This is an optimization exercise on Yosys and OpenROAD, whose aim is small area, not a production implementation.
Where RTL was checked, it was by simulation tests only, not by an equivalence proof against the original.
The series may have gaps, and a smaller design here may also do less where the tests do not look.
For runs 1, 2 and 5, only the layout was checked, not whether the RTL still works.
With no activity given, the tool overestimates toggling in this design, so its power and IR-drop figures are unreliable.

Fig. 1: run 1, met1 routing
(1.5 px per µm)
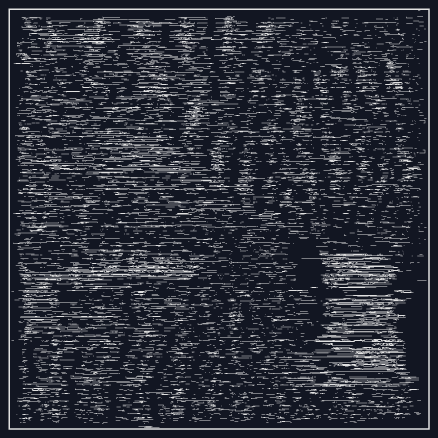
Fig. 2: run 1, routed metal, one colour a layer
(1.5 px per µm)
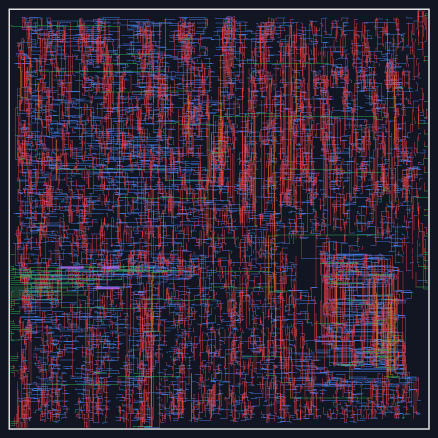
Fig. 3: run 1, IR drop over the die
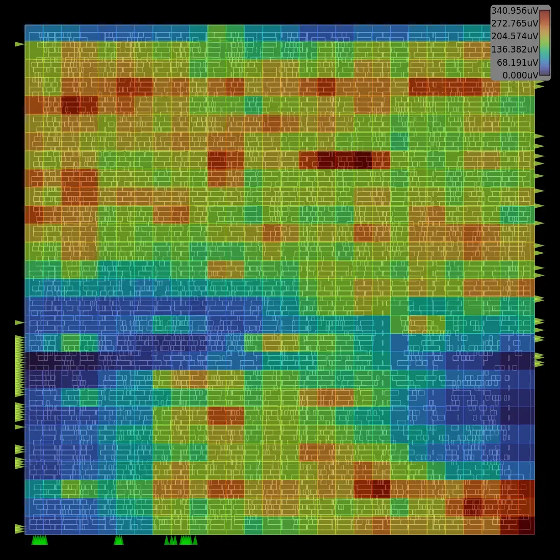
==> flow/design.v, too long to show whole: its modules and the start of the top module <==
// module cordic: 2458 lines
module cordic #(
    parameter INPUT_DATA_WIDTH = 16,
    parameter ITERATIONS = 16
)(
    input wire i_clk,
    input wire i_resetn,
    input wire signed [INPUT_DATA_WIDTH - 1:0] i_xIn,
    input wire signed [INPUT_DATA_WIDTH - 1:0] i_yIn,
    input wire signed [31:0] i_angle,
    output reg signed [INPUT_DATA_WIDTH:0] o_xOut,
    output reg signed [INPUT_DATA_WIDTH:0] o_yOut
);
  // ...
==> flow/run.sh <==
#!/bin/bash
# synth_recipe.tcl (not shown) runs the flow's synth.tcl, then flattens the netlist and writes it again
# the make line also repeats each setting of config.mk as NAME=value (left out here)
make -C /OpenROAD-flow-scripts/flow DESIGN_CONFIG=/design/flow/config.mk WORK_HOME=/design/flow/orfs CLKGATE_MAP_FILE= SYNTH_SCRIPT=/design/flow/synth_recipe.tcl finish
==> flow/config.mk <==
export PLATFORM = sky130hd
export DESIGN_NAME = cordic
export DESIGN_NICKNAME = cordic
export VERILOG_FILES = /design/flow/design.v
export SDC_FILE = /design/flow/constraint.sdc
export NUM_CORES = 4
export LEC_CHECK = 0
export CAP_MARGIN = 20
export CORE_MARGIN = 2
export CORE_UTILIZATION = 60
export CTS_CLUSTER_DIAMETER = 90
export CTS_CLUSTER_SIZE = 28
export SLEW_MARGIN = 20
==> flow/constraint.sdc <==
create_clock -name core_clock -period 5.5 [get_ports {i_clk}]
set_input_delay 1.1000 -clock core_clock [delete_from_list [all_inputs] [get_ports {i_clk}]]
set_output_delay 1.1000 -clock core_clock [all_outputs]
set_load 0.01 [all_outputs]
==> flow_metrics.env, run 1 <==
export IMPL_status="complete, no violations"
export IMPL_clk_latency_ns=0.60
export IMPL_layout_cells_non_filler=5047
export IMPL_fin_util_pct=66.63
export IMPL_period_minus_slack_ns=5.345
export IMPL_dp_cells=4977
export IMPL_layout_drive_gt1_share_pct=9.720
export IMPL_fmax_ghz=0.1871
export IMPL_endpoint_kind="flop"
export IMPL_multi_input_comb_cells=2352
export IMPL_fillers=5719
export IMPL_worstPathCellList="xor2_1 -> fa_1 -> fa_1 -> fa_1 -> fa_1 -> fa_1 -> fa_1 -> fa_1 -> fa_1 -> fa_2 -> or3_1 -> nor4_2 -> a41oi_2 -> nor2_1 -> xor2_1"
export IMPL_pre_cts_ws_ns=-0.05282
export IMPL_grt_max_degree=57
export IMPL_clockNetworkAreaShare_pct=2.402
export IMPL_largest_class="multi-input combinational cells"
export IMPL_drcViolationCount=0
export IMPL_antenna_found_initial=10
export IMPL_area_delta_synth_final_pct=9.674
export IMPL_synthSimpleGateAreaFrac_pct=7.261
export IMPL_crit_arrival_ns=5.89
export IMPL_multi_input_area_mm2=0.02470
export IMPL_core_mm2=0.07457
export IMPL_synthXorXnorAreaFrac_pct=14.38
export IMPL_post_cts_buffers=0
export IMPL_ff2ff_path_depth=15
export IMPL_num_antenna_cells=4
export IMPL_critPathMostFrequentCell="fa_1"
export IMPL_fin_setup_tns_ns=0
export IMPL_synth_main_ff_cell="dfxtp_1"
export IMPL_clockRootBuffer="clkbuf_16"
export IMPL_n_tap_cell=969
export IMPL_vias_per_cell=5.022
export IMPL_synth_compound_area_share_pct=4.187
export IMPL_synth_area_mux_share_pct=1.511
export IMPL_min_path_type="flop to flop"
export IMPL_async_flop_share_pct=3.680
export IMPL_maxCapViolations=0
export IMPL_clockBufferCount=50
export IMPL_whs_ns=0.3263
export IMPL_numCtsBuffers=40
export IMPL_synth_edf_count=0
export IMPL_use_met2_pct=40.93
export IMPL_wl_met3_um=2768
export IMPL_cts_resized=12
export IMPL_die_area_mm2=0.07772
export IMPL_grt_pass1_vias=27390
export IMPL_seq_cell_count=924
export IMPL_grt_pass1_wl_um=131800
export IMPL_syn_avg_cell_area_um2=11.53
export IMPL_slew_violations=0
export IMPL_synth_area_mm2=0.04530
export IMPL_top_layer="met5"
export IMPL_rows=100
export IMPL_first_pass_iters=5
export IMPL_syn_nets=4608
export IMPL_synth_cells=3928
export IMPL_ys_seq_area_share_pct=41.21
export IMPL_multi_input_area_share_pct=49.71
export IMPL_dpl_cell_area_mm2=0.04785
export IMPL_wl_met2_um=43170
export IMPL_die_h_um=278.8
export IMPL_die_w_um=278.8
export IMPL_overflow=0
export IMPL_critPathKind="flop to flop"
export IMPL_signal_buffers=209
export IMPL_grt_busiest_layer="met2"
export IMPL_start_kind="flop"
export IMPL_cts_tree="done"
export IMPL_seq_share_pct=37.71
export IMPL_postCtsHoldBufs=0
export IMPL_seqCellArea_mm2=0.01874
export IMPL_io_buffers=99
export IMPL_setup_violations=0
export IMPL_max_stage_delay_ns=0.44
export IMPL_worst_slack_ns=0.1548
export IMPL_drt_iter0_drc=940
export IMPL_synth_seq_cells=924
export IMPL_grt_util_met3_pct=3.121
export IMPL_cp_max_fo=5
export IMPL_final_cell_area_mm2=0.04969
export IMPL_rsz0062_at_grt="true"
export IMPL_cts_sinks=924
export IMPL_cts_htree_levels=2
export IMPL_cp_required_ns=6.04
Notes on Fig. 1 above:
- share of all routed wire: 39%
- main direction: horizontal
- nets with wire on the layer: 4,476
- longest straight run: 46.5 µm
- wire length on this layer: 30.1 mm
GR Util met1: 23.34%
DR vias: 25,350
DRT Wirelength: 78,030 µm

Notes on Fig. 2 above:
- orange: metal 4 (wire length 1,990 µm)
- blue: metal 1 (wire length 30.1 mm)
- red: metal 2 (wire length 43.2 mm)
- green: metal 3 (wire length 2,770 µm)
- purple: metal 5 (wire length 37.7 µm)
GR Util All Layers: 20.91%
DR WL/cell: 15.46 µm

Notes on Fig. 3 above:

==> run 1: critical path, delay by kind of cell (launching register included) <==
| kind | cells | cell delay [ns] |
|---|---|---|
| XOR/XNOR | 2 | 0.34 |
| AO/OA/AOI/OAI | 1 | 0.11 |
| AND/OR/NAND/NOR | 3 | 0.82 |
| adder cells (fa/ha/maj) | 9 | 3.64 |
| flip-flops | 1 | 0.36 |
==> run 1: cells in the mapped netlist (all sizes together) (10+ instances only) <==
master | count | area share (%)
xor2 | 271 | 5.3
nand2b | 13 | 0.18
dfxtp | 890 | 39
xnor2 | 472 | 9.1
nor4 | 37 | 0.57
a31oi | 27 | 0.37
fa | 541 | 24
nor3 | 66 | 0.75
mux2i | 38 | 0.84
nand4 | 27 | 0.41
o31ai | 11 | 0.19
and2 | 10 | 0.14
or3 | 23 | 0.32
a211oi | 11 | 0.19
and3 | 33 | 0.46
nand2 | 130 | 1.1
inv | 531 | 4.4
buf | 42 | 0.48
or2 | 14 | 0.19
o21ai | 73 | 0.81
ha | 73 | 2.0
clkbuf | 78 | 0.65
mux2 | 27 | 0.67
nor2b | 15 | 0.21
nand3 | 60 | 0.70
a21oi | 98 | 1.1
nor2 | 168 | 1.4
dfrtp | 34 | 1.9
==> run 1: layout by cell type (no fill, tap or decap), types with 6 or more instances in the layout <==
cell | synthesis | final
fa_1 | 541 | 494
inv_2 | 1 | 6
nor2_1 | 168 | 157
nand2b_1 | 13 | 13
buf_4 | 2 | 106
nand3b_1 | 8 | 8
nor3_1 | 64 | 60
ha_1 | 73 | 73
clkdlybuf4s50_1 | 0 | 97
nand4_1 | 26 | 26
nor2_2 | 0 | 8
and4_1 | 6 | 6
a21oi_1 | 96 | 94
dfxtp_1 | 890 | 851
nand3_1 | 58 | 55
xor2_1 | 270 | 269
fa_2 | 0 | 47
inv_1 | 530 | 523
or3_1 | 23 | 18
o31ai_1 | 10 | 8
mux2i_1 | 38 | 38
dfxtp_2 | 0 | 31
mux2_2 | 27 | 27
dfrtp_1 | 34 | 34
a211oi_1 | 10 | 8
and3_1 | 33 | 32
nor4_2 | 4 | 13
xnor2_1 | 472 | 471
a31oi_1 | 27 | 25
clkbuf_16 | 0 | 42
dfxtp_4 | 0 | 8
and2_1 | 10 | 10
o21ai_0 | 69 | 61
nor4_1 | 33 | 20
o21ai_1 | 4 | 11
or2_2 | 13 | 12
nand2_1 | 129 | 128
nor2b_1 | 15 | 14
Fig. 4: run 1, cells coloured by class
(1.5 px per µm) Fill, decap, tap and diode cells in grey.
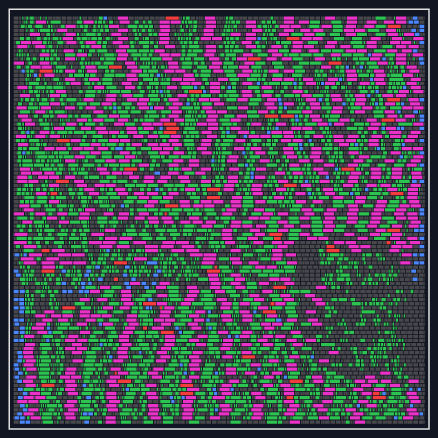

## Run 2: large edit since run 1, in outline
flow/design.v: 2460 -> 2487 lines; modules unchanged: 0
  cordic: edited, 2458 -> 2485 lines
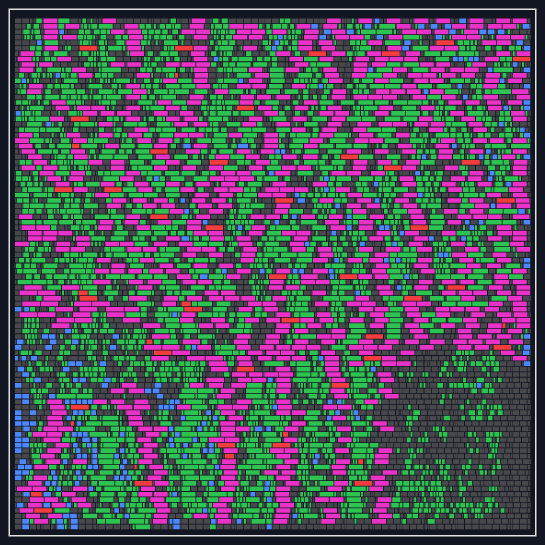
Fig. 5. Cells coloured by class (run 2).
(2 px per µm) Fill, decap, tap and diode cells in grey.
- magenta: flops (cells 845; share of their area 39%)
- blue: other buffers and delay cells (cells 287; share of their area 5.5%)
- green: combinational and other logic (cells 2,561; share of their area 53%)
- red: clock drivers and dummy loads (cells 51; share of their area 2.5%)
Seq/total area: 37.92%
Post-Route Utilization: 68.56%
design area: 0.04524 mm²

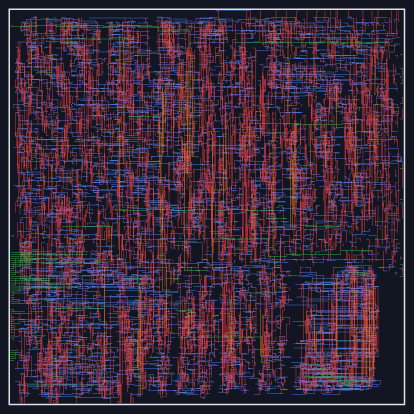
Fig. 6. Routed metal, one colour a layer (run 2).
(1.5 px per µm)
- orange: metal 4 (wire length 2,770 µm)
- green: metal 3 (wire length 2,180 µm)
- red: metal 2 (wire length 41.0 mm)
- blue: metal 1 (wire length 29.2 mm)
GR Util All Layers: 22.38%
DR WL/cell: 16.31 µm
DRT Wirelength: 75,170 µm

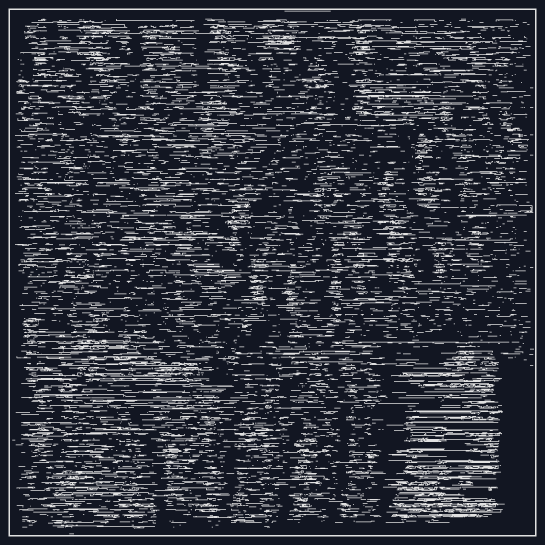
Fig. 7. Met1 routing (run 2).
(2 px per µm)
- wire length on this layer: 29.2 mm
- share of all routed wire: 39%
- nets with wire on the layer: 4,062
- main direction: horizontal
- longest straight run: 49.7 µm
DR vias: 23,850
GR Util met1: 25.11%

==> run 2 against run 1 <==
Now fails the layout checks on setup timing. Sequential cell count is 79 lower. Final cell count shrank 8.7%. Global-route usage rose by 1.5 points. Via count down 5.9%. Critical path depth grew 9. Clock skew is 0.012 ns lower. Die area decreased by 11%. Area after synthesis is 11% lower. Worst hold slack better by 0.0035 ns. Non-clock buffer count rose by 78.
==> flow_metrics.env, run 2 <==
export IMPL_drcViolationCount=0
export IMPL_syn_nets=4073
export IMPL_cts_tree="done"
export IMPL_yosysTopAreaCell="dfxtp_1"
export IMPL_crit_arrival_ns=6.07
export IMPL_die_w_um=262.5
export IMPL_cts_htree_levels=2
export IMPL_ant_nets=0
export IMPL_check_faults="setup timing"
export IMPL_period_minus_slack_ns=5.552
export IMPL_dp_cells=4530
export IMPL_syn_avg_cell_area_um2=11.37
export IMPL_fmax_ghz=0.1801
export IMPL_final_common_cell="dfxtp_1"
export IMPL_first_pass_iters=5
export IMPL_grt_pass1_wl_um=125800
export IMPL_vias_per_cell=5.176
export IMPL_synth_area_mux_share_pct=1.732
export IMPL_setup_violations=2
export IMPL_grt_pass1_vias=25670
export IMPL_fillers=4753
export IMPL_synth_cell_types=66
export IMPL_io_buffers=99
export IMPL_synth_compound_area_share_pct=5.427
export IMPL_largest_register_ffs=31
export IMPL_status="finished with violations"
export IMPL_start_kind="flop"
export IMPL_area_delta_synth_final_pct=12.82
export IMPL_clockRootBuffer="clkbuf_16"
export IMPL_synth_area_leaders="dfxtp_1, fa_1, xnor2_1"
export IMPL_num_antenna_cells=0
export IMPL_synth_main_ff_cell="dfxtp_1"
export IMPL_worst_slack_ns=-0.05204
export IMPL_layout_drive_gt1_share_pct=13.51
export IMPL_die_h_um=262.5
export IMPL_relSlewSlack_pct=29.64
export IMPL_fin_skew_ns=0.01813
export IMPL_synth_seq_cells=845
export IMPL_synth_area_mm2=0.04009
export IMPL_overflow=0
export IMPL_async_flop_share_pct=4.024
export IMPL_postCtsHoldBufs=0
export IMPL_ys_seq_area_share_pct=42.62
export IMPL_numCtsBuffers=37
export IMPL_min_path_type="flop to flop"
export IMPL_cp_max_fo=3
export IMPL_critPathKind="flop to flop"
export IMPL_rows=94
export IMPL_yosysMostFrequentCell="dfxtp_1"
export IMPL_synthXorXnorAreaFrac_pct=14.59
export IMPL_die_area_mm2=0.06891
export IMPL_ff2ff_path_depth=24
export IMPL_pre_cts_ws_ns=-0.1776
export IMPL_synth_top_cells_by_count="dfxtp_1, fa_1, xnor2_1, inv_1, xor2_1"
export IMPL_endpoint_kind="flop"
export IMPL_rsz0062_at_grt="true"
export IMPL_fin_setup_tns_ns=-0.08949
export IMPL_yosys_area_top_type_share_pct=40.49
export IMPL_layout_common_cells="dfxtp_1, xnor2_1, fa_1"
export IMPL_cp_required_ns=6.02
export IMPL_slew_violations=0
export IMPL_drt_iter0_drc=828
export IMPL_grt_max_degree=72
export IMPL_synth_cells=3525
run 2: changes by cell type after synthesis, moves of 21 or more:
cell / before / now
fa_1: 541 / 426
nor4_1: 33 / 54
xnor2_1: 472 / 414
dfxtp_1: 890 / 811
inv_1: 530 / 337
nor3_1: 64 / 86
run 2: cell type report:
type	instances	area, µm²	area share [%]
Inverter	337	1280	2.830
Timing Repair Buffer	287	2426	5.363
Clock inverter	8	67.56	0.1494
Multi-Input combinational cell	2224	22210	49.09
Clock buffer	43	1021	2.257
Tap cell	864	1081	2.390
Sequential cell	845	17150	37.92
run 2: cell families after synthesis:
group,after synthesis
flops,845
xor+xnor,668
simple gates,656
fa+ha+maj,484
buf+inv,456
compound gates,350
mux,66
run 2: layer usage:
layer  vias to the layer above  track usage (%)  part of all wire (%)
li1                      11740                -                     -
met1                     11650            25.11                    39
met2                       324            43.13                    55
met3                       146            2.849                   2.9
met4                         0            8.093                   3.7
met5                         -                0                     0
run 2: critical path, cell delays in order, from the launching register on:
cell and delay, ns:
dfxtp_4 0.37, o21ai_2 0.14, a21oi_2 0.07, o41ai_2 0.21, a21oi_1 0.15, o41ai_2 0.33, a21o_1 0.17, o2111ai_2 0.14
inv_4 0.11, ha_4 0.12, inv_2 0.03, fa_2 0.33, fa_2 0.34, fa_2 0.36, fa_2 0.35, fa_2 0.35
fa_2 0.46, o41ai_4 0.32, and3_4 0.26, nand2_4 0.05, nor4_4 0.17, a21oi_2 0.11, nor4_2 0.24, nor2b_2 0.20
xnor2_1 0.11
run 2: what timing repair did:
item,CTS,global route
buffers inserted,9,18
setup endpoints to repair,34,89
resized for setup,37,199
pin swaps,10,53
run 2: through the flow:
step / instance area, µm² / hold WS (ns)
floorplan: 40350 / 0.3095
global placement: 43120 / 0.3110
detailed placement: 43120 / 0.3121
CTS: 44410 / 0.3329
global route: 45240 / 0.3364
finish: 45240 / 0.3298
Fig. 8: run 2, selected gate families
(3 px per µm)
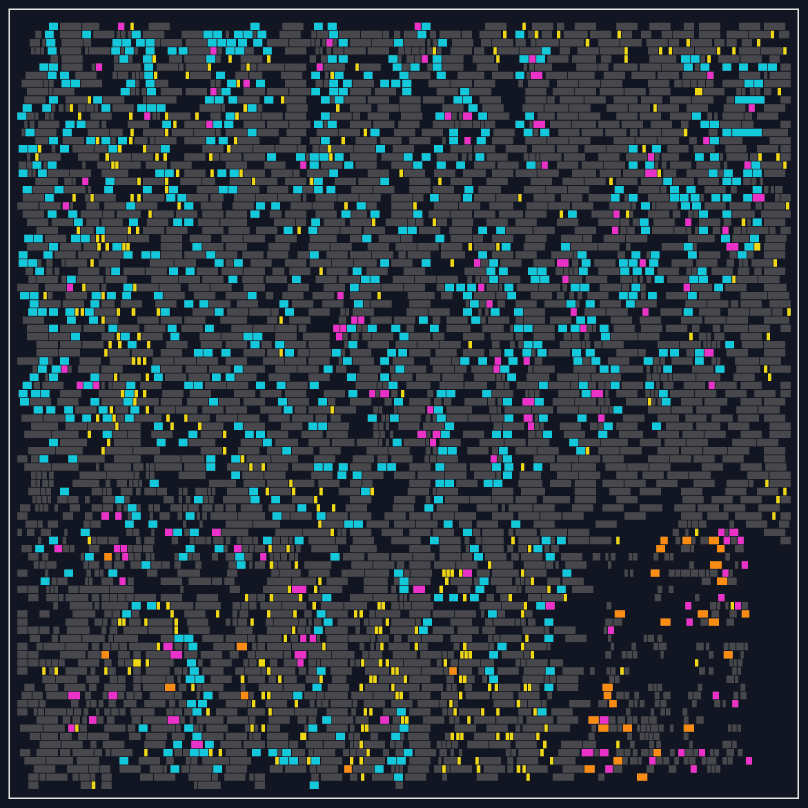

==> run 3: too many edits to list; what changed since run 2 <==
flow/design.v: 2487 -> 2561 lines; modules unchanged: 0
  cordic: edited, 2485 -> 2559 lines
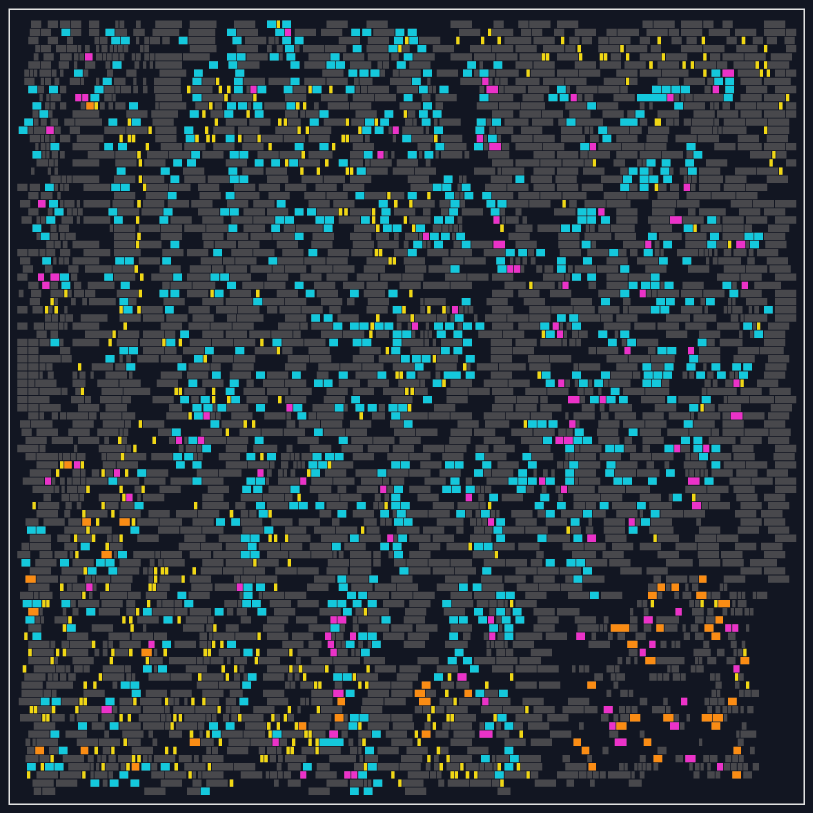
Fig. 9. Selected gate families (run 3).
(3 px per µm)
- orange: AND-OR and OR-AND gates (cells 49; most used a21o_1; where a band across the bottom)
- cyan: XOR/XNOR gates (cells 675; most used xnor2_1; where all over the die)
- yellow: inverters (cells 376; most used inv_1; where all over the die)
- magenta: AND and OR gates (cells 106; most used and3_1; where all over the die)
Non-Filler Instances: 4,576
leading cell type in the layout, fill and taps excluded: dfxtp_1
fraction of area in multi-input gates: 49.77%

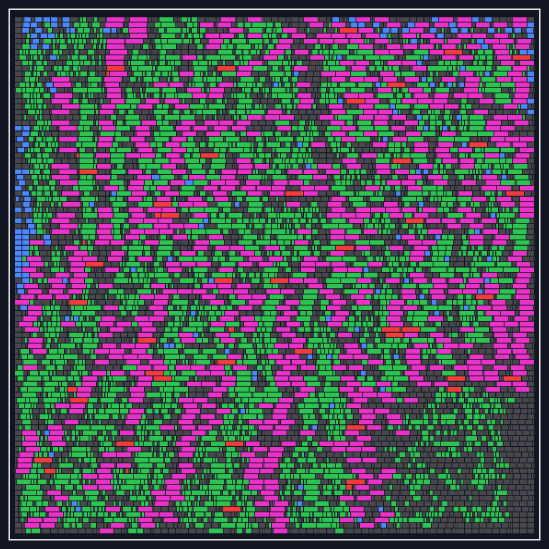
Fig. 10. Cells coloured by class (run 3).
(2 px per µm) Fill, decap, tap and diode cells in grey.
- magenta: flops (cells 845; share of their area 39%)
- blue: other buffers and delay cells (cells 187; share of their area 3.8%)
- red: clock drivers and dummy loads (cells 49; share of their area 2.5%)
- green: combinational and other logic (cells 2,622; share of their area 54%)
row count: 95
Seq/total area: 38.49%
design area: 0.04449 mm²

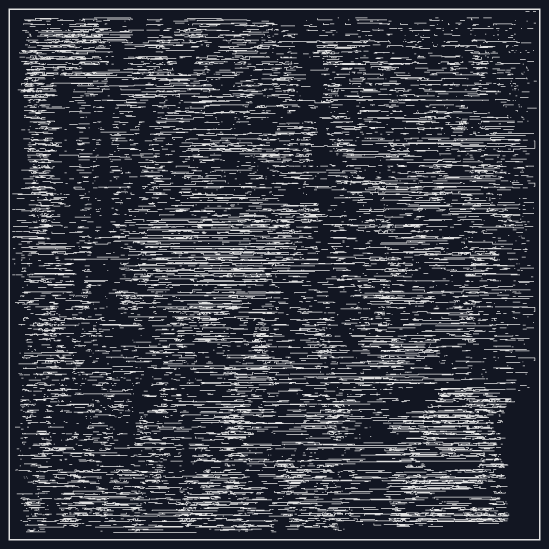
Fig. 11. Met1 routing (run 3).
(2 px per µm)
- share of all routed wire: 45%
- wire length on this layer: 34.5 mm
- nets with wire on the layer: 4,047
- main direction: horizontal
- longest straight run: 71.3 µm
DRT Wirelength: 77,270 µm
DR vias: 24,100
GR Util met1: 29.93%

==> run 3 against run 2 <==
Now clean on timing, DRC and antenna. Worst setup slack improved by 0.20 ns. Critical path type unchanged. Clock skew increased by 0.0029 ns. Largest cell class unchanged. First-iteration DRC count grew 37%.
==> flow_metrics.env, run 3 <==
export IMPL_status="complete, no violations"
export IMPL_cts_tree="done"
export IMPL_drcViolationCount=0
export IMPL_gr_usage_all_layers_pct=22.61
export IMPL_synth_top_cells_by_count="dfxtp_1, xnor2_1, fa_1, inv_1, xor2_1"
export IMPL_crit_arrival_ns=5.88
export IMPL_synth_area_leaders="dfxtp_1, fa_1, xnor2_1"
export IMPL_postCtsHoldBufs=0
export IMPL_cts_sinks=845
export IMPL_cp_required_ns=6.02
export IMPL_synth_main_ff_cell="dfxtp_1"
export IMPL_relSlewSlack_pct=32.39
export IMPL_ff2ff_path_depth=18
export IMPL_cp_max_fo=3
export IMPL_setup_violations=0
export IMPL_largest_register_ffs=31
export IMPL_fin_util_pct=66.24
export IMPL_max_stage_delay_ns=0.41
export IMPL_drt_iter0_drc=1135
export IMPL_first_pass_iters=5
export IMPL_clk_latency_ns=0.60
export IMPL_async_flop_share_pct=4.024
export IMPL_die_w_um=264.5
export IMPL_synth_cells=3590
export IMPL_endpoint_kind="flop"
export IMPL_slew_violations=0
export IMPL_grt_pass1_wl_um=129000
export IMPL_fin_skew_ns=0.02105
export IMPL_vias_per_cell=5.267
export IMPL_area_delta_synth_final_pct=9.263
export IMPL_yosys_area_top_type_share_pct=39.88
export IMPL_syn_nets=4159
export IMPL_worstPathCellList="mux2_2 -> fa_1 -> fa_1 -> fa_1 -> fa_1 -> fa_1 -> fa_2 -> fa_1 -> fa_1 -> inv_1 -> fa_2 -> nand3_1 -> or2_2 -> o31ai_1 -> buf_4 -> nor2_1 -> a21oi_2 -> xnor2_1"
export IMPL_ant_nets=0
export IMPL_synth_edf_count=0
run 3: final cells by class:
| type | count | area (µm²) |
|---|---|---|
| tap | 873 | 1092 |
| clock inverter | 5 | 62.56 |
| fill | 5158 | 22670 |
| timing repair buffer | 187 | 1649 |
| inverter | 376 | 1414 |
| multi-input combinational | 2246 | 22140 |
| sequential | 845 | 17120 |
| clock buffer | 44 | 1005 |
run 3: worst max-delay path, delay by kind of cell, from the launching register on:
kind	cells	cell delay (ns)
AOI/OAI and AO/OA	2	0.34
xor gates and xnor gates	1	0.12
adders and majority gates	9	3.40
buffers and inverters	2	0.25
DFF	1	0.38
muxes	1	0.35
and+or+nand+nor	3	0.44
run 3: per-layer routing:
layer  GRT usage (%)  up-vias  part of all wire, %
li1                -    11750                    -
met3           2.239       92                  2.9
met1           29.93    11880                   45
met2           40.43      379                   51
met5               0        -                    0
met4           4.714        0                  1.8
run 3: timing repair:
action / CTS / global route
cloned: 0 / 0
pin swaps: 1 / 19
endpoints found under the setup margin: 6 / 67
buffers inserted: 0 / 6
resized for setup: 8 / 118
run 3: through the flow:
step | setup WS [ns] | TNS [ns]
CTS | 0.0002593 | 0
detailed placement | -0.03045 | -0.06908
global route | -0.04750 | -0.1891
finish | 0.1483 | 0
global placement | 0.1140 | 0
floorplan | -0.04721 | -0.08807
run 3: logic make-up (layout without fill, tap and decap cells):
logic type / Yosys count / after routing / share of synthesized area [%]
xor+xnor: 675 / 675 / 14.55
flops: 845 / 845 / 41.97
simple gates: 627 / 627 / 7.959
mux: 64 / 64 / 1.653
buf+inv: 499 / 612 / 4.745
compound gates: 377 / 377 / 6.140
fa+ha+maj: 503 / 503 / 22.98
Fig. 12: run 3, IR drop over the die
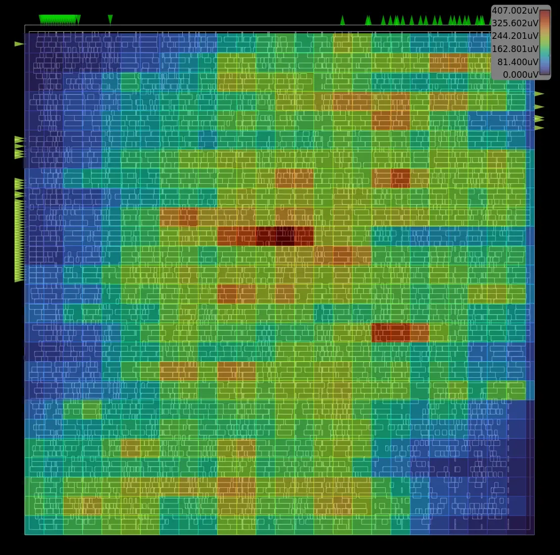

==> inputs of run 4 (changes only) <==
==> flow/flow/run.sh (new file) <==
#!/bin/bash
# The standard layout (standard.sh: standard synthesis and the ORFS flow), with one change:
# the buffers that placement puts on the input and output ports are the smallest buffer cell,
# sky130_fd_sc_hd__buf_1, instead of the flow's default choice. The make output (every tool's
# output, in order) goes to standard_flow.log here; ORFS keeps each step's own log under orfs/logs.
set -euo pipefail
export BUFFER_PORTS_ARGS="-buffer_cell sky130_fd_sc_hd__buf_1"
bash standard.sh > standard_flow.log 2>&1
==> flow/standard.sh (new file) <==
#!/bin/bash
# synth_recipe.tcl (not shown) runs the flow's synth.tcl, then flattens the netlist and writes it again
# the make line also repeats each setting of config.mk as NAME=value (left out here)
make -C /OpenROAD-flow-scripts/flow DESIGN_CONFIG=/design/flow/config.mk WORK_HOME=/design/flow/orfs CLKGATE_MAP_FILE= SYNTH_SCRIPT=/design/flow/synth_recipe.tcl "${@:-finish}"
removed: flow/run.sh
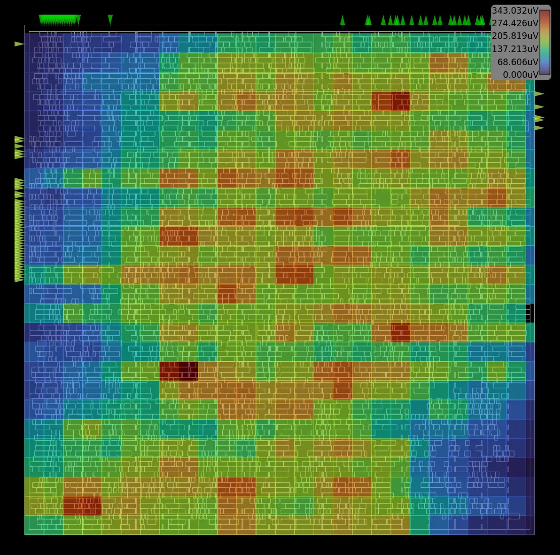
Fig. 13. IR drop over the die (run 4).

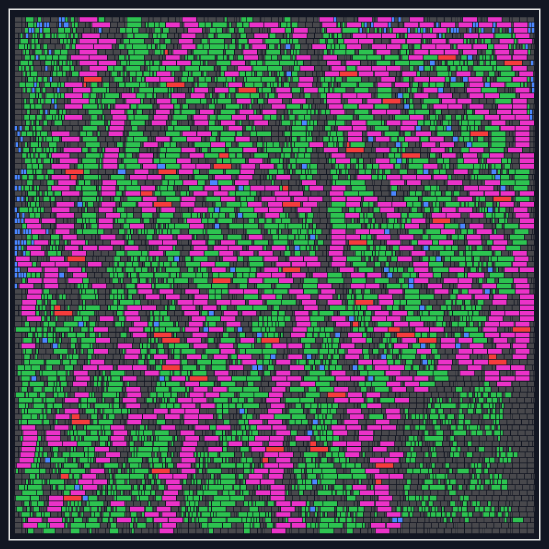
Fig. 14. Cells coloured by class (run 4).
(2 px per µm) Fill, decap, tap and diode cells in grey.
CORE AREA: 0.06716 mm²
Seq/total area: 39.03%
design area: 0.04389 mm²
Post-Route Utilization: 65.35%

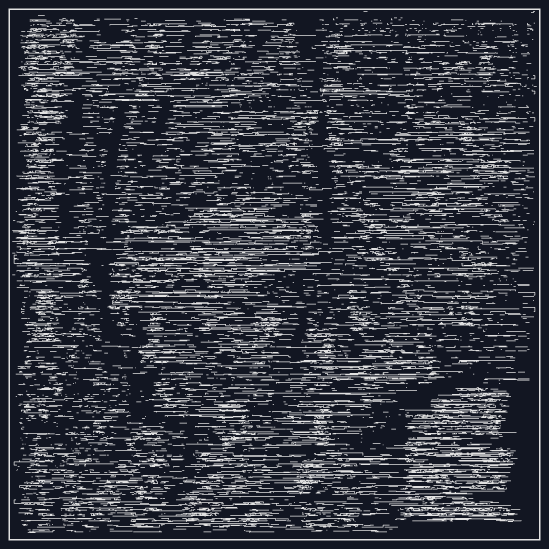
Fig. 15. Met1 routing (run 4).
(2 px per µm)
- main direction: horizontal
- wire length on this layer: 33.4 mm
GR Util met1: 29.13%
DRT Wirelength: 76,120 µm
DR vias: 24,030

==> run 4 against run 3 <==
Final cell count hardly changed. Critical path depth fell by 3. Non-clock buffer count decreased by 2. Fmax shrank 0.37%. Global-route usage is 0.42 points lower. Highest routed layer unchanged.
==> flow_metrics.env, run 4 <==
export IMPL_status="complete, no violations"
export IMPL_synth_edf_count=0
export IMPL_clockRootBuffer="clkbuf_16"
export IMPL_die_w_um=264.5
export IMPL_synth_cell_types=88
export IMPL_setup_violations=0
export IMPL_clk_latency_ns=0.61
export IMPL_fin_setup_tns_ns=0
export IMPL_syn_avg_cell_area_um2=11.34
export IMPL_grt_max_degree=71
export IMPL_relSlewSlack_pct=28.67
export IMPL_cp_depth=15
export IMPL_drcViolationCount=0
export IMPL_yosysTopAreaCell="dfxtp_1"
export IMPL_layout_common_cells="dfxtp_1, xnor2_1, fa_1"
export IMPL_synth_area_leaders="dfxtp_1, fa_1, xnor2_1"
export IMPL_worstPathCellList="xor2_1 -> fa_1 -> fa_1 -> fa_1 -> fa_1 -> fa_1 -> fa_1 -> fa_1 -> fa_1 -> fa_2 -> or3_1 -> nor4_2 -> a41oi_2 -> a21oi_2 -> xor2_1"
export IMPL_area_delta_synth_final_pct=7.794
export IMPL_min_path_type="flop to flop"
export IMPL_vias_per_cell=5.246
export IMPL_path_buf_inv=0
export IMPL_start_kind="flop"
export IMPL_drt_iter0_drc=1130
export IMPL_critPathKind="flop to flop"
export IMPL_synth_seq_cells=845
export IMPL_synth_area_mm2=0.04071
export IMPL_synth_main_ff_cell="dfxtp_1"
export IMPL_ff2ff_path_depth=15
export IMPL_fmax_ghz=0.1862
export IMPL_slew_violations=0
export IMPL_die_area_mm2=0.06996
export IMPL_numCtsBuffers=38
export IMPL_crit_arrival_ns=5.91
export IMPL_largest_register_ffs=31
export IMPL_max_stage_delay_ns=0.43
export IMPL_yosysMostFrequentCell="dfxtp_1"
export IMPL_grt_pass1_vias=25040
export IMPL_cts_tree="done"
export IMPL_final_common_cell="dfxtp_1"
export IMPL_die_h_um=264.5
export IMPL_wl_per_cell_um=16.62
export IMPL_maxCapViolations=0
export IMPL_syn_nets=4159
export IMPL_ant_nets=0
export IMPL_period_minus_slack_ns=5.371
-- run 4: cell counts after synthesis --
No cell type changed its count.
-- run 4: layout make-up --
type / instances / area [µm²]
Clock inverter: 13 / 132.6
Tap cell: 873 / 1092
Multi-Input combinational cell: 2246 / 22090
Clock buffer: 42 / 997.2
Timing Repair Buffer: 185 / 1032
Sequential cell: 845 / 17130
Fill cell: 5209 / 23270
Inverter: 376 / 1414
-- run 4: cell families after synthesis --
family	count (synthesis)	share of synthesized area, %
DFF	845	41.97
adders and majority gates	503	22.98
and+or+nand+nor	627	7.959
AOI/OAI and AO/OA	377	6.140
muxes	64	1.653
buffers and inverters	499	4.745
xor gates and xnor gates	675	14.55
-- run 4: timing repair --
item,in CTS,in global routing
pin swaps,1,16
buffers inserted,0,4
endpoints found under the setup margin,9,67
resized for setup,8,116
hold buffers,0,0
-- run 4: worst register-to-register path: stages (launching register included) --
cell	delay [ns]
dfxtp_2	0.37
xor2_1	0.21
fa_1	0.43
fa_1	0.40
fa_1	0.39
fa_1	0.39
fa_1	0.40
fa_1	0.39
fa_1	0.39
fa_1	0.39
fa_2	0.39
or3_1	0.43
nor4_2	0.24
a41oi_2	0.13
a21oi_2	0.20
xor2_1	0.14
-- run 4: per-layer routing --
layer / track usage, % / part of all wire (%)
met1: 29.13 / 44
met2: 39.42 / 51
met3: 2.620 / 3.6
met4: 5.052 / 1.9
met5: 0 / 0
-- run 4: per-stage QoR --
step           hold WS [ns]  instance area (µm²)  setup slack (ns)  instances
2_1_floorplan        0.3096                40800          -0.04721       3590
3_3_place_gp         0.3121                42320            0.1074       4521
3_5_place_dp         0.3121                42320          -0.04061       4521
4_1_cts              0.3220                43490           0.01369       4576
5_1_grt              0.3325                43890          -0.09215       4580
6_report             0.3258                43890            0.1286       4580
Fig. 16: run 4, selected gate families
(3 px per µm)
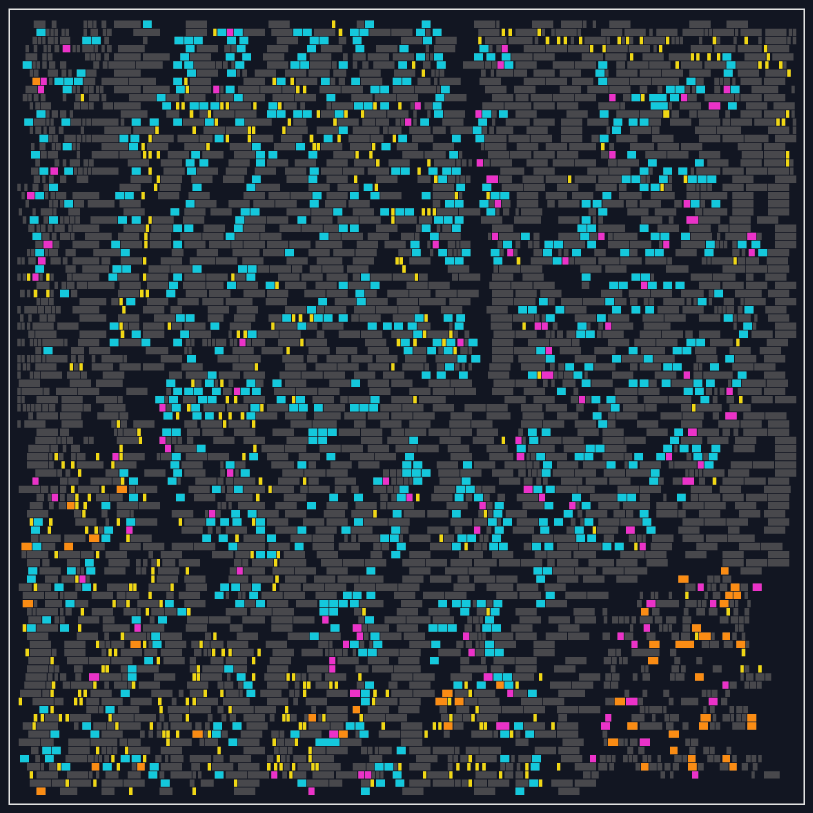

==> run 5: too many edits to list; what changed since run 4 <==
flow/design.v: 2561 -> 2244 lines; modules unchanged: 0
  cordic: edited, 2559 -> 2242 lines
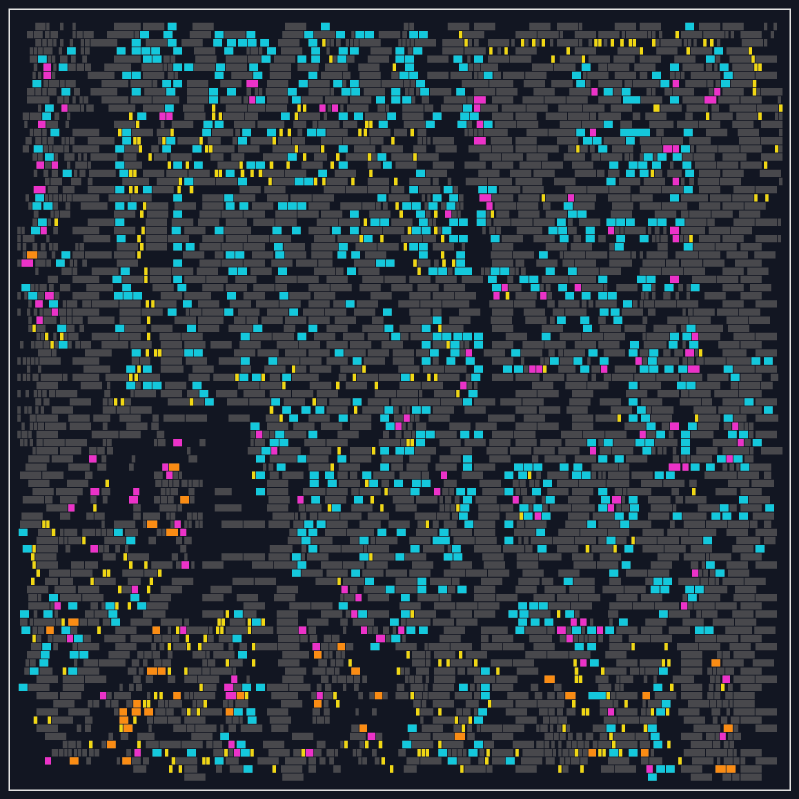
Fig. 17. Selected gate families (run 5).
(3 px per µm)
fraction of area in multi-input gates: 49.88%
Non-Filler Instances: 4,459

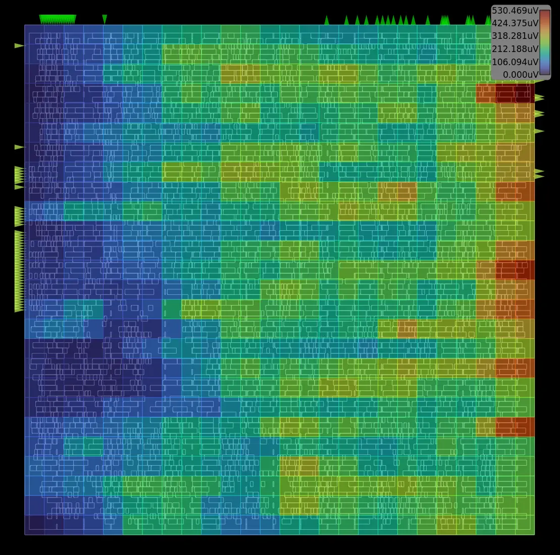
Fig. 18. IR drop over the die (run 5).

==> run 5 against run 4 <==
First-iteration DRC count shrank 0.62%. Via count shrank 1.9%. Worst setup slack gained 0.036 ns. Sequential share of layout area grew 0.11 points. Count of clock-buffer cells in the layout grew 2. Non-clock buffer count grew 20. Still clean on timing, DRC and antenna. Worst hold slack is essentially flat. Synthesized cell count shrank 4.2%. Area after synthesis shrank 3.6%. Register-to-register slack gained 0.04 ns. Final cell count shrank 2.6%.
==> flow_metrics.env, run 5 <==
export IMPL_status="complete, no violations"
export IMPL_layout_drive_gt1_share_pct=9.326
export IMPL_synth_edf_count=0
export IMPL_synth_seq_cells=829
export IMPL_syn_avg_cell_area_um2=11.42
export IMPL_synth_area_mux_share_pct=1.660
export IMPL_vias=23570
export IMPL_clk_latency_ns=0.60
export IMPL_postCtsHoldBufs=0
export IMPL_async_flop_share_pct=4.101
export IMPL_synthAdderAreaFrac_pct=22.78
export IMPL_clockRootBuffer="clkbuf_16"
export IMPL_cts_sinks=829
export IMPL_antenna_found_initial=0
export IMPL_worst_slack_ns=0.1646
export IMPL_synth_top_cells_by_count="dfxtp_1, xnor2_1, fa_1, inv_1, xor2_1"
export IMPL_fin_util_pct=66.51
export IMPL_whs_ns=0.3255
export IMPL_synthXorXnorAreaFrac_pct=14.61
export IMPL_slew_violations=0
export IMPL_cp_max_fo=3
export IMPL_synth_compound_area_share_pct=5.717
export IMPL_crit_arrival_ns=5.87
export IMPL_period_minus_slack_ns=5.335
export IMPL_endpoint_kind="flop"
export IMPL_ys_seq_area_share_pct=42.70
export IMPL_yosysTopAreaCell="dfxtp_1"
export IMPL_yosys_area_top_type_share_pct=40.54
export IMPL_rows=93
export IMPL_min_path_type="flop to flop"
export IMPL_io_buffers=99
export IMPL_area_delta_synth_final_pct=9.401
export IMPL_cts_htree_levels=2
export IMPL_pre_cts_ws_ns=-0.07578
export IMPL_ant_nets=0
export IMPL_grt_pass1_wl_um=124400
export IMPL_grt_pass1_vias=24970
export IMPL_ff2ff_path_depth=14
export IMPL_synth_area_leaders="dfxtp_1, fa_1, xnor2_1"
export IMPL_final_common_cell="dfxtp_1"
export IMPL_die_area_mm2=0.06750
export IMPL_synth_top_family_by_area="adder cells"
export IMPL_largest_register_ffs=31
export IMPL_fin_skew_ns=0.03601
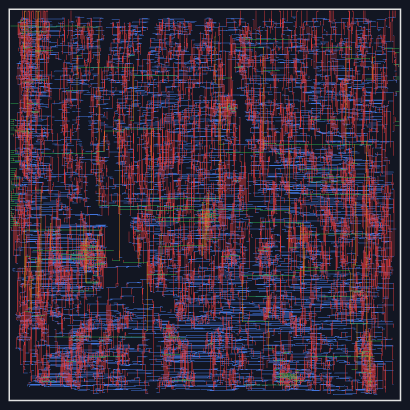
Fig. 19. Routed metal, one colour a layer (run 5).
(1.5 px per µm)
- green: metal 3 (wire length 2,360 µm)
- blue: metal 1 (wire length 32.4 mm)
- orange: metal 4 (wire length 1,930 µm)
- red: metal 2 (wire length 38.5 mm)
GR Util All Layers: 22.75%
DRT Wirelength: 75,230 µm
DR WL/cell: 16.87 µm

run 5: cell types whose count changed after synthesis, moves of 9 or more:
cell     before  now
fa_1        408  393
inv_1       376  318
xnor2_1     410  396
nand4_1      24   34
buf_2        15    4
nand2_1     107  119
a21oi_1     109   91
ha_1         95   86
nor4_1       46   36
dfxtp_1     811  795
run 5: final cells by class:
cell class	count	area [µm²]
Timing Repair Buffer	205	1182
Clock buffer	44	1046
Tap cell	855	1070
Fill cell	4891	21630
Antenna cell	1	2.502
Clock inverter	18	210.2
Sequential cell	829	16810
Inverter	320	1204
Multi-Input combinational cell	2187	21430
run 5: timing repair:
| item | CTS | global route |
|---|---|---|
| gates cloned | 0 | 0 |
| pin swaps | 0 | 16 |
| setup buffers | 0 | 4 |
| resized for setup | 13 | 128 |
| setup endpoints to repair | 10 | 92 |
| endpoints found under the hold margin | 0 | 0 |
run 5: routing by layer:
layer | routed length [µm] | share of wire [%] | global-route usage (%)
met5 | 0 | 0 | 0
met4 | 1930 | 2.6 | 6.753
met3 | 2356 | 3.1 | 2.573
met2 | 38540 | 51 | 40.87
met1 | 32400 | 43 | 28.87
run 5: stage by stage:
stage / TNS, ns / cells
after CTS: 0 / 4454
after floorplan: -0.07846 / 3439
final: 0 / 4459
after detailed placement: -0.1707 / 4392
after global placement: 0 / 4392
after global routing: -0.06303 / 4458
run 5: kinds of logic (layout without fill, tap and decap cells):
logic type	Yosys count	in the layout
fa+ha+maj	479	479
buf+inv	423	587
other cells	0	1
xor+xnor	655	655
flops	829	829
mux	62	62
compound gates	349	349
simple gates	642	642
run 5: worst max-delay path, cell delays in order (launching register included):
cell and delay [ns]:
dfxtp_1 0.36, mux2_2 0.35, fa_1 0.39, fa_2 0.36
fa_1 0.38, fa_1 0.40, fa_1 0.39, fa_1 0.39
fa_1 0.40, fa_1 0.40, fa_2 0.36, or4_4 0.51
o31ai_4 0.28, buf_4 0.16, xor2_1 0.14
Fig. 20: run 5, cells coloured by class
(2 px per µm) Fill, decap, tap and diode cells in grey.
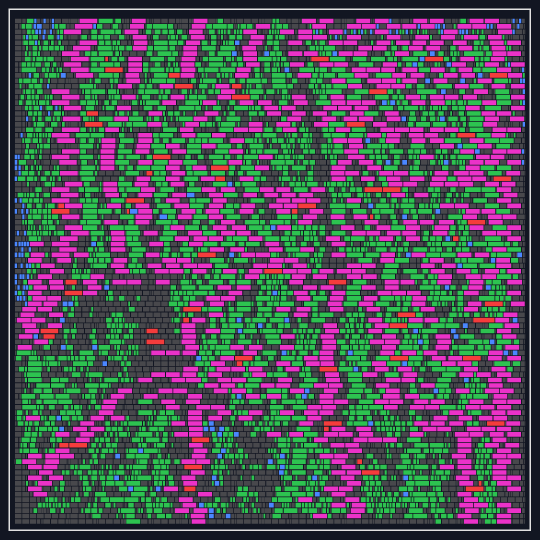

==> run 6: too many edits to list; what changed since run 5 <==
flow/design.v: 2244 -> 2260 lines; modules unchanged: 0
  cordic: edited, 2242 -> 2258 lines
--- a/flow/config.mk
+++ b/flow/config.mk
@@ -8,5 +8,5 @@
 export CAP_MARGIN = 20
 export CORE_MARGIN = 2
-export CORE_UTILIZATION = 60
+export CORE_UTILIZATION = 70
 export CTS_CLUSTER_DIAMETER = 90
 export CTS_CLUSTER_SIZE = 28
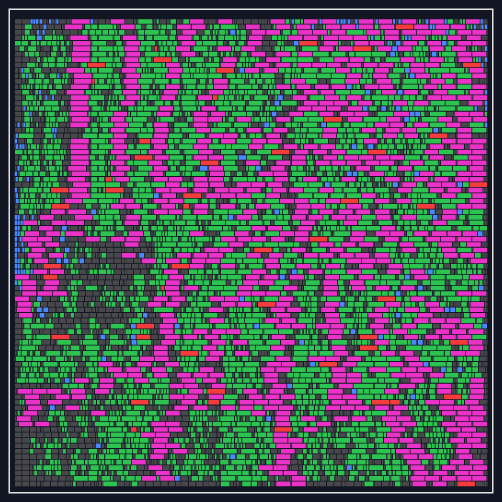
Fig. 21. Cells coloured by class (run 6).
(2 px per µm) Fill, decap, tap and diode cells in grey.
- magenta: flops (cells 829; share of their area 40%)
- green: combinational and other logic (cells 2,514; share of their area 54%)
- red: clock drivers and dummy loads (cells 51; share of their area 2.7%)
- blue: other buffers and delay cells (cells 195; share of their area 2.6%)
Post-Route Utilization: 77.05%
CORE AREA: 0.05531 mm²
row count: 86

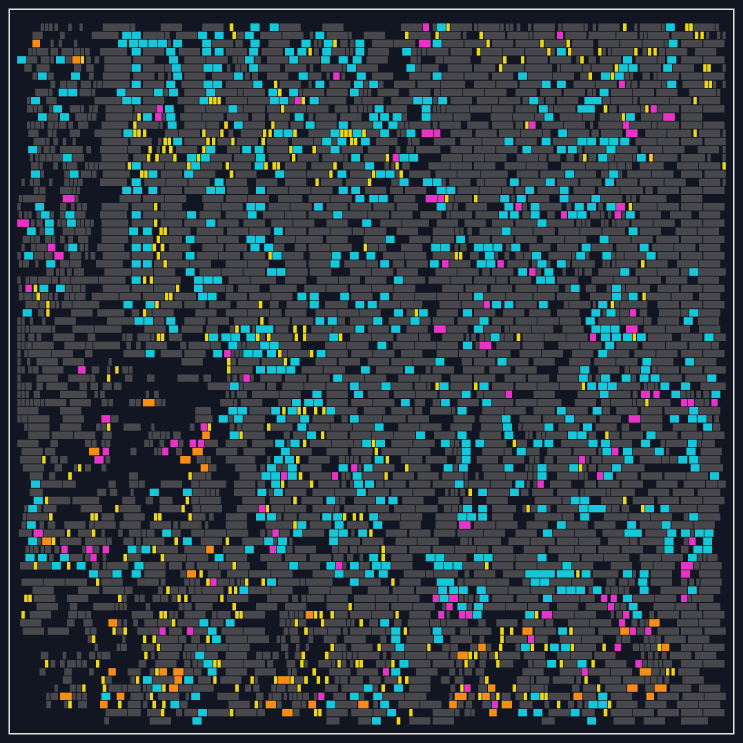
Fig. 22. Selected gate families (run 6).
(3 px per µm)
- cyan: XOR/XNOR gates (cells 656; most used xnor2_1; where all over the die)
- magenta: AND and OR gates (cells 100; most used and3_1; where all over the die)
- yellow: inverters (cells 341; most used inv_1; where all over the die)
- orange: AND-OR and OR-AND gates (cells 43; most used a21o_1)
Non-Filler Instances: 4,339
fraction of area in multi-input gates: 50.15%

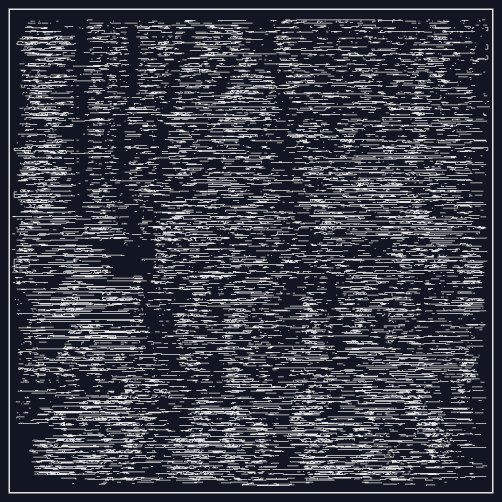
Fig. 23. Met1 routing (run 6).
(2 px per µm)
- share of all routed wire: 42%
- wire length on this layer: 32.7 mm
- longest straight run: 61.2 µm
DR vias: 23,500
GR Util met1: 34.58%
DRT Wirelength: 77,290 µm

==> run 6 against run 5 <==
Still clean on timing, DRC and antenna. Worst hold slack got worse by 0.0097 ns. Design area fell by 0.78%. Critical path depth rose by 1. Count of clock-buffer cells in the layout fell by 2. Synthesized cell count fell by 0.17%. Sequential share of layout area rose by 0.31 points. Via count fell by 0.31%. Global-route usage rose by 4.4 points. Non-clock buffer count fell by 10. Final cell count fell by 2.7%. Critical endpoint is now r_xn11[15]. Highest routed layer unchanged.
==> flow_metrics.env, run 6 <==
export IMPL_gr_usage_all_layers_pct=27.19
export IMPL_critical_path_slowest_cell="or3_1"
export IMPL_multi_input_area_mm2=0.02137
export IMPL_worst_slack_ns=0.1410
export IMPL_fmax_ghz=0.1866
export IMPL_synth_cells=3433
export IMPL_path_clk_slew_ns=0.10
export IMPL_cts_sinks=829
export IMPL_wl_per_cell_um=17.81
export IMPL_cts_htree_levels=2
export IMPL_yosys_area_top_type_share_pct=40.47
export IMPL_cts_tree="done"
export IMPL_setup_violations=0
export IMPL_clock_path_buffers=3
export IMPL_synth_cell_types=88
export IMPL_relSlewSlack_pct=33.09
export IMPL_syn_avg_cell_area_um2=11.46
export IMPL_synth_seq_cells=829
export IMPL_overflow=0
export IMPL_fin_skew_ns=0.03097
export IMPL_grt_pass1_wl_um=125600
export IMPL_ant_nets=0
export IMPL_numCtsBuffers=37
export IMPL_min_path_type="flop to flop"
export IMPL_die_w_um=241.0
export IMPL_drt_iter0_drc=1275
export IMPL_yosysTopAreaCell="dfxtp_1"
export IMPL_critPathMostFrequentCell="fa_1"
export IMPL_path_buf_inv=0
export IMPL_seqCellArea_mm2=0.01681
export IMPL_antenna_found_initial=3
export IMPL_worst_pin_slew_ns=1.004
export IMPL_first_pass_iters=5
export IMPL_syn_nets=3984
export IMPL_layout_common_cells="dfxtp_1, xnor2_1, fa_1"
export IMPL_synth_top_cells_by_count="dfxtp_1, xnor2_1, fa_1, inv_1, xor2_1"
export IMPL_slew_violations=0
export IMPL_path_delay_family="adder cells"
export IMPL_synth_edf_count=0
export IMPL_clockRootBuffer="clkbuf_16"
export IMPL_grt_pass1_vias=24870
export IMPL_largest_register_ffs=31
export IMPL_ff2ff_path_depth=15
export IMPL_dpl_cell_area_mm2=0.04093
export IMPL_area_delta_synth_final_pct=8.371
export IMPL_grt_max_degree=64
export IMPL_period_minus_slack_ns=5.359
export IMPL_maxCapViolations=0
export IMPL_dp_cells=4276
export IMPL_synth_main_ff_cell="dfxtp_1"
export IMPL_die_area_mm2=0.05809
export IMPL_fillers=3513
export IMPL_synth_area_leaders="dfxtp_1, fa_1, xnor2_1"
export IMPL_die_h_um=241.0
export IMPL_async_flop_share_pct=4.101
export IMPL_drcViolationCount=0
export IMPL_max_stage_delay_ns=0.43
export IMPL_final_common_cell="dfxtp_1"
export IMPL_endpoint_kind="flop"
export IMPL_ys_seq_area_share_pct=42.63
export IMPL_fin_crit_sh_pct=97.44
export IMPL_pre_cts_ws_ns=-0.09546
export IMPL_crit_arrival_ns=5.89
export IMPL_synth_area_mm2=0.03933
export IMPL_critPathKind="flop to flop"
export IMPL_start_kind="flop"
export IMPL_cp_required_ns=6.03
export IMPL_final_cell_area_mm2=0.04262
export IMPL_cp_depth=15
export IMPL_io_buffers=99
export IMPL_whs_ns=0.3158
export IMPL_worstPathCellList="xor2_1 -> fa_1 -> fa_1 -> fa_1 -> fa_1 -> fa_1 -> fa_1 -> fa_1 -> fa_1 -> fa_2 -> or3_1 -> nor4_2 -> a41oi_1 -> nor2_1 -> xor2_1"
export IMPL_status="complete, no violations"
export IMPL_postCtsHoldBufs=0
export IMPL_fin_setup_tns_ns=0
export IMPL_layout_drive_gt1_share_pct=9.418
-- run 6: changes by cell type after synthesis, sizes merged, moves of 13 or more --
cell / previous run / this run
ha: 86 / 99
a21oi: 91 / 106
inv: 318 / 340
nor4: 37 / 53
nor2: 147 / 172
nor3: 74 / 60
nand4: 34 / 19
clkbuf: 80 / 54
buf: 23 / 36
o21ai: 84 / 71
-- run 6: kinds of logic (layout without fill, tap and decap cells) --
group	count (synthesis)	after routing	synth area share (%)
adders and majority gates	485	485	22.80
buffers and inverters	431	587	4.187
and+or+nand+nor	612	612	7.865
muxes	64	64	1.715
other	0	2	0
AOI/OAI and AO/OA	356	356	6.064
xor gates and xnor gates	656	656	14.73
DFF	829	829	42.63
-- run 6: what timing repair did --
action	CTS	global route
endpoints found under the setup margin	18	79
gates resized for setup	18	120
pin swaps	1	21
setup buffers	0	10
-- run 6: final cells by class --
cell class / count / area share [%]
diodes: 2 / 0.01174
multi-input cells: 2173 / 50.15
flip-flops and latches: 829 / 39.45
clock inverters: 9 / 0.2613
inverters: 341 / 3.003
clock buffers: 42 / 2.340
repair buffers: 195 / 2.589
well taps: 748 / 2.196
-- run 6: routing by layer --
layer | vias to the layer above | global-route usage (%) | part of all wire (%)
li1 | 11370 | - | -
met1 | 11600 | 34.58 | 42
met2 | 433 | 49.66 | 52
met3 | 101 | 2.894 | 3.3
met4 | 0 | 6.902 | 2.1
met5 | - | 0 | 0
Fig. 24: run 6, IR drop over the die
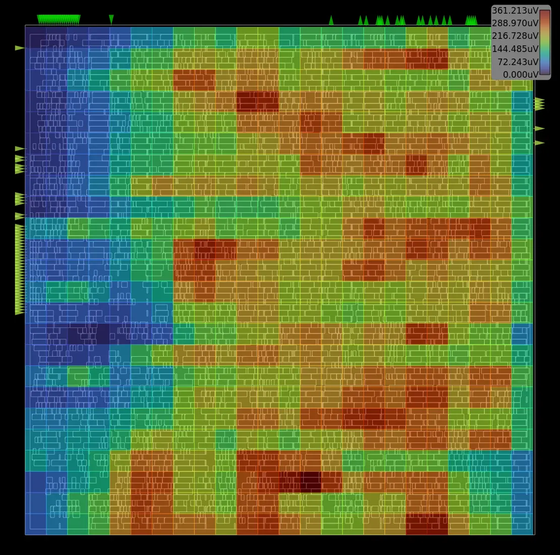

==> inputs of run 7 (changes only) <==
--- a/flow/config.mk
+++ b/flow/config.mk
@@ -8,5 +8,5 @@
 export CAP_MARGIN = 20
 export CORE_MARGIN = 2
-export CORE_UTILIZATION = 70
+export CORE_UTILIZATION = 50
 export CTS_CLUSTER_DIAMETER = 90
 export CTS_CLUSTER_SIZE = 28
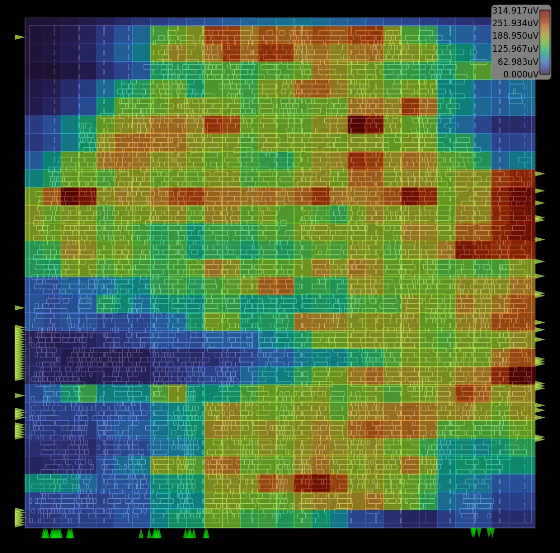
Fig. 25. IR drop over the die (run 7).

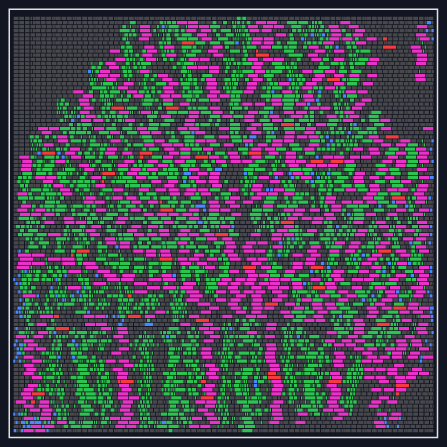
Fig. 26. Cells coloured by class (run 7).
(1.5 px per µm) Fill, decap, tap and diode cells in grey.
- magenta: flops (cells 829; share of their area 40%)
- red: clock drivers and dummy loads (cells 50; share of their area 2.5%)
- blue: other buffers and delay cells (cells 185; share of their area 2.6%)
- green: combinational and other logic (cells 2,514; share of their area 54%)
CORE AREA: 0.07772 mm²
row count: 102
Seq/total area: 39.24%
design area: 0.04282 mm²
Post-Route Utilization: 55.09%

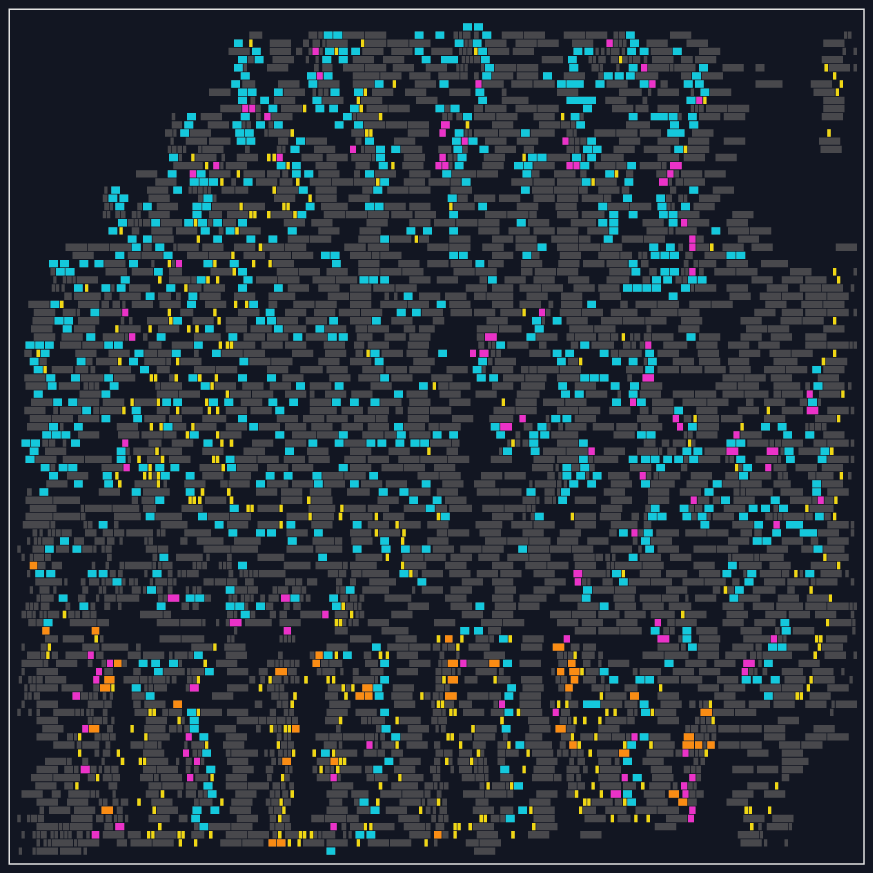
Fig. 27. Selected gate families (run 7).
(3 px per µm)
- cyan: XOR/XNOR gates (cells 656; most used xnor2_1; where all over the die)
- yellow: inverters (cells 341; most used inv_1; where all over the die)
- magenta: AND and OR gates (cells 100; most used and3_1; where all over the die)
- orange: AND-OR and OR-AND gates (cells 43; most used a21o_1; where a band across the bottom)
fraction of area in multi-input gates: 49.82%
Non-Filler Instances: 4,622

==> run 7 against run 6 <==
First-iteration DRC count decreased by 18%. Via count decreased by 2.5%. Die area increased by 39%. Critical path type unchanged. Final cell count increased by 6.5%. Wire length decreased by 7.9%.
==> flow_metrics.env, run 7 <==
export IMPL_status="complete, no violations"
export IMPL_cts_htree_levels=2
export IMPL_ant_nets=0
export IMPL_slew_violations=0
export IMPL_synth_seq_cells=829
export IMPL_die_w_um=284.4
export IMPL_clk_latency_ns=0.60
export IMPL_wl_per_cell_um=15.40
export IMPL_multi_input_area_mm2=0.02133
export IMPL_yosysMostFrequentCell="dfxtp_1"
export IMPL_fin_crit_sh_pct=96.97
export IMPL_first_pass_iters=5
export IMPL_numCtsBuffers=37
export IMPL_path_clk_slew_ns=0.11
export IMPL_path_buf_inv=0
export IMPL_min_path_type="flop to flop"
export IMPL_path_delay_family="adder cells"
export IMPL_seqCellArea_mm2=0.01680
export IMPL_fmax_ghz=0.1875
export IMPL_syn_avg_cell_area_um2=11.46
export IMPL_fin_setup_tns_ns=0
export IMPL_clockRootBuffer="clkbuf_16"
export IMPL_worstPathCellList="mux2_2 -> fa_1 -> fa_1 -> fa_1 -> fa_1 -> fa_1 -> fa_1 -> fa_1 -> fa_2 -> fa_2 -> and3_1 -> and2_1 -> mux2_2 -> nand2_1 -> nor2_1 -> xor2_1"
export IMPL_max_stage_delay_ns=0.45
export IMPL_layout_drive_gt1_share_pct=8.776
export IMPL_relSlewSlack_pct=42.09
export IMPL_drt_total_wl_um=71180
export IMPL_synth_area_mm2=0.03933
export IMPL_async_flop_share_pct=4.101
export IMPL_io_buffers=99
export IMPL_drt_iter0_drc=1041
export IMPL_grt_pass1_wl_um=120600
export IMPL_grt_pass1_vias=24490
export IMPL_largest_register_ffs=31
export IMPL_synth_top_cells_by_count="dfxtp_1, xnor2_1, fa_1, inv_1, xor2_1"
export IMPL_clock_path_buffers=3
export IMPL_fin_skew_ns=0.02750
export IMPL_synth_warnings=1
export IMPL_period_minus_slack_ns=5.334
export IMPL_synth_cells=3433
export IMPL_cp_max_fo=4
export IMPL_synth_cell_types=88
export IMPL_synth_edf_count=0
export IMPL_start_kind="flop"
export IMPL_yosys_area_top_type_share_pct=40.47
export IMPL_nets=4118
export IMPL_synth_area_leaders="dfxtp_1, fa_1, xnor2_1"
export IMPL_die_area_mm2=0.08091
export IMPL_critPathMostFrequentCell="fa_1"
export IMPL_overflow=0
export IMPL_cp_depth=16
export IMPL_endpoint_kind="flop"
export IMPL_area_delta_synth_final_pct=8.886
export IMPL_worst_pin_slew_ns=0.8657
export IMPL_cts_tree="done"
export IMPL_fillers=6656
export IMPL_final_common_cell="dfxtp_1"
export IMPL_vias_per_cell=4.957
export IMPL_drcViolationCount=0
export IMPL_syn_nets=3984
export IMPL_whs_ns=0.3211
export IMPL_maxCapViolations=0
export IMPL_ys_seq_area_share_pct=42.63
export IMPL_antenna_found_initial=5
export IMPL_postCtsHoldBufs=0
export IMPL_crit_arrival_ns=5.83
export IMPL_pre_cts_ws_ns=-0.05660
export IMPL_worst_slack_ns=0.1665
export IMPL_critPathKind="flop to flop"
export IMPL_die_h_um=284.4
export IMPL_yosysTopAreaCell="dfxtp_1"
export IMPL_critical_path_slowest_cell="fa_2"
[run 7: cell counts after synthesis]
No cell type changed its count.
[run 7: cell families after synthesis]
logic type / after synthesis / synth area share [%]
flip-flops: 829 / 42.63
XOR/XNOR: 656 / 14.73
AND/OR/NAND/NOR: 612 / 7.865
adder cells (fa/ha/maj): 485 / 22.80
buffers and inverters: 431 / 4.187
AO/OA/AOI/OAI: 356 / 6.064
multiplexers: 64 / 1.715
[run 7: final cells by class]
type | instances | share of cell area (%)
repair buffers | 185 | 2.475
clock inverters | 13 | 0.2513
flip-flops and latches | 829 | 39.24
diodes | 4 | 0.02338
well taps | 1040 | 3.039
clock buffers | 37 | 2.162
multi-input cells | 2173 | 49.82
inverters | 341 | 2.989
[run 7: timing repair]
action | 4_1_cts | 5_1_grt
hold endpoints to repair | 0 | 0
pin swaps | 0 | 13
gates resized for setup | 7 | 119
setup buffers | 0 | 5
endpoints found under the setup margin | 11 | 86
[run 7: worst reg2reg max path: cells and delay by family, from the launching register on]
| kind | cells | cell delay, ns |
|---|---|---|
| fa+ha+maj | 9 | 3.56 |
| mux | 2 | 0.63 |
| simple gates | 4 | 0.54 |
| flops | 1 | 0.35 |
| xor+xnor | 1 | 0.14 |
[run 7: metal layers]
layer / share of wire [%] / vias to the layer above / wire length [µm] / GRT usage, %
met4: 2.7 / 2 / 1933 / 5.355
met3: 3.0 / 105 / 2130 / 2.063
met1: 43 / 11110 / 30680 / 22.45
met2: 51 / 343 / 36420 / 32.90
met5: 0.018 / - / 13 / 0
li1: - / 11360 / - / -
Fig. 28: run 7, met1 routing
(1.5 px per µm)
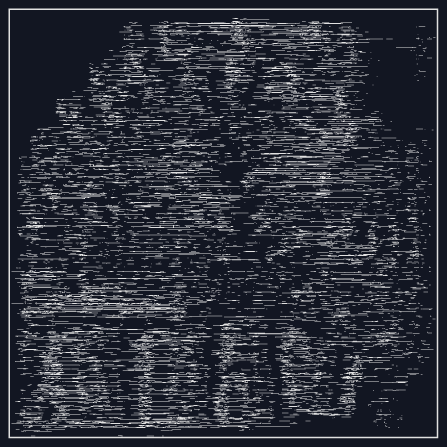

==> inputs of run 8 (changes only) <==
--- a/flow/config.mk
+++ b/flow/config.mk
@@ -9,5 +9,5 @@
 export CORE_MARGIN = 2
 export CORE_UTILIZATION = 50
-export CTS_CLUSTER_DIAMETER = 90
-export CTS_CLUSTER_SIZE = 28
+export CTS_CLUSTER_DIAMETER = 95
+export CTS_CLUSTER_SIZE = 32
 export SLEW_MARGIN = 20
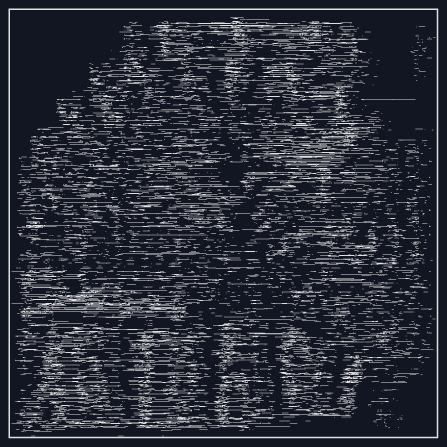
Fig. 29. Met1 routing (run 8).
(1.5 px per µm)
- share of all routed wire: 43%
- wire length on this layer: 30.8 mm
- longest straight run: 55.7 µm
- nets with wire on the layer: 3,869
DRT Wirelength: 71,200 µm
DR vias: 22,960
GR Util met1: 22.37%

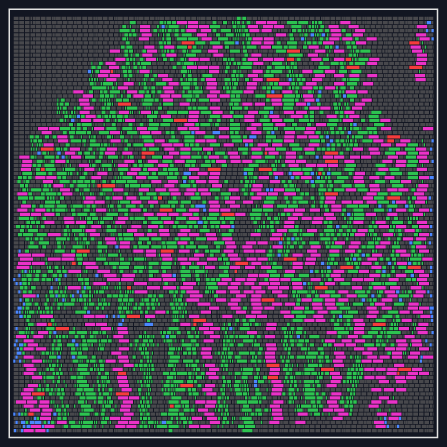
Fig. 30. Cells coloured by class (run 8).
(1.5 px per µm) Fill, decap, tap and diode cells in grey.
- red: clock drivers and dummy loads (cells 61; share of their area 2.8%)
- blue: other buffers and delay cells (cells 186; share of their area 2.6%)
- green: combinational and other logic (cells 2,514; share of their area 54%)
- magenta: flops (cells 829; share of their area 40%)
Post-Route Utilization: 55.33%
Seq/total area: 39.08%
design area: 0.04300 mm²

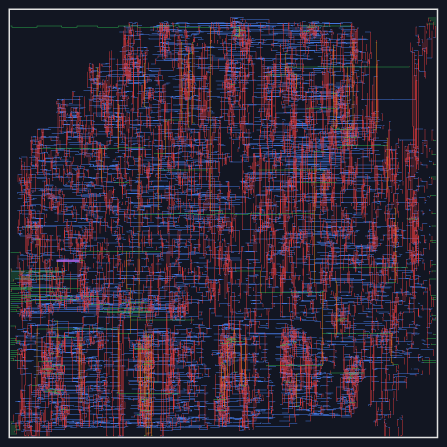
Fig. 31. Routed metal, one colour a layer (run 8).
(1.5 px per µm)
- green: metal 3 (wire length 2,160 µm)
- red: metal 2 (wire length 36.4 mm)
- blue: metal 1 (wire length 30.8 mm)
- purple: metal 5 (wire length 13.8 µm)
- orange: metal 4 (wire length 1,880 µm)
DR WL/cell: 15.36 µm
GR Util All Layers: 18.07%

==> run 8 against run 7 <==
Register-to-register slack lost 0.03 ns. Sequential share of layout area shrank 0.16 points. Largest cell class unchanged. Global-route usage is essentially flat. Critical path depth is the same.
==> flow_metrics.env, run 8 <==
export IMPL_cts_htree_levels=2
export IMPL_ys_seq_area_share_pct=42.63
export IMPL_min_path_type="flop to flop"
export IMPL_synth_area_mm2=0.03933
export IMPL_overflow=0
export IMPL_yosys_area_top_type_share_pct=40.47
export IMPL_pre_cts_ws_ns=-0.05660
export IMPL_die_h_um=284.4
export IMPL_largest_register_ffs=31
export IMPL_io_buffers=99
export IMPL_die_w_um=284.4
export IMPL_worst_pin_slew_ns=0.8658
export IMPL_clk_latency_ns=0.60
export IMPL_crit_arrival_ns=5.86
export IMPL_grt_max_degree=69
export IMPL_yosysTopAreaCell="dfxtp_1"
export IMPL_vias_per_cell=4.953
export IMPL_synth_edf_count=0
export IMPL_worstPathCellList="mux2_2 -> fa_1 -> fa_1 -> fa_1 -> fa_1 -> fa_1 -> fa_1 -> fa_1 -> fa_2 -> fa_2 -> and3_1 -> and2_1 -> mux2_2 -> nand2_1 -> nor2_1 -> xor2_1"
export IMPL_start_kind="flop"
export IMPL_antenna_found_initial=6
export IMPL_ant_nets=0
export IMPL_cp_required_ns=6.00
export IMPL_synth_top_cells_by_count="dfxtp_1, xnor2_1, fa_1, inv_1, xor2_1"
export IMPL_area_delta_synth_final_pct=9.351
export IMPL_fmax_ghz=0.1866
export IMPL_async_flop_share_pct=4.101
export IMPL_fin_crit_sh_pct=97.44
export IMPL_cp_max_fo=4
export IMPL_io_pins=100
export IMPL_syn_nets=3984
export IMPL_slew_violations=0
export IMPL_hpwl_um=58290
export IMPL_fin_skew_ns=0.02157
export IMPL_drcViolationCount=0
export IMPL_first_pass_iters=5
export IMPL_path_delay_family="adder cells"
export IMPL_initial_core_util_pct=50.60
export IMPL_path_buf_inv=0
export IMPL_cp_depth=16
export IMPL_grt_pass1_wl_um=120600
export IMPL_cts_sinks=829
export IMPL_synth_main_ff_cell="dfxtp_1"
export IMPL_layout_common_cells="dfxtp_1, xnor2_1, fa_1"
export IMPL_critical_path_slowest_cell="fa_2"
export IMPL_drt_iter0_drc=1035
export IMPL_hold_violations=0
export IMPL_ff2ff_path_depth=16
export IMPL_max_stage_delay_ns=0.45
export IMPL_grt_pass1_vias=24530
export IMPL_setup_violations=0
export IMPL_synth_area_leaders="dfxtp_1, fa_1, xnor2_1"
export IMPL_layout_drive_gt1_share_pct=9.192
export IMPL_clock_path_buffers=3
export IMPL_syn_avg_cell_area_um2=11.46
export IMPL_core_mm2=0.07772
export IMPL_critPathMostFrequentCell="fa_1"
export IMPL_synth_seq_cells=829
export IMPL_rows=102
export IMPL_gp_congestion=0.8471
export IMPL_final_common_cell="dfxtp_1"
export IMPL_path_clk_slew_ns=0.11
export IMPL_critPathKind="flop to flop"
export IMPL_relSlewSlack_pct=42.09
export IMPL_period_minus_slack_ns=5.359
export IMPL_r2r_setup_slack_ns=0.14
export IMPL_worstHoldPathCells=0
export IMPL_synth_warnings=1
export IMPL_endpoint_kind="flop"
export IMPL_die_area_mm2=0.08091
export IMPL_nets=4118
export IMPL_yosysMostFrequentCell="dfxtp_1"
export IMPL_worst_slack_ns=0.1410
export IMPL_synth_cell_types=88
export IMPL_clockRootBuffer="clkbuf_16"
export IMPL_dpl_cell_area_mm2=0.04126
export IMPL_maxCapViolations=0
export IMPL_cts_tree="done"
export IMPL_postCtsHoldBufs=0
export IMPL_status="complete, no violations"
export IMPL_synth_cells=3433
export IMPL_numCtsBuffers=36
==> run 8: cells by family (layout without fill, tap and decap cells) <==
| group | count (synthesis) | after routing | synth area share (%) |
|---|---|---|---|
| flops | 829 | 829 | 42.63 |
| xor+xnor | 656 | 656 | 14.73 |
| simple gates | 612 | 612 | 7.865 |
| fa+ha+maj | 485 | 485 | 22.80 |
| buf+inv | 431 | 588 | 4.187 |
| compound gates | 356 | 356 | 6.064 |
| mux | 64 | 64 | 1.715 |
| other cells | 0 | 5 | 0 |
==> run 8: stage by stage <==
stage | instances | hold slack (ns) | setup TNS [ns]
2_1_floorplan | 3433 | 0.3096 | -0.02749
3_3_place_gp | 4563 | 0.3110 | -0.01641
3_5_place_dp | 4563 | 0.3121 | -0.2317
4_1_cts | 4624 | 0.3327 | 0
5_1_grt | 4635 | 0.3195 | -0.2490
6_report | 4635 | 0.3304 | 0
==> run 8: cell type report <==
| class | count | area [µm²] |
|---|---|---|
| fill | 6631 | 34720 |
| multi-input combinational | 2173 | 21360 |
| sequential | 829 | 16810 |
| tap | 1040 | 1301 |
| inverter | 341 | 1280 |
| timing repair buffer | 186 | 1067 |
| clock buffer | 42 | 964.7 |
| clock inverter | 19 | 212.7 |
| antenna | 5 | 12.51 |
==> run 8: repair_timing <==
| action | CTS | global route |
|---|---|---|
| resized for setup | 8 | 128 |
| pin swaps | 0 | 16 |
| endpoints found under the setup margin | 11 | 82 |
| endpoints found under the hold margin | 0 | 0 |
| setup buffers | 0 | 6 |
| gates cloned | 0 | 0 |
==> run 8: routing by layer <==
metal / global-route usage (%) / share of wire [%] / wire [µm]
met1: 22.37 / 43 / 30770
met3: 2.303 / 3.0 / 2164
met4: 5.342 / 2.6 / 1880
met2: 32.84 / 51 / 36380
met5: 0 / 0.018 / 13
Fig. 32: run 8, selected gate families
(3 px per µm)
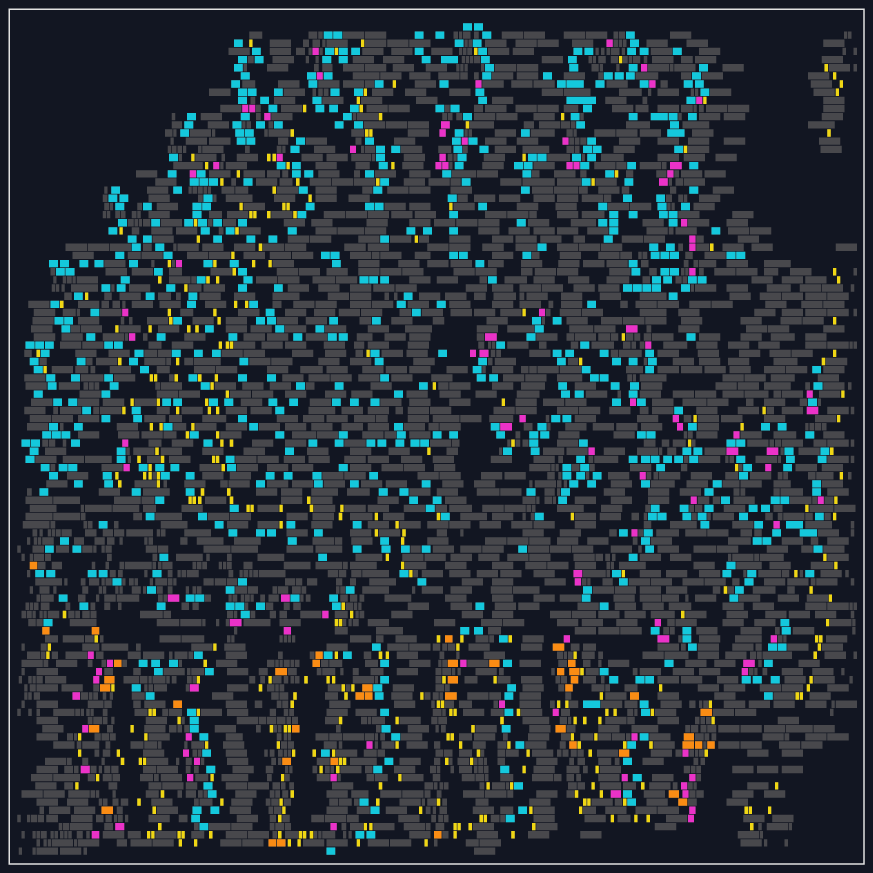

==> inputs of run 9 (changes only) <==
--- a/flow/config.mk
+++ b/flow/config.mk
@@ -6,8 +6,9 @@
 export NUM_CORES = 4
 export LEC_CHECK = 0
+export ABC_CLOCK_PERIOD_IN_PS = 6500
 export CAP_MARGIN = 20
 export CORE_MARGIN = 2
-export CORE_UTILIZATION = 50
-export CTS_CLUSTER_DIAMETER = 95
-export CTS_CLUSTER_SIZE = 32
+export CORE_UTILIZATION = 60
+export CTS_CLUSTER_DIAMETER = 90
+export CTS_CLUSTER_SIZE = 28
 export SLEW_MARGIN = 20
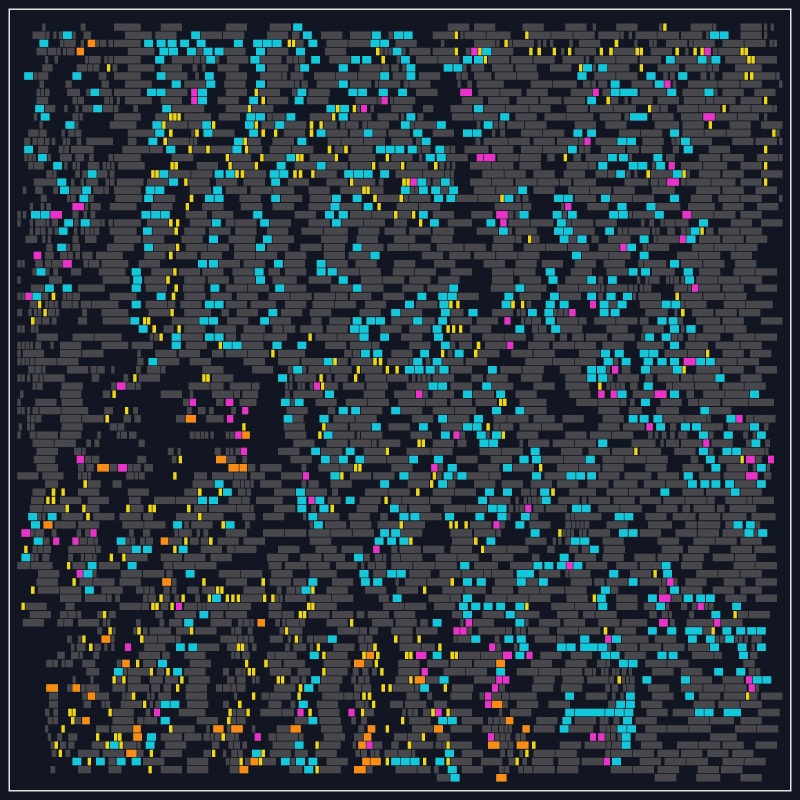
Fig. 33. Selected gate families (run 9).
(3 px per µm)
- yellow: inverters (cells 341; most used inv_1; where all over the die)
- orange: AND-OR and OR-AND gates (cells 43; most used a21o_1)
- magenta: AND and OR gates (cells 100; most used and3_1; where all over the die)
- cyan: XOR/XNOR gates (cells 656; most used xnor2_1; where all over the die)
fraction of area in multi-input gates: 49.86%
Non-Filler Instances: 4,439

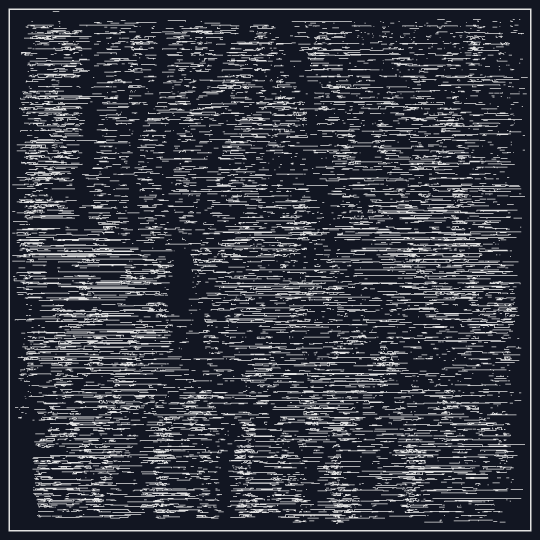
Fig. 34. Met1 routing (run 9).
(2 px per µm)
- nets with wire on the layer: 3,885
- main direction: horizontal
GR Util met1: 28.78%
DR vias: 23,060
DRT Wirelength: 74,590 µm

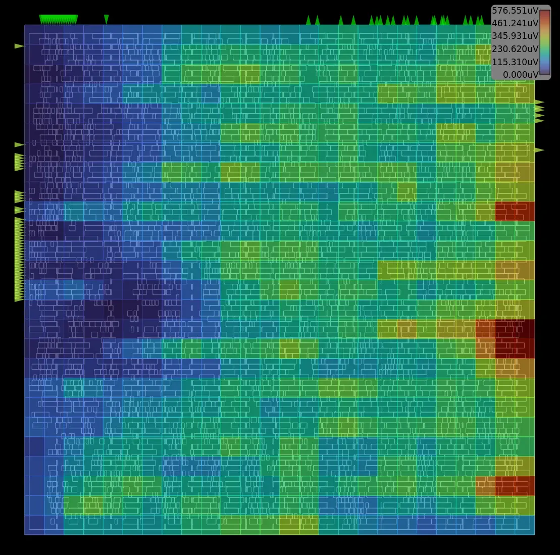
Fig. 35. IR drop over the die (run 9).

==> run 9 against run 8 <==
Still clean. Fmax is 0.19% lower. Wire length is 4.8% higher. First-iteration DRC count is 17% lower. Critical endpoint is now r_yn12[16].
==> flow_metrics.env, run 9 <==
export IMPL_initial_core_util_pct=60.89
export IMPL_yosysMostFrequentCell="dfxtp_1"
export IMPL_endpoint_kind="flop"
export IMPL_synth_top_cells_by_count="dfxtp_1, xnor2_1, fa_1, inv_1, xor2_1"
export IMPL_syn_avg_cell_area_um2=11.46
export IMPL_critPathMostFrequentCell="fa_2"
export IMPL_layout_drive_gt1_share_pct=9.096
export IMPL_clk_latency_ns=0.61
export IMPL_ant_nets=0
export IMPL_path_clk_slew_ns=0.10
export IMPL_synth_area_leaders="dfxtp_1, fa_1, xnor2_1"
export IMPL_overflow=0
export IMPL_max_stage_delay_ns=0.43
export IMPL_final_cell_area_mm2=0.04267
export IMPL_maxCapViolations=0
export IMPL_io_pins=100
export IMPL_largest_register_ffs=31
export IMPL_ff2ff_path_depth=16
export IMPL_die_h_um=260.0
export IMPL_fin_crit_sh_pct=97.62
export IMPL_synth_warnings=1
export IMPL_antenna_found_initial=0
export IMPL_cts_tree="done"
export IMPL_grt_pass1_vias=24380
export IMPL_area_delta_synth_final_pct=8.517
export IMPL_synth_cell_types=88
export IMPL_hold_violations=0
export IMPL_worstHoldPathCells=0
export IMPL_drcViolationCount=0
export IMPL_fin_skew_ns=0.02818
export IMPL_cts_sinks=829
export IMPL_syn_nets=3984
export IMPL_setup_violations=0
export IMPL_clockRootBuffer="clkbuf_16"
export IMPL_whs_ns=0.3308
export IMPL_layout_common_cells="dfxtp_1, xnor2_1, fa_1"
export IMPL_synth_edf_count=0
export IMPL_clock_path_buffers=3
export IMPL_crit_arrival_ns=5.89
export IMPL_fmax_ghz=0.1862
export IMPL_worst_pin_slew_ns=1.000
export IMPL_yosys_area_top_type_share_pct=40.47
export IMPL_synth_cells=3433
export IMPL_status="complete, no violations"
[run 9: cell types whose count changed in the layout (fill, tap and decap cells not counted), sizes merged]
cell      before  now
buf          183  184
bufinv         1    0
clkinv         7    8
clkinvlp       2    1
diode          5    0
inv          350  344
[run 9: layout make-up]
| cell class | instances | area (µm²) |
|---|---|---|
| Clock buffer | 42 | 1018 |
| Fill cell | 4940 | 21910 |
| Inverter | 341 | 1280 |
| Sequential cell | 829 | 16810 |
| Clock inverter | 12 | 147.6 |
| Timing Repair Buffer | 187 | 1070 |
| Multi-Input combinational cell | 2173 | 21280 |
| Tap cell | 855 | 1070 |
[run 9: what timing repair did]
action / 4_1_cts / 5_1_grt
gates cloned: 0 / 1
hold buffers: 0 / 0
setup endpoints to repair: 8 / 79
resized for setup: 10 / 115
pin swaps: 2 / 19
setup buffers: 0 / 1
[run 9: kinds of logic (layout without fill, tap and decap cells)]
group	Yosys count	count (layout)	share of synthesized area, %
AOI/OAI and AO/OA	356	356	6.064
muxes	64	64	1.715
DFF	829	829	42.63
and+or+nand+nor	612	612	7.865
buffers and inverters	431	582	4.187
adders and majority gates	485	485	22.80
xor gates and xnor gates	656	656	14.73
[run 9: layer usage]
metal | part of all wire [%] | track usage (%) | vias to the layer above | wire, µm
met1 | 43 | 28.78 | 11310 | 31910
met4 | 1.9 | 5.077 | 0 | 1419
met2 | 53 | 42.18 | 311 | 39310
met3 | 2.6 | 2.290 | 88 | 1952
met5 | 0 | 0 | - | 0
li1 | - | - | 11350 | -
[run 9: worst max-delay path: cells and delay by family (launching register included)]
family / cells / cell delay [ns]
muxes: 1 / 0.34
xor gates and xnor gates: 1 / 0.17
DFF: 1 / 0.35
adders and majority gates: 9 / 3.42
AOI/OAI and AO/OA: 1 / 0.09
and+or+nand+nor: 4 / 0.94
[run 9: per-stage QoR]
stage,setup TNS [ns],std cells,utilization [%],setup slack [ns]
2_1_floorplan,-0.02749,3433,-,-0.02749
3_3_place_gp,0,4383,63.59,0.04653
3_5_place_dp,-0.1230,4383,63.59,-0.06712
4_1_cts,0,4437,65.43,0.006486
5_1_grt,-0.08773,4439,66.08,-0.03207
6_report,0,4439,66.08,0.1308
Fig. 36: run 9, routed metal, one colour a layer
(1.5 px per µm)
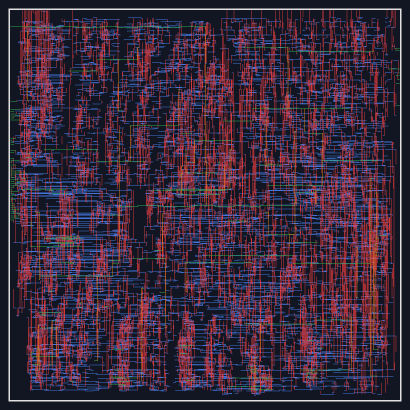

==> inputs of run 10 (changes only) <==
--- a/flow/config.mk
+++ b/flow/config.mk
@@ -6,9 +6,8 @@
 export NUM_CORES = 4
 export LEC_CHECK = 0
-export ABC_CLOCK_PERIOD_IN_PS = 6500
-export CAP_MARGIN = 20
+export CAP_MARGIN = 10
 export CORE_MARGIN = 2
 export CORE_UTILIZATION = 60
 export CTS_CLUSTER_DIAMETER = 90
 export CTS_CLUSTER_SIZE = 28
-export SLEW_MARGIN = 20
+export SLEW_MARGIN = 10
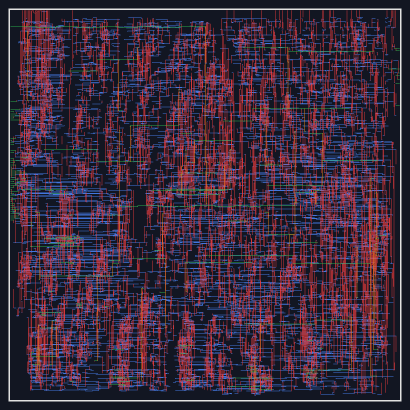
Fig. 37. Routed metal, one colour a layer (run 10).
(1.5 px per µm)
- blue: metal 1 (wire length 31.9 mm)
- green: metal 3 (wire length 1,960 µm)
- orange: metal 4 (wire length 1,420 µm)
- red: metal 2 (wire length 39.3 mm)
DRT Wirelength: 74,590 µm
GR Util All Layers: 22.82%
DR WL/cell: 16.80 µm

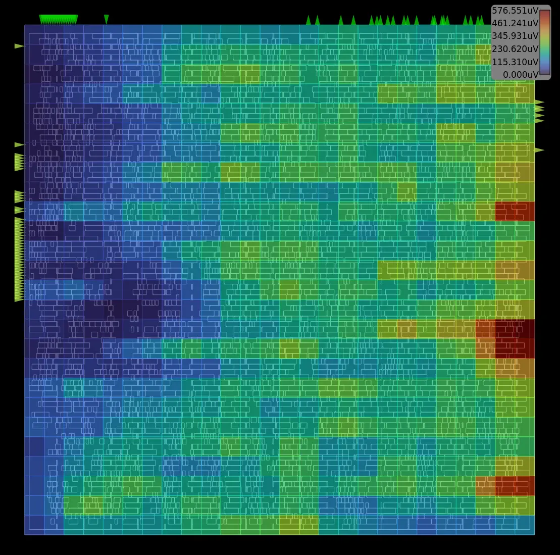
Fig. 38. IR drop over the die (run 10).

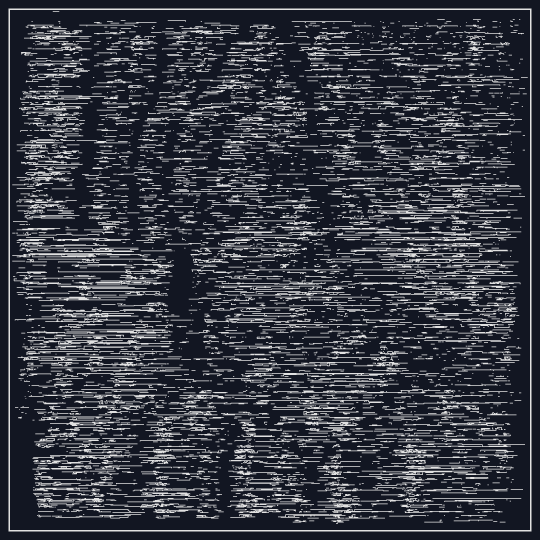
Fig. 39. Met1 routing (run 10).
(2 px per µm)
- longest straight run: 54.3 µm
- main direction: horizontal
- nets with wire on the layer: 3,884
- share of all routed wire: 43%

==> run 10 against run 9 <==
Via count did not move. Sequential share of layout area unchanged. Synthesized cell count stayed put. Highest routed layer unchanged.
==> flow_metrics.env, run 10 <==
export IMPL_status="complete, no violations"
export IMPL_synth_cell_types=88
export IMPL_gp_congestion=0.8854
export IMPL_nets=4121
export IMPL_met1Wirelength_um=31900
export IMPL_grt_pass1_wl_um=123800
export IMPL_die_w_um=260.0
export IMPL_wl_met2_um=39310
export IMPL_setup_violations=0
export IMPL_final_common_cell="dfxtp_1"
export IMPL_grt_max_degree=69
export IMPL_r2r_setup_slack_ns=0.13
export IMPL_yosysMostFrequentCell="dfxtp_1"
export IMPL_layout_cells_non_filler=4439
export IMPL_grt_pass1_vias=24380
export IMPL_synth_area_mm2=0.03933
export IMPL_initial_core_util_pct=60.89
export IMPL_synth_area_leaders="dfxtp_1, fa_1, xnor2_1"
export IMPL_overflow=0
export IMPL_synthXorXnorAreaFrac_pct=14.73
export IMPL_io_pins=100
export IMPL_synth_seq_cells=829
export IMPL_synthAdderAreaFrac_pct=22.80
export IMPL_synth_warnings=1
export IMPL_synth_compound_area_share_pct=6.064
export IMPL_clock_path_buffers=3
export IMPL_vias=23060
export IMPL_start_kind="flop"
export IMPL_synthSimpleGateAreaFrac_pct=7.865
export IMPL_largest_register_ffs=31
export IMPL_synth_top_cells_by_count="dfxtp_1, xnor2_1, fa_1, inv_1, xor2_1"
export IMPL_cp_required_ns=6.02
export IMPL_relSlewSlack_pct=25.56
export IMPL_num_antenna_cells=0
export IMPL_core_mm2=0.06458
export IMPL_synth_cells=3433
export IMPL_postCtsHoldBufs=0
export IMPL_layout_common_cells="dfxtp_1, xnor2_1, fa_1"
export IMPL_dp_cells=4383
export IMPL_area_delta_synth_final_pct=8.517
export IMPL_ff2ff_path_depth=16
export IMPL_vias_per_cell=5.194
export IMPL_period_minus_slack_ns=5.369
export IMPL_synth_edf_count=0
export IMPL_yosys_area_top_type_share_pct=40.47
export IMPL_fillers=4940
export IMPL_worstHoldPathCells=0
export IMPL_ys_seq_area_share_pct=42.63
export IMPL_die_h_um=260.0
export IMPL_slew_violations=0
export IMPL_maxCapViolations=0
export IMPL_whs_ns=0.3308
export IMPL_cp_max_fo=3
export IMPL_worst_slack_ns=0.1308
export IMPL_fin_skew_ns=0.02818
export IMPL_die_area_mm2=0.06761
export IMPL_numCtsBuffers=38
export IMPL_syn_nets=3984
export IMPL_hpwl_um=60320
export IMPL_layout_drive_gt1_share_pct=9.096
export IMPL_min_path_type="flop to flop"
export IMPL_fin_crit_sh_pct=97.62
export IMPL_first_pass_iters=5
export IMPL_cts_tree="done"
export IMPL_async_flop_share_pct=4.101
export IMPL_critPathKind="flop to flop"
export IMPL_top_layer="met4"
export IMPL_drt_iter0_drc=854
export IMPL_clockRootBuffer="clkbuf_16"
export IMPL_hold_violations=0
export IMPL_antenna_found_initial=0
export IMPL_io_buffers=99
export IMPL_pre_cts_ws_ns=-0.06712
export IMPL_syn_avg_cell_area_um2=11.46
export IMPL_rows=93
export IMPL_wl_met3_um=1961
export IMPL_synth_area_mux_share_pct=1.715
export IMPL_cts_sinks=829
export IMPL_yosysTopAreaCell="dfxtp_1"
export IMPL_ant_nets=0
export IMPL_synth_main_ff_cell="dfxtp_1"
export IMPL_fmax_ghz=0.1862
export IMPL_worst_pin_slew_ns=1.117
export IMPL_synth_top_family_by_area="adder cells"
export IMPL_drcViolationCount=0
export IMPL_endpoint_kind="flop"
export IMPL_crit_arrival_ns=5.89
export IMPL_cts_htree_levels=2
export IMPL_clk_latency_ns=0.61
export IMPL_path_clk_slew_ns=0.10
## run 10: cell counts after synthesis
Identical to the previous run, type by type.
## run 10: metrics by stage
stage | cell area (µm²) | util [%] | TNS (ns)
2_1_floorplan | 39360 | - | -0.02749
3_3_place_gp | 41060 | 63.59 | 0
3_5_place_dp | 41060 | 63.59 | -0.1230
4_1_cts | 42260 | 65.43 | 0
5_1_grt | 42670 | 66.08 | -0.08773
6_report | 42670 | 66.08 | 0
## run 10: critical path: stages, from the launching register on
cell,delay (ns)
dfxtp_2,0.35
mux2_2,0.34
fa_1,0.39
fa_2,0.37
fa_2,0.36
fa_1,0.40
fa_2,0.36
fa_1,0.39
fa_2,0.36
fa_2,0.36
fa_2,0.43
or3_4,0.40
nor4_4,0.27
a41oi_2,0.09
nor2_2,0.19
nand2_1,0.08
xnor2_1,0.17
## run 10: cell type report
| cell class | instances | area, µm² | area share, % |
|---|---|---|---|
| clock inverter | 12 | 147.6 | 0.3460 |
| multi-input combinational | 2173 | 21280 | 49.86 |
| inverter | 341 | 1280 | 2.999 |
| tap | 855 | 1070 | 2.507 |
| timing repair buffer | 187 | 1070 | 2.507 |
| clock buffer | 42 | 1018 | 2.387 |
| sequential | 829 | 16810 | 39.39 |
## run 10: what timing repair did
item,in CTS,in global routing
cloned,0,1
buffers inserted,0,1
pin swaps,2,19
endpoints found under the setup margin,8,79
gates resized for setup,10,115
## run 10: logic make-up (layout without fill, tap and decap cells)
kind of cell	Yosys count	count (layout)
fa+ha+maj	485	485
mux	64	64
flops	829	829
compound gates	356	356
simple gates	612	612
xor+xnor	656	656
buf+inv	431	582
## run 10: metal layers
metal | track usage (%) | vias to the layer above
met3 | 2.290 | 88
li1 | - | 11350
met2 | 42.18 | 315
met5 | 0 | -
met4 | 5.077 | 0
met1 | 28.78 | 11300
==> inputs of run 11 (changes only) <==
--- a/flow/config.mk
+++ b/flow/config.mk
@@ -6,8 +6,8 @@
 export NUM_CORES = 4
 export LEC_CHECK = 0
-export CAP_MARGIN = 10
+export CAP_MARGIN = 0
 export CORE_MARGIN = 2
 export CORE_UTILIZATION = 60
 export CTS_CLUSTER_DIAMETER = 90
 export CTS_CLUSTER_SIZE = 28
-export SLEW_MARGIN = 10
+export SLEW_MARGIN = 0
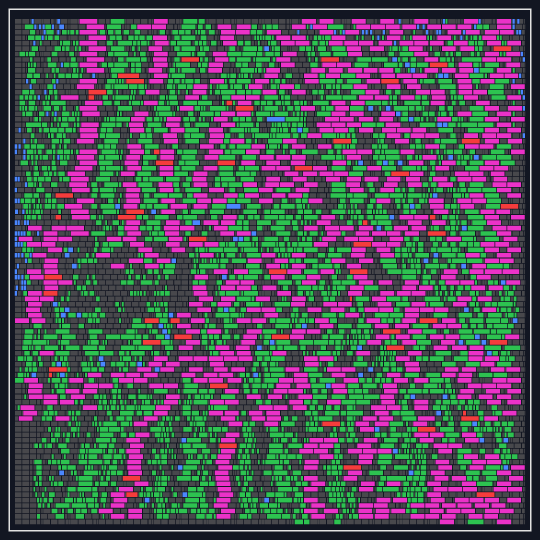
Fig. 40. Cells coloured by class (run 11).
(2 px per µm) Fill, decap, tap and diode cells in grey.
- blue: other buffers and delay cells (cells 187; share of their area 2.6%)
- red: clock drivers and dummy loads (cells 54; share of their area 2.8%)
- green: combinational and other logic (cells 2,514; share of their area 54%)
- magenta: flops (cells 829; share of their area 40%)
row count: 93
design area: 0.04267 mm²
Post-Route Utilization: 66.08%

==> run 11 against run 10 <==
Register-to-register slack hardly changed. Still clean on timing, DRC and antenna. Synthesized cell count unchanged. Critical path type unchanged. Non-clock buffer count unchanged. Via count unchanged. Final cell count unchanged. Worst setup slack is the same.
==> flow_metrics.env, run 11 <==
export IMPL_vias=23060
export IMPL_die_h_um=260.0
export IMPL_fmax_ghz=0.1862
export IMPL_final_common_cell="dfxtp_1"
export IMPL_critPathMostFrequentCell="fa_2"
export IMPL_antenna_found_initial=0
export IMPL_yosys_area_top_type_share_pct=40.47
export IMPL_vias_per_cell=5.194
export IMPL_yosysTopAreaCell="dfxtp_1"
export IMPL_clockRootBuffer="clkbuf_16"
export IMPL_grt_pass1_vias=24380
export IMPL_core_mm2=0.06458
export IMPL_multi_input_area_mm2=0.02128
export IMPL_max_stage_delay_ns=0.43
export IMPL_io_pins=100
export IMPL_layout_drive_gt1_share_pct=9.096
export IMPL_ys_seq_area_share_pct=42.63
export IMPL_die_area_mm2=0.06761
export IMPL_ff2ff_path_depth=16
export IMPL_cp_max_fo=3
export IMPL_worstHoldPathCells=0
export IMPL_synth_area_mm2=0.03933
export IMPL_drt_iter0_drc=854
export IMPL_maxCapViolations=0
export IMPL_die_w_um=260.0
export IMPL_async_flop_share_pct=4.101
export IMPL_layout_common_cells="dfxtp_1, xnor2_1, fa_1"
export IMPL_period_minus_slack_ns=5.369
export IMPL_drcViolationCount=0
export IMPL_relSlewSlack_pct=25.56
export IMPL_status="complete, no violations"
export IMPL_whs_ns=0.3308
export IMPL_synth_warnings=1
export IMPL_synth_edf_count=0
export IMPL_clock_path_buffers=3
export IMPL_hpwl_um=60320
export IMPL_setup_violations=0
export IMPL_overflow=0
export IMPL_worst_slack_ns=0.1308
export IMPL_clk_latency_ns=0.61
export IMPL_synth_cells=3433
export IMPL_hold_violations=0
export IMPL_dp_cells=4383
export IMPL_io_buffers=99
export IMPL_fillers=4940
export IMPL_first_pass_iters=5
==> run 11: cell counts after synthesis <==
No cell type changed its count.
==> run 11: final cells by class <==
cell class	count	area share, %
Tap cell	855	2.507
Sequential cell	829	39.39
Clock inverter	12	0.3460
Timing Repair Buffer	187	2.507
Multi-Input combinational cell	2173	49.86
Inverter	341	2.999
Clock buffer	42	2.387
==> run 11: worst max-delay path, delay by kind of cell (launching register included) <==
kind            cells  cell delay, ns
simple gates        4            0.94
mux                 1            0.34
xor+xnor            1            0.17
fa+ha+maj           9            3.42
compound gates      1            0.09
flops               1            0.35
==> run 11: per-layer routing <==
layer	vias up	global-route usage (%)	wire length, µm
li1	11350	-	-
met2	315	42.18	39310
met1	11300	28.78	31900
met4	0	5.077	1419
met3	88	2.290	1961
met5	-	0	0
==> run 11: logic make-up (layout without fill, tap and decap cells) <==
| kind of cell | after synthesis | count (layout) | share of synthesized area (%) |
|---|---|---|---|
| AOI/OAI and AO/OA | 356 | 356 | 6.064 |
| and+or+nand+nor | 612 | 612 | 7.865 |
| adders and majority gates | 485 | 485 | 22.80 |
| muxes | 64 | 64 | 1.715 |
| xor gates and xnor gates | 656 | 656 | 14.73 |
| buffers and inverters | 431 | 582 | 4.187 |
| DFF | 829 | 829 | 42.63 |
==> run 11: repair_timing <==
action | in CTS | in global routing
gates cloned | 0 | 1
endpoints found under the setup margin | 8 | 79
setup buffers | 0 | 1
pin swaps | 2 | 19
gates resized for setup | 10 | 115
hold buffers | 0 | 0
==> inputs of run 12 (changes only) <==
--- a/flow/config.mk
+++ b/flow/config.mk
@@ -6,8 +6,9 @@
 export NUM_CORES = 4
 export LEC_CHECK = 0
-export CAP_MARGIN = 0
+export CAP_MARGIN = 20
 export CORE_MARGIN = 2
 export CORE_UTILIZATION = 60
 export CTS_CLUSTER_DIAMETER = 90
 export CTS_CLUSTER_SIZE = 28
-export SLEW_MARGIN = 0
+export GPL_TIMING_DRIVEN = 0
+export SLEW_MARGIN = 20
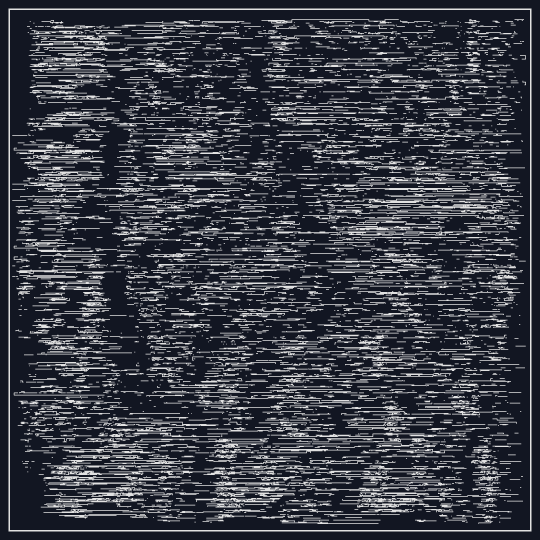
Fig. 41. Met1 routing (run 12).
(2 px per µm)
- wire length on this layer: 34.5 mm
- longest straight run: 65.3 µm
- share of all routed wire: 45%
- main direction: horizontal
DR vias: 23,410
GR Util met1: 30.86%

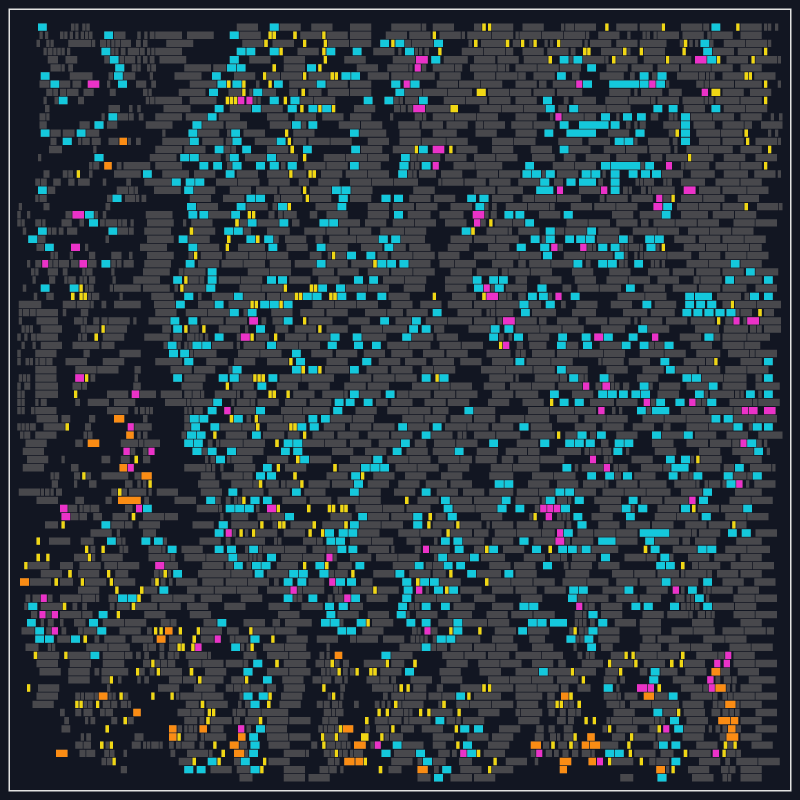
Fig. 42. Selected gate families (run 12).
(3 px per µm)
- cyan: XOR/XNOR gates (cells 656; most used xnor2_1; where all over the die)
- magenta: AND and OR gates (cells 100; most used and3_1; where all over the die)
- orange: AND-OR and OR-AND gates (cells 43; most used a21o_1)
- yellow: inverters (cells 341; most used inv_1; where all over the die)
fraction of area in multi-input gates: 50.25%
Non-Filler Instances: 4,465

==> run 12 against run 11 <==
Synthesized cell count unchanged. Wire length up 3.8%. Via count up 1.5%. First-iteration DRC count up 37%. Critical path type unchanged.
==> flow_metrics.env, run 12 <==
export IMPL_status="complete, no violations"
export IMPL_clock_path_buffers=3
export IMPL_yosys_area_top_type_share_pct=40.47
export IMPL_grt_pass1_vias=24670
export IMPL_crit_arrival_ns=5.85
export IMPL_grt_max_degree=35
export IMPL_layout_drive_gt1_share_pct=11.25
export IMPL_cts_htree_levels=2
export IMPL_synth_cells=3433
export IMPL_async_flop_share_pct=4.101
export IMPL_numCtsBuffers=38
export IMPL_syn_avg_cell_area_um2=11.46
export IMPL_setup_violations=0
export IMPL_fin_skew_ns=0.03822
export IMPL_path_clk_slew_ns=0.10
export IMPL_layout_common_cells="dfxtp_1, xnor2_1, inv_1"
export IMPL_antenna_found_initial=1
export IMPL_slew_violations=0
export IMPL_yosysMostFrequentCell="dfxtp_1"
export IMPL_critPathKind="flop to flop"
export IMPL_min_path_type="flop to flop"
export IMPL_final_common_cell="dfxtp_1"
export IMPL_overflow=0
export IMPL_synth_seq_cells=829
export IMPL_fmax_ghz=0.1865
export IMPL_multi_input_area_mm2=0.02179
export IMPL_synth_cell_types=88
export IMPL_largest_register_ffs=31
export IMPL_synth_area_mm2=0.03933
export IMPL_pre_cts_ws_ns=-0.5979
export IMPL_hold_violations=0
export IMPL_cts_sinks=829
export IMPL_cts_tree="done"
export IMPL_clockRootBuffer="clkbuf_16"
export IMPL_period_minus_slack_ns=5.362
export IMPL_drt_total_wl_um=77450
export IMPL_initial_core_util_pct=60.89
export IMPL_die_w_um=260.0
export IMPL_seqCellArea_mm2=0.01681
export IMPL_synth_warnings=1
export IMPL_fin_crit_sh_pct=97.49
export IMPL_num_antenna_cells=0
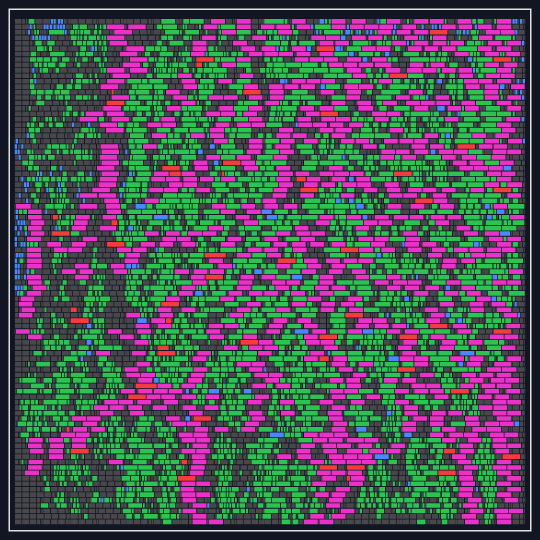
Fig. 43. Cells coloured by class (run 12).
(2 px per µm) Fill, decap, tap and diode cells in grey.
Post-Route Utilization: 67.15%
design area: 0.04336 mm²
CORE AREA: 0.06458 mm²
Seq/total area: 38.76%

## run 12: area by class of cell
type | count | area share [%]
clock inverters | 13 | 0.3953
multi-input cells | 2173 | 50.25
plain buffers | 79 | 1.342
well taps | 855 | 2.467
clock buffers | 43 | 2.331
inverters | 341 | 2.992
flip-flops and latches | 829 | 38.76
repair buffers | 132 | 1.457
## run 12: what timing repair did
action | CTS | global route
resized for setup | 176 | 153
endpoints found under the setup margin | 127 | 98
pin swaps | 14 | 39
setup buffers | 9 | 27
## run 12: layer usage
metal	wire, µm	global-route usage, %	vias to the layer above
li1	-	-	11400
met1	34530	30.86	11520
met2	39340	41.66	400
met3	2243	2.378	88
met4	1336	5.140	0
met5	0	0	-
## run 12: metrics by stage
stage	hold WS, ns	TNS (ns)	area [µm²]	instances
4_1_cts	0.2974	0	42670	4442
6_report	0.2974	0	43360	4465
3_5_place_dp	0.3121	-29.52	40790	4384
5_1_grt	0.2944	-0.1608	43360	4465
3_3_place_gp	0.3101	-19.28	40790	4384
2_1_floorplan	0.3096	-0.02749	39360	3433
## run 12: logic make-up after synthesis
group / Yosys count / share of synthesized area, %
mux: 64 / 1.715
flops: 829 / 42.63
xor+xnor: 656 / 14.73
buf+inv: 431 / 4.187
compound gates: 356 / 6.064
simple gates: 612 / 7.865
fa+ha+maj: 485 / 22.80
## run 12: critical path: stages, from the launching register on
cell and delay [ns]:
dfxtp_1 0.32, buf_6 0.13, buf_12 0.15, xnor2_1 0.15, fa_2 0.38, fa_1 0.40, fa_2 0.36, fa_1 0.40
fa_1 0.41, fa_1 0.41, fa_1 0.41, fa_2 0.38, fa_2 0.41, and3_1 0.20, and2_1 0.18, mux2_2 0.27
nand2_1 0.10, nor2_1 0.07, xor2_1 0.14
==> inputs of run 13 (changes only) <==
--- a/flow/config.mk
+++ b/flow/config.mk
@@ -11,4 +11,3 @@
 export CTS_CLUSTER_DIAMETER = 90
 export CTS_CLUSTER_SIZE = 28
-export GPL_TIMING_DRIVEN = 0
 export SLEW_MARGIN = 20
==> run 13 against run 12 <==
Global-route usage fell by 0.56 points. Area after synthesis did not move. Utilization is 1.1 points lower. Critical endpoint is now r_yn12[16]. Highest routed layer unchanged.
==> flow_metrics.env, run 13 <==
export IMPL_syn_nets=3984
export IMPL_pre_cts_ws_ns=-0.06712
export IMPL_die_w_um=260.0
export IMPL_clockRootBuffer="clkbuf_16"
export IMPL_cts_htree_levels=2
export IMPL_cp_depth=16
export IMPL_drt_total_wl_um=74590
export IMPL_status="complete, no violations"
export IMPL_critical_path_slowest_cell="fa_2"
export IMPL_cts_tree="done"
export IMPL_final_common_cell="dfxtp_1"
export IMPL_die_area_mm2=0.06761
export IMPL_synth_main_ff_cell="dfxtp_1"
export IMPL_die_h_um=260.0
export IMPL_synth_top_cells_by_count="dfxtp_1, xnor2_1, fa_1, inv_1, xor2_1"
export IMPL_layout_common_cells="dfxtp_1, xnor2_1, fa_1"
export IMPL_fin_skew_ns=0.02818
export IMPL_worstHoldPathCells=0
export IMPL_yosysMostFrequentCell="dfxtp_1"
export IMPL_drt_iter0_drc=854
export IMPL_first_pass_iters=5
export IMPL_max_stage_delay_ns=0.43
export IMPL_relSlewSlack_pct=33.30
export IMPL_fin_util_pct=66.08
export IMPL_dp_cells=4383
export IMPL_setup_violations=0
export IMPL_io_buffers=99
export IMPL_crit_arrival_ns=5.89
export IMPL_antenna_found_initial=0
export IMPL_vias_per_cell=5.194
export IMPL_fmax_ghz=0.1862
export IMPL_clk_latency_ns=0.61
export IMPL_ant_nets=0
export IMPL_cts_sinks=829
export IMPL_start_kind="flop"
export IMPL_fillers=4940
export IMPL_core_mm2=0.06458
export IMPL_ys_seq_area_share_pct=42.63
export IMPL_gp_congestion=0.8854
export IMPL_synth_seq_cells=829
export IMPL_cp_required_ns=6.02
export IMPL_io_pins=100
export IMPL_rows=93
export IMPL_initial_core_util_pct=60.89
export IMPL_largest_register_ffs=31
export IMPL_fin_crit_sh_pct=97.62
export IMPL_worstPathCellList="mux2_2 -> fa_1 -> fa_2 -> fa_2 -> fa_1 -> fa_2 -> fa_1 -> fa_2 -> fa_2 -> fa_2 -> or3_4 -> nor4_4 -> a41oi_2 -> nor2_2 -> nand2_1 -> xnor2_1"
export IMPL_postCtsHoldBufs=0
export IMPL_area_delta_synth_final_pct=8.517
export IMPL_synthSimpleGateAreaFrac_pct=7.865
export IMPL_synth_area_mux_share_pct=1.715
export IMPL_async_flop_share_pct=4.101
export IMPL_gr_usage_all_layers_pct=22.82
export IMPL_layout_drive_gt1_share_pct=9.096
export IMPL_syn_avg_cell_area_um2=11.46
export IMPL_synth_area_leaders="dfxtp_1, fa_1, xnor2_1"
export IMPL_synth_cell_types=88
export IMPL_grt_pass1_vias=24380
export IMPL_synth_cells=3433
export IMPL_hold_violations=0
export IMPL_critPathMostFrequentCell="fa_2"
export IMPL_period_minus_slack_ns=5.369
export IMPL_r2r_setup_slack_ns=0.13
export IMPL_synth_area_mm2=0.03933
export IMPL_numCtsBuffers=38
export IMPL_layout_cells_non_filler=4439
export IMPL_nets=4121
export IMPL_num_antenna_cells=0
export IMPL_endpoint_kind="flop"
export IMPL_slew_violations=0
export IMPL_path_delay_family="adder cells"
export IMPL_maxCapViolations=0
run 13: cell count changes in the layout (fill, tap and decap cells not counted), sizes merged:
cell and delta:
clkinv -2, inv +3, clkinvlp -1, clkbuf -39
bufinv -1, buf +14
run 13: metal layers:
metal  wire (µm)  GRT usage, %  share of wire, %  vias to the layer above
met4        1419         5.077               1.9                        0
met1       31910         28.78                43                    11310
met5           0             0                 0                        -
met2       39310         42.18                53                      311
li1            -             -                 -                    11350
met3        1952         2.290               2.6                       88
run 13: timing repair:
item | CTS | global route
gates resized for setup | 10 | 115
setup buffers | 0 | 1
gates cloned | 0 | 1
pin swaps | 2 | 19
setup endpoints to repair | 8 | 79
run 13: stage by stage:
step	instance area (µm²)	TNS (ns)	hold WS (ns)
6_report	42670	0	0.3308
5_1_grt	42670	-0.08773	0.3331
4_1_cts	42260	0	0.3340
3_5_place_dp	41060	-0.1230	0.3121
3_3_place_gp	41060	0	0.3110
2_1_floorplan	39360	-0.02749	0.3096
run 13: kinds of logic (layout without fill, tap and decap cells):
group,count (synthesis),after routing
xor gates and xnor gates,656,656
and+or+nand+nor,612,612
buffers and inverters,431,582
AOI/OAI and AO/OA,356,356
adders and majority gates,485,485
muxes,64,64
DFF,829,829
run 13: final cells by class:
type / count / area share (%)
repair buffers: 187 / 2.507
inverters: 341 / 2.999
well taps: 855 / 2.507
multi-input cells: 2173 / 49.86
clock inverters: 12 / 0.3460
clock buffers: 42 / 2.387
flip-flops and latches: 829 / 39.39
==> inputs of run 14 (changes only) <==
==> flow/run.sh (new file) <==
#!/bin/bash
# synth_recipe.tcl (not shown) runs the flow's synth.tcl, then flattens the netlist and writes it again
# the make line also repeats each setting of config.mk as NAME=value (left out here)
make -C /OpenROAD-flow-scripts/flow DESIGN_CONFIG=/design/flow/config.mk WORK_HOME=/design/flow/orfs CLKGATE_MAP_FILE= SYNTH_SCRIPT=/design/flow/synth_recipe.tcl finish
removed: flow/flow/run.sh
removed: flow/standard.sh
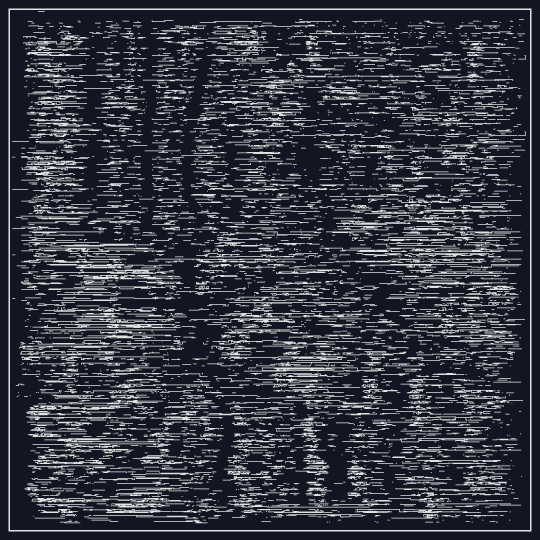
Fig. 44. Met1 routing (run 14).
(2 px per µm)
DRT Wirelength: 75,220 µm
GR Util met1: 28.60%

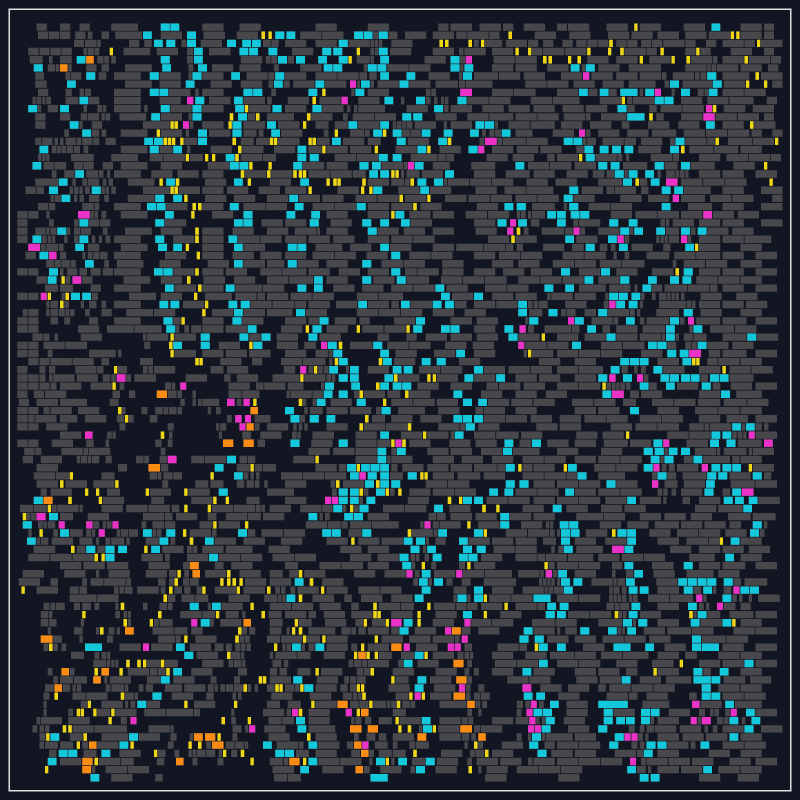
Fig. 45. Selected gate families (run 14).
(3 px per µm)
- orange: AND-OR and OR-AND gates (cells 43; most used a21o_1)
- yellow: inverters (cells 341; most used inv_1; where all over the die)
- cyan: XOR/XNOR gates (cells 656; most used xnor2_1; where all over the die)
- magenta: AND and OR gates (cells 100; most used and3_1; where all over the die)
fraction of area in multi-input gates: 49.12%
Non-Filler Instances: 4,438

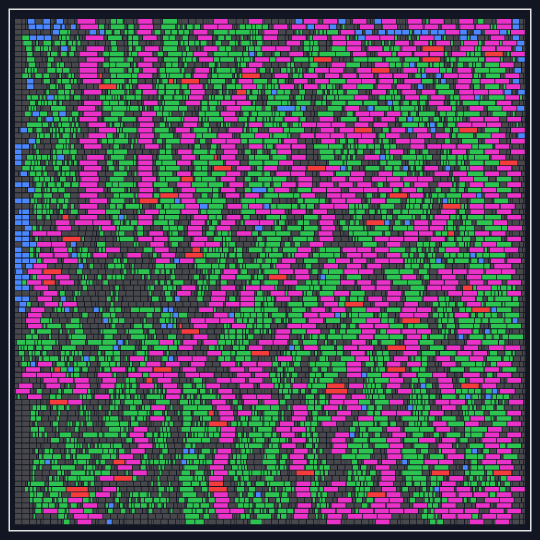
Fig. 46. Cells coloured by class (run 14).
(2 px per µm) Fill, decap, tap and diode cells in grey.
- green: combinational and other logic (cells 2,514; share of their area 53%)
- magenta: flops (cells 829; share of their area 40%)
- red: clock drivers and dummy loads (cells 59; share of their area 3.0%)
- blue: other buffers and delay cells (cells 181; share of their area 3.9%)
design area: 0.04337 mm²
Seq/total area: 38.79%

==> run 14 against run 13 <==
Via count barely moved. Non-clock buffer count fell by 6.
==> flow_metrics.env, run 14 <==
export IMPL_num_antenna_cells=0
export IMPL_rows=93
export IMPL_yosysTopAreaCell="dfxtp_1"
export IMPL_clockRootBuffer="clkbuf_16"
export IMPL_critPathKind="flop to flop"
export IMPL_hold_violations=0
export IMPL_cp_required_ns=5.99
export IMPL_first_pass_iters=4
export IMPL_grt_max_degree=69
export IMPL_crit_arrival_ns=5.80
export IMPL_fin_skew_ns=0.03434
export IMPL_slew_violations=0
export IMPL_fin_crit_sh_pct=96.45
export IMPL_fmax_ghz=0.1885
export IMPL_gp_congestion=0.8859
export IMPL_min_path_type="flop to flop"
export IMPL_fillers=4835
export IMPL_worstPathCellList="mux2_2 -> fa_1 -> fa_2 -> fa_1 -> fa_1 -> fa_1 -> fa_1 -> fa_1 -> fa_1 -> fa_2 -> and3_1 -> and2_1 -> mux2_2 -> nand2_1 -> nor2_1 -> xor2_1"
export IMPL_clock_path_buffers=3
export IMPL_async_flop_share_pct=4.101
export IMPL_path_buf_inv=0
export IMPL_synth_main_ff_cell="dfxtp_1"
export IMPL_cp_depth=16
export IMPL_antenna_found_initial=0
export IMPL_path_delay_family="adder cells"
export IMPL_cts_tree="done"
export IMPL_ys_seq_area_share_pct=42.63
export IMPL_layout_common_cells="dfxtp_1, xnor2_1, fa_1"
export IMPL_clk_latency_ns=0.60
export IMPL_synth_warnings=1
export IMPL_start_kind="flop"
export IMPL_ff2ff_path_depth=16
export IMPL_synth_top_cells_by_count="dfxtp_1, xnor2_1, fa_1, inv_1, xor2_1"
export IMPL_max_stage_delay_ns=0.42
export IMPL_die_h_um=260.0
export IMPL_die_area_mm2=0.06761
export IMPL_layout_drive_gt1_share_pct=9.126
export IMPL_endpoint_kind="flop"
export IMPL_r2r_setup_slack_ns=0.20
export IMPL_whs_ns=0.3208
export IMPL_cts_htree_levels=2
export IMPL_worst_slack_ns=0.1951
export IMPL_maxCapViolations=0
export IMPL_gr_usage_all_layers_pct=22.85
export IMPL_status="complete, no violations"
export IMPL_pre_cts_ws_ns=-0.04528
export IMPL_ant_nets=0
export IMPL_synth_cells=3433
export IMPL_final_common_cell="dfxtp_1"
export IMPL_io_pins=100
export IMPL_synth_cell_types=88
export IMPL_area_delta_synth_final_pct=10.28
export IMPL_synth_area_leaders="dfxtp_1, fa_1, xnor2_1"
export IMPL_syn_nets=3984
export IMPL_period_minus_slack_ns=5.305
export IMPL_postCtsHoldBufs=0
export IMPL_setup_violations=0
export IMPL_hpwl_um=60580
export IMPL_critical_path_slowest_cell="fa_1"
export IMPL_io_buffers=99
==> run 14: timing repair <==
item | in CTS | in global routing
gates cloned | 0 | 1
resized for setup | 13 | 123
pin swaps | 2 | 18
endpoints found under the setup margin | 11 | 78
==> run 14: metal layers <==
| metal | part of all wire (%) | GRT usage [%] | routed length (µm) |
|---|---|---|---|
| met3 | 2.5 | 2.290 | 1900 |
| met2 | 52 | 42.00 | 39400 |
| met5 | 0 | 0 | 0 |
| met1 | 43 | 28.60 | 32040 |
| met4 | 2.5 | 6.082 | 1882 |
==> run 14: area by class of cell <==
cell class              count  area, µm²  share of cell area (%)
well taps                 855       1070                   2.467
inverters                 341       1280                   2.952
clock inverters            14      220.2                  0.5078
multi-input cells        2173      21300                   49.12
clock buffers              45       1040                   2.398
flip-flops and latches    829      16820                   38.79
repair buffers            181       1634                   3.768
==> run 14: cells by family (layout without fill, tap and decap cells) <==
| logic type | count (synthesis) | in the layout | synth area share (%) |
|---|---|---|---|
| flops | 829 | 829 | 42.63 |
| xor+xnor | 656 | 656 | 14.73 |
| simple gates | 612 | 612 | 7.865 |
| fa+ha+maj | 485 | 485 | 22.80 |
| buf+inv | 431 | 581 | 4.187 |
| compound gates | 356 | 356 | 6.064 |
| mux | 64 | 64 | 1.715 |
==> run 14: through the flow <==
| step | std cells | utilization [%] |
|---|---|---|
| floorplan | 3433 | - |
| global placement | 4378 | 64.47 |
| detailed placement | 4378 | 64.47 |
| CTS | 4437 | 66.47 |
| global route | 4438 | 67.15 |
| finish | 4438 | 67.15 |

## re-timing with driven ports
The flow's constraints put no driver on any port. The routed layouts listed below were extracted and timed again, unchanged, in two steps. Step 1 assumes that a clkbuf_16 drives the clock port and a buf_2 every other input. Step 2 times the ports against the registers' clock, not the clock port: input delays grow and output delays shrink by t, the midpoint of the rising clock arrivals with the driver on. Three values: ideal ports, drivers, drivers and shift; two values: the first two.
run | t (ns) | slack for setup (ns) | slew at the worst register clock pin (ns) | worst data-port slew with drivers (ns) | cell pins on the clock port's net
run 1 | 0.653 | 0.155 / 0.155 / 0.155 | 0.11 / 0.11 | 0.11 | 1
run 2 | 0.650 | -0.052 / -0.052 / -0.052 | 0.11 / 0.11 | 0.07 | 1
run 3 | 0.646 | 0.148 / 0.148 / 0.148 | 0.11 / 0.11 | 0.05 | 1
run 4 | 0.655 | 0.129 / 0.129 / 0.129 | 0.11 / 0.11 | 0.06 | 1
run 5 | 0.651 | 0.165 / 0.165 / 0.165 | 0.10 / 0.10 | 0.08 | 1
run 6 | 0.660 | 0.141 / 0.141 / 0.141 | 0.11 / 0.11 | 0.07 | 1
run 7 | 0.655 | 0.166 / 0.166 / 0.166 | 0.11 / 0.11 | 0.08 | 1
run 8 | 0.657 | 0.141 / 0.141 / 0.141 | 0.12 / 0.12 | 0.08 | 1
run 9 | 0.657 | 0.131 / 0.131 / 0.131 | 0.10 / 0.10 | 0.08 | 1
run 10 | 0.657 | 0.131 / 0.131 / 0.131 | 0.10 / 0.10 | 0.08 | 1
run 11 | 0.657 | 0.131 / 0.131 / 0.131 | 0.10 / 0.10 | 0.08 | 1
run 12 | 0.649 | 0.138 / 0.138 / 0.138 | 0.11 / 0.11 | 0.05 | 1
run 13 | 0.657 | 0.131 / 0.131 / 0.131 | 0.10 / 0.10 | 0.08 | 1
run 14 | 0.646 | 0.195 / 0.195 / 0.195 | 0.11 / 0.11 | 0.08 | 1
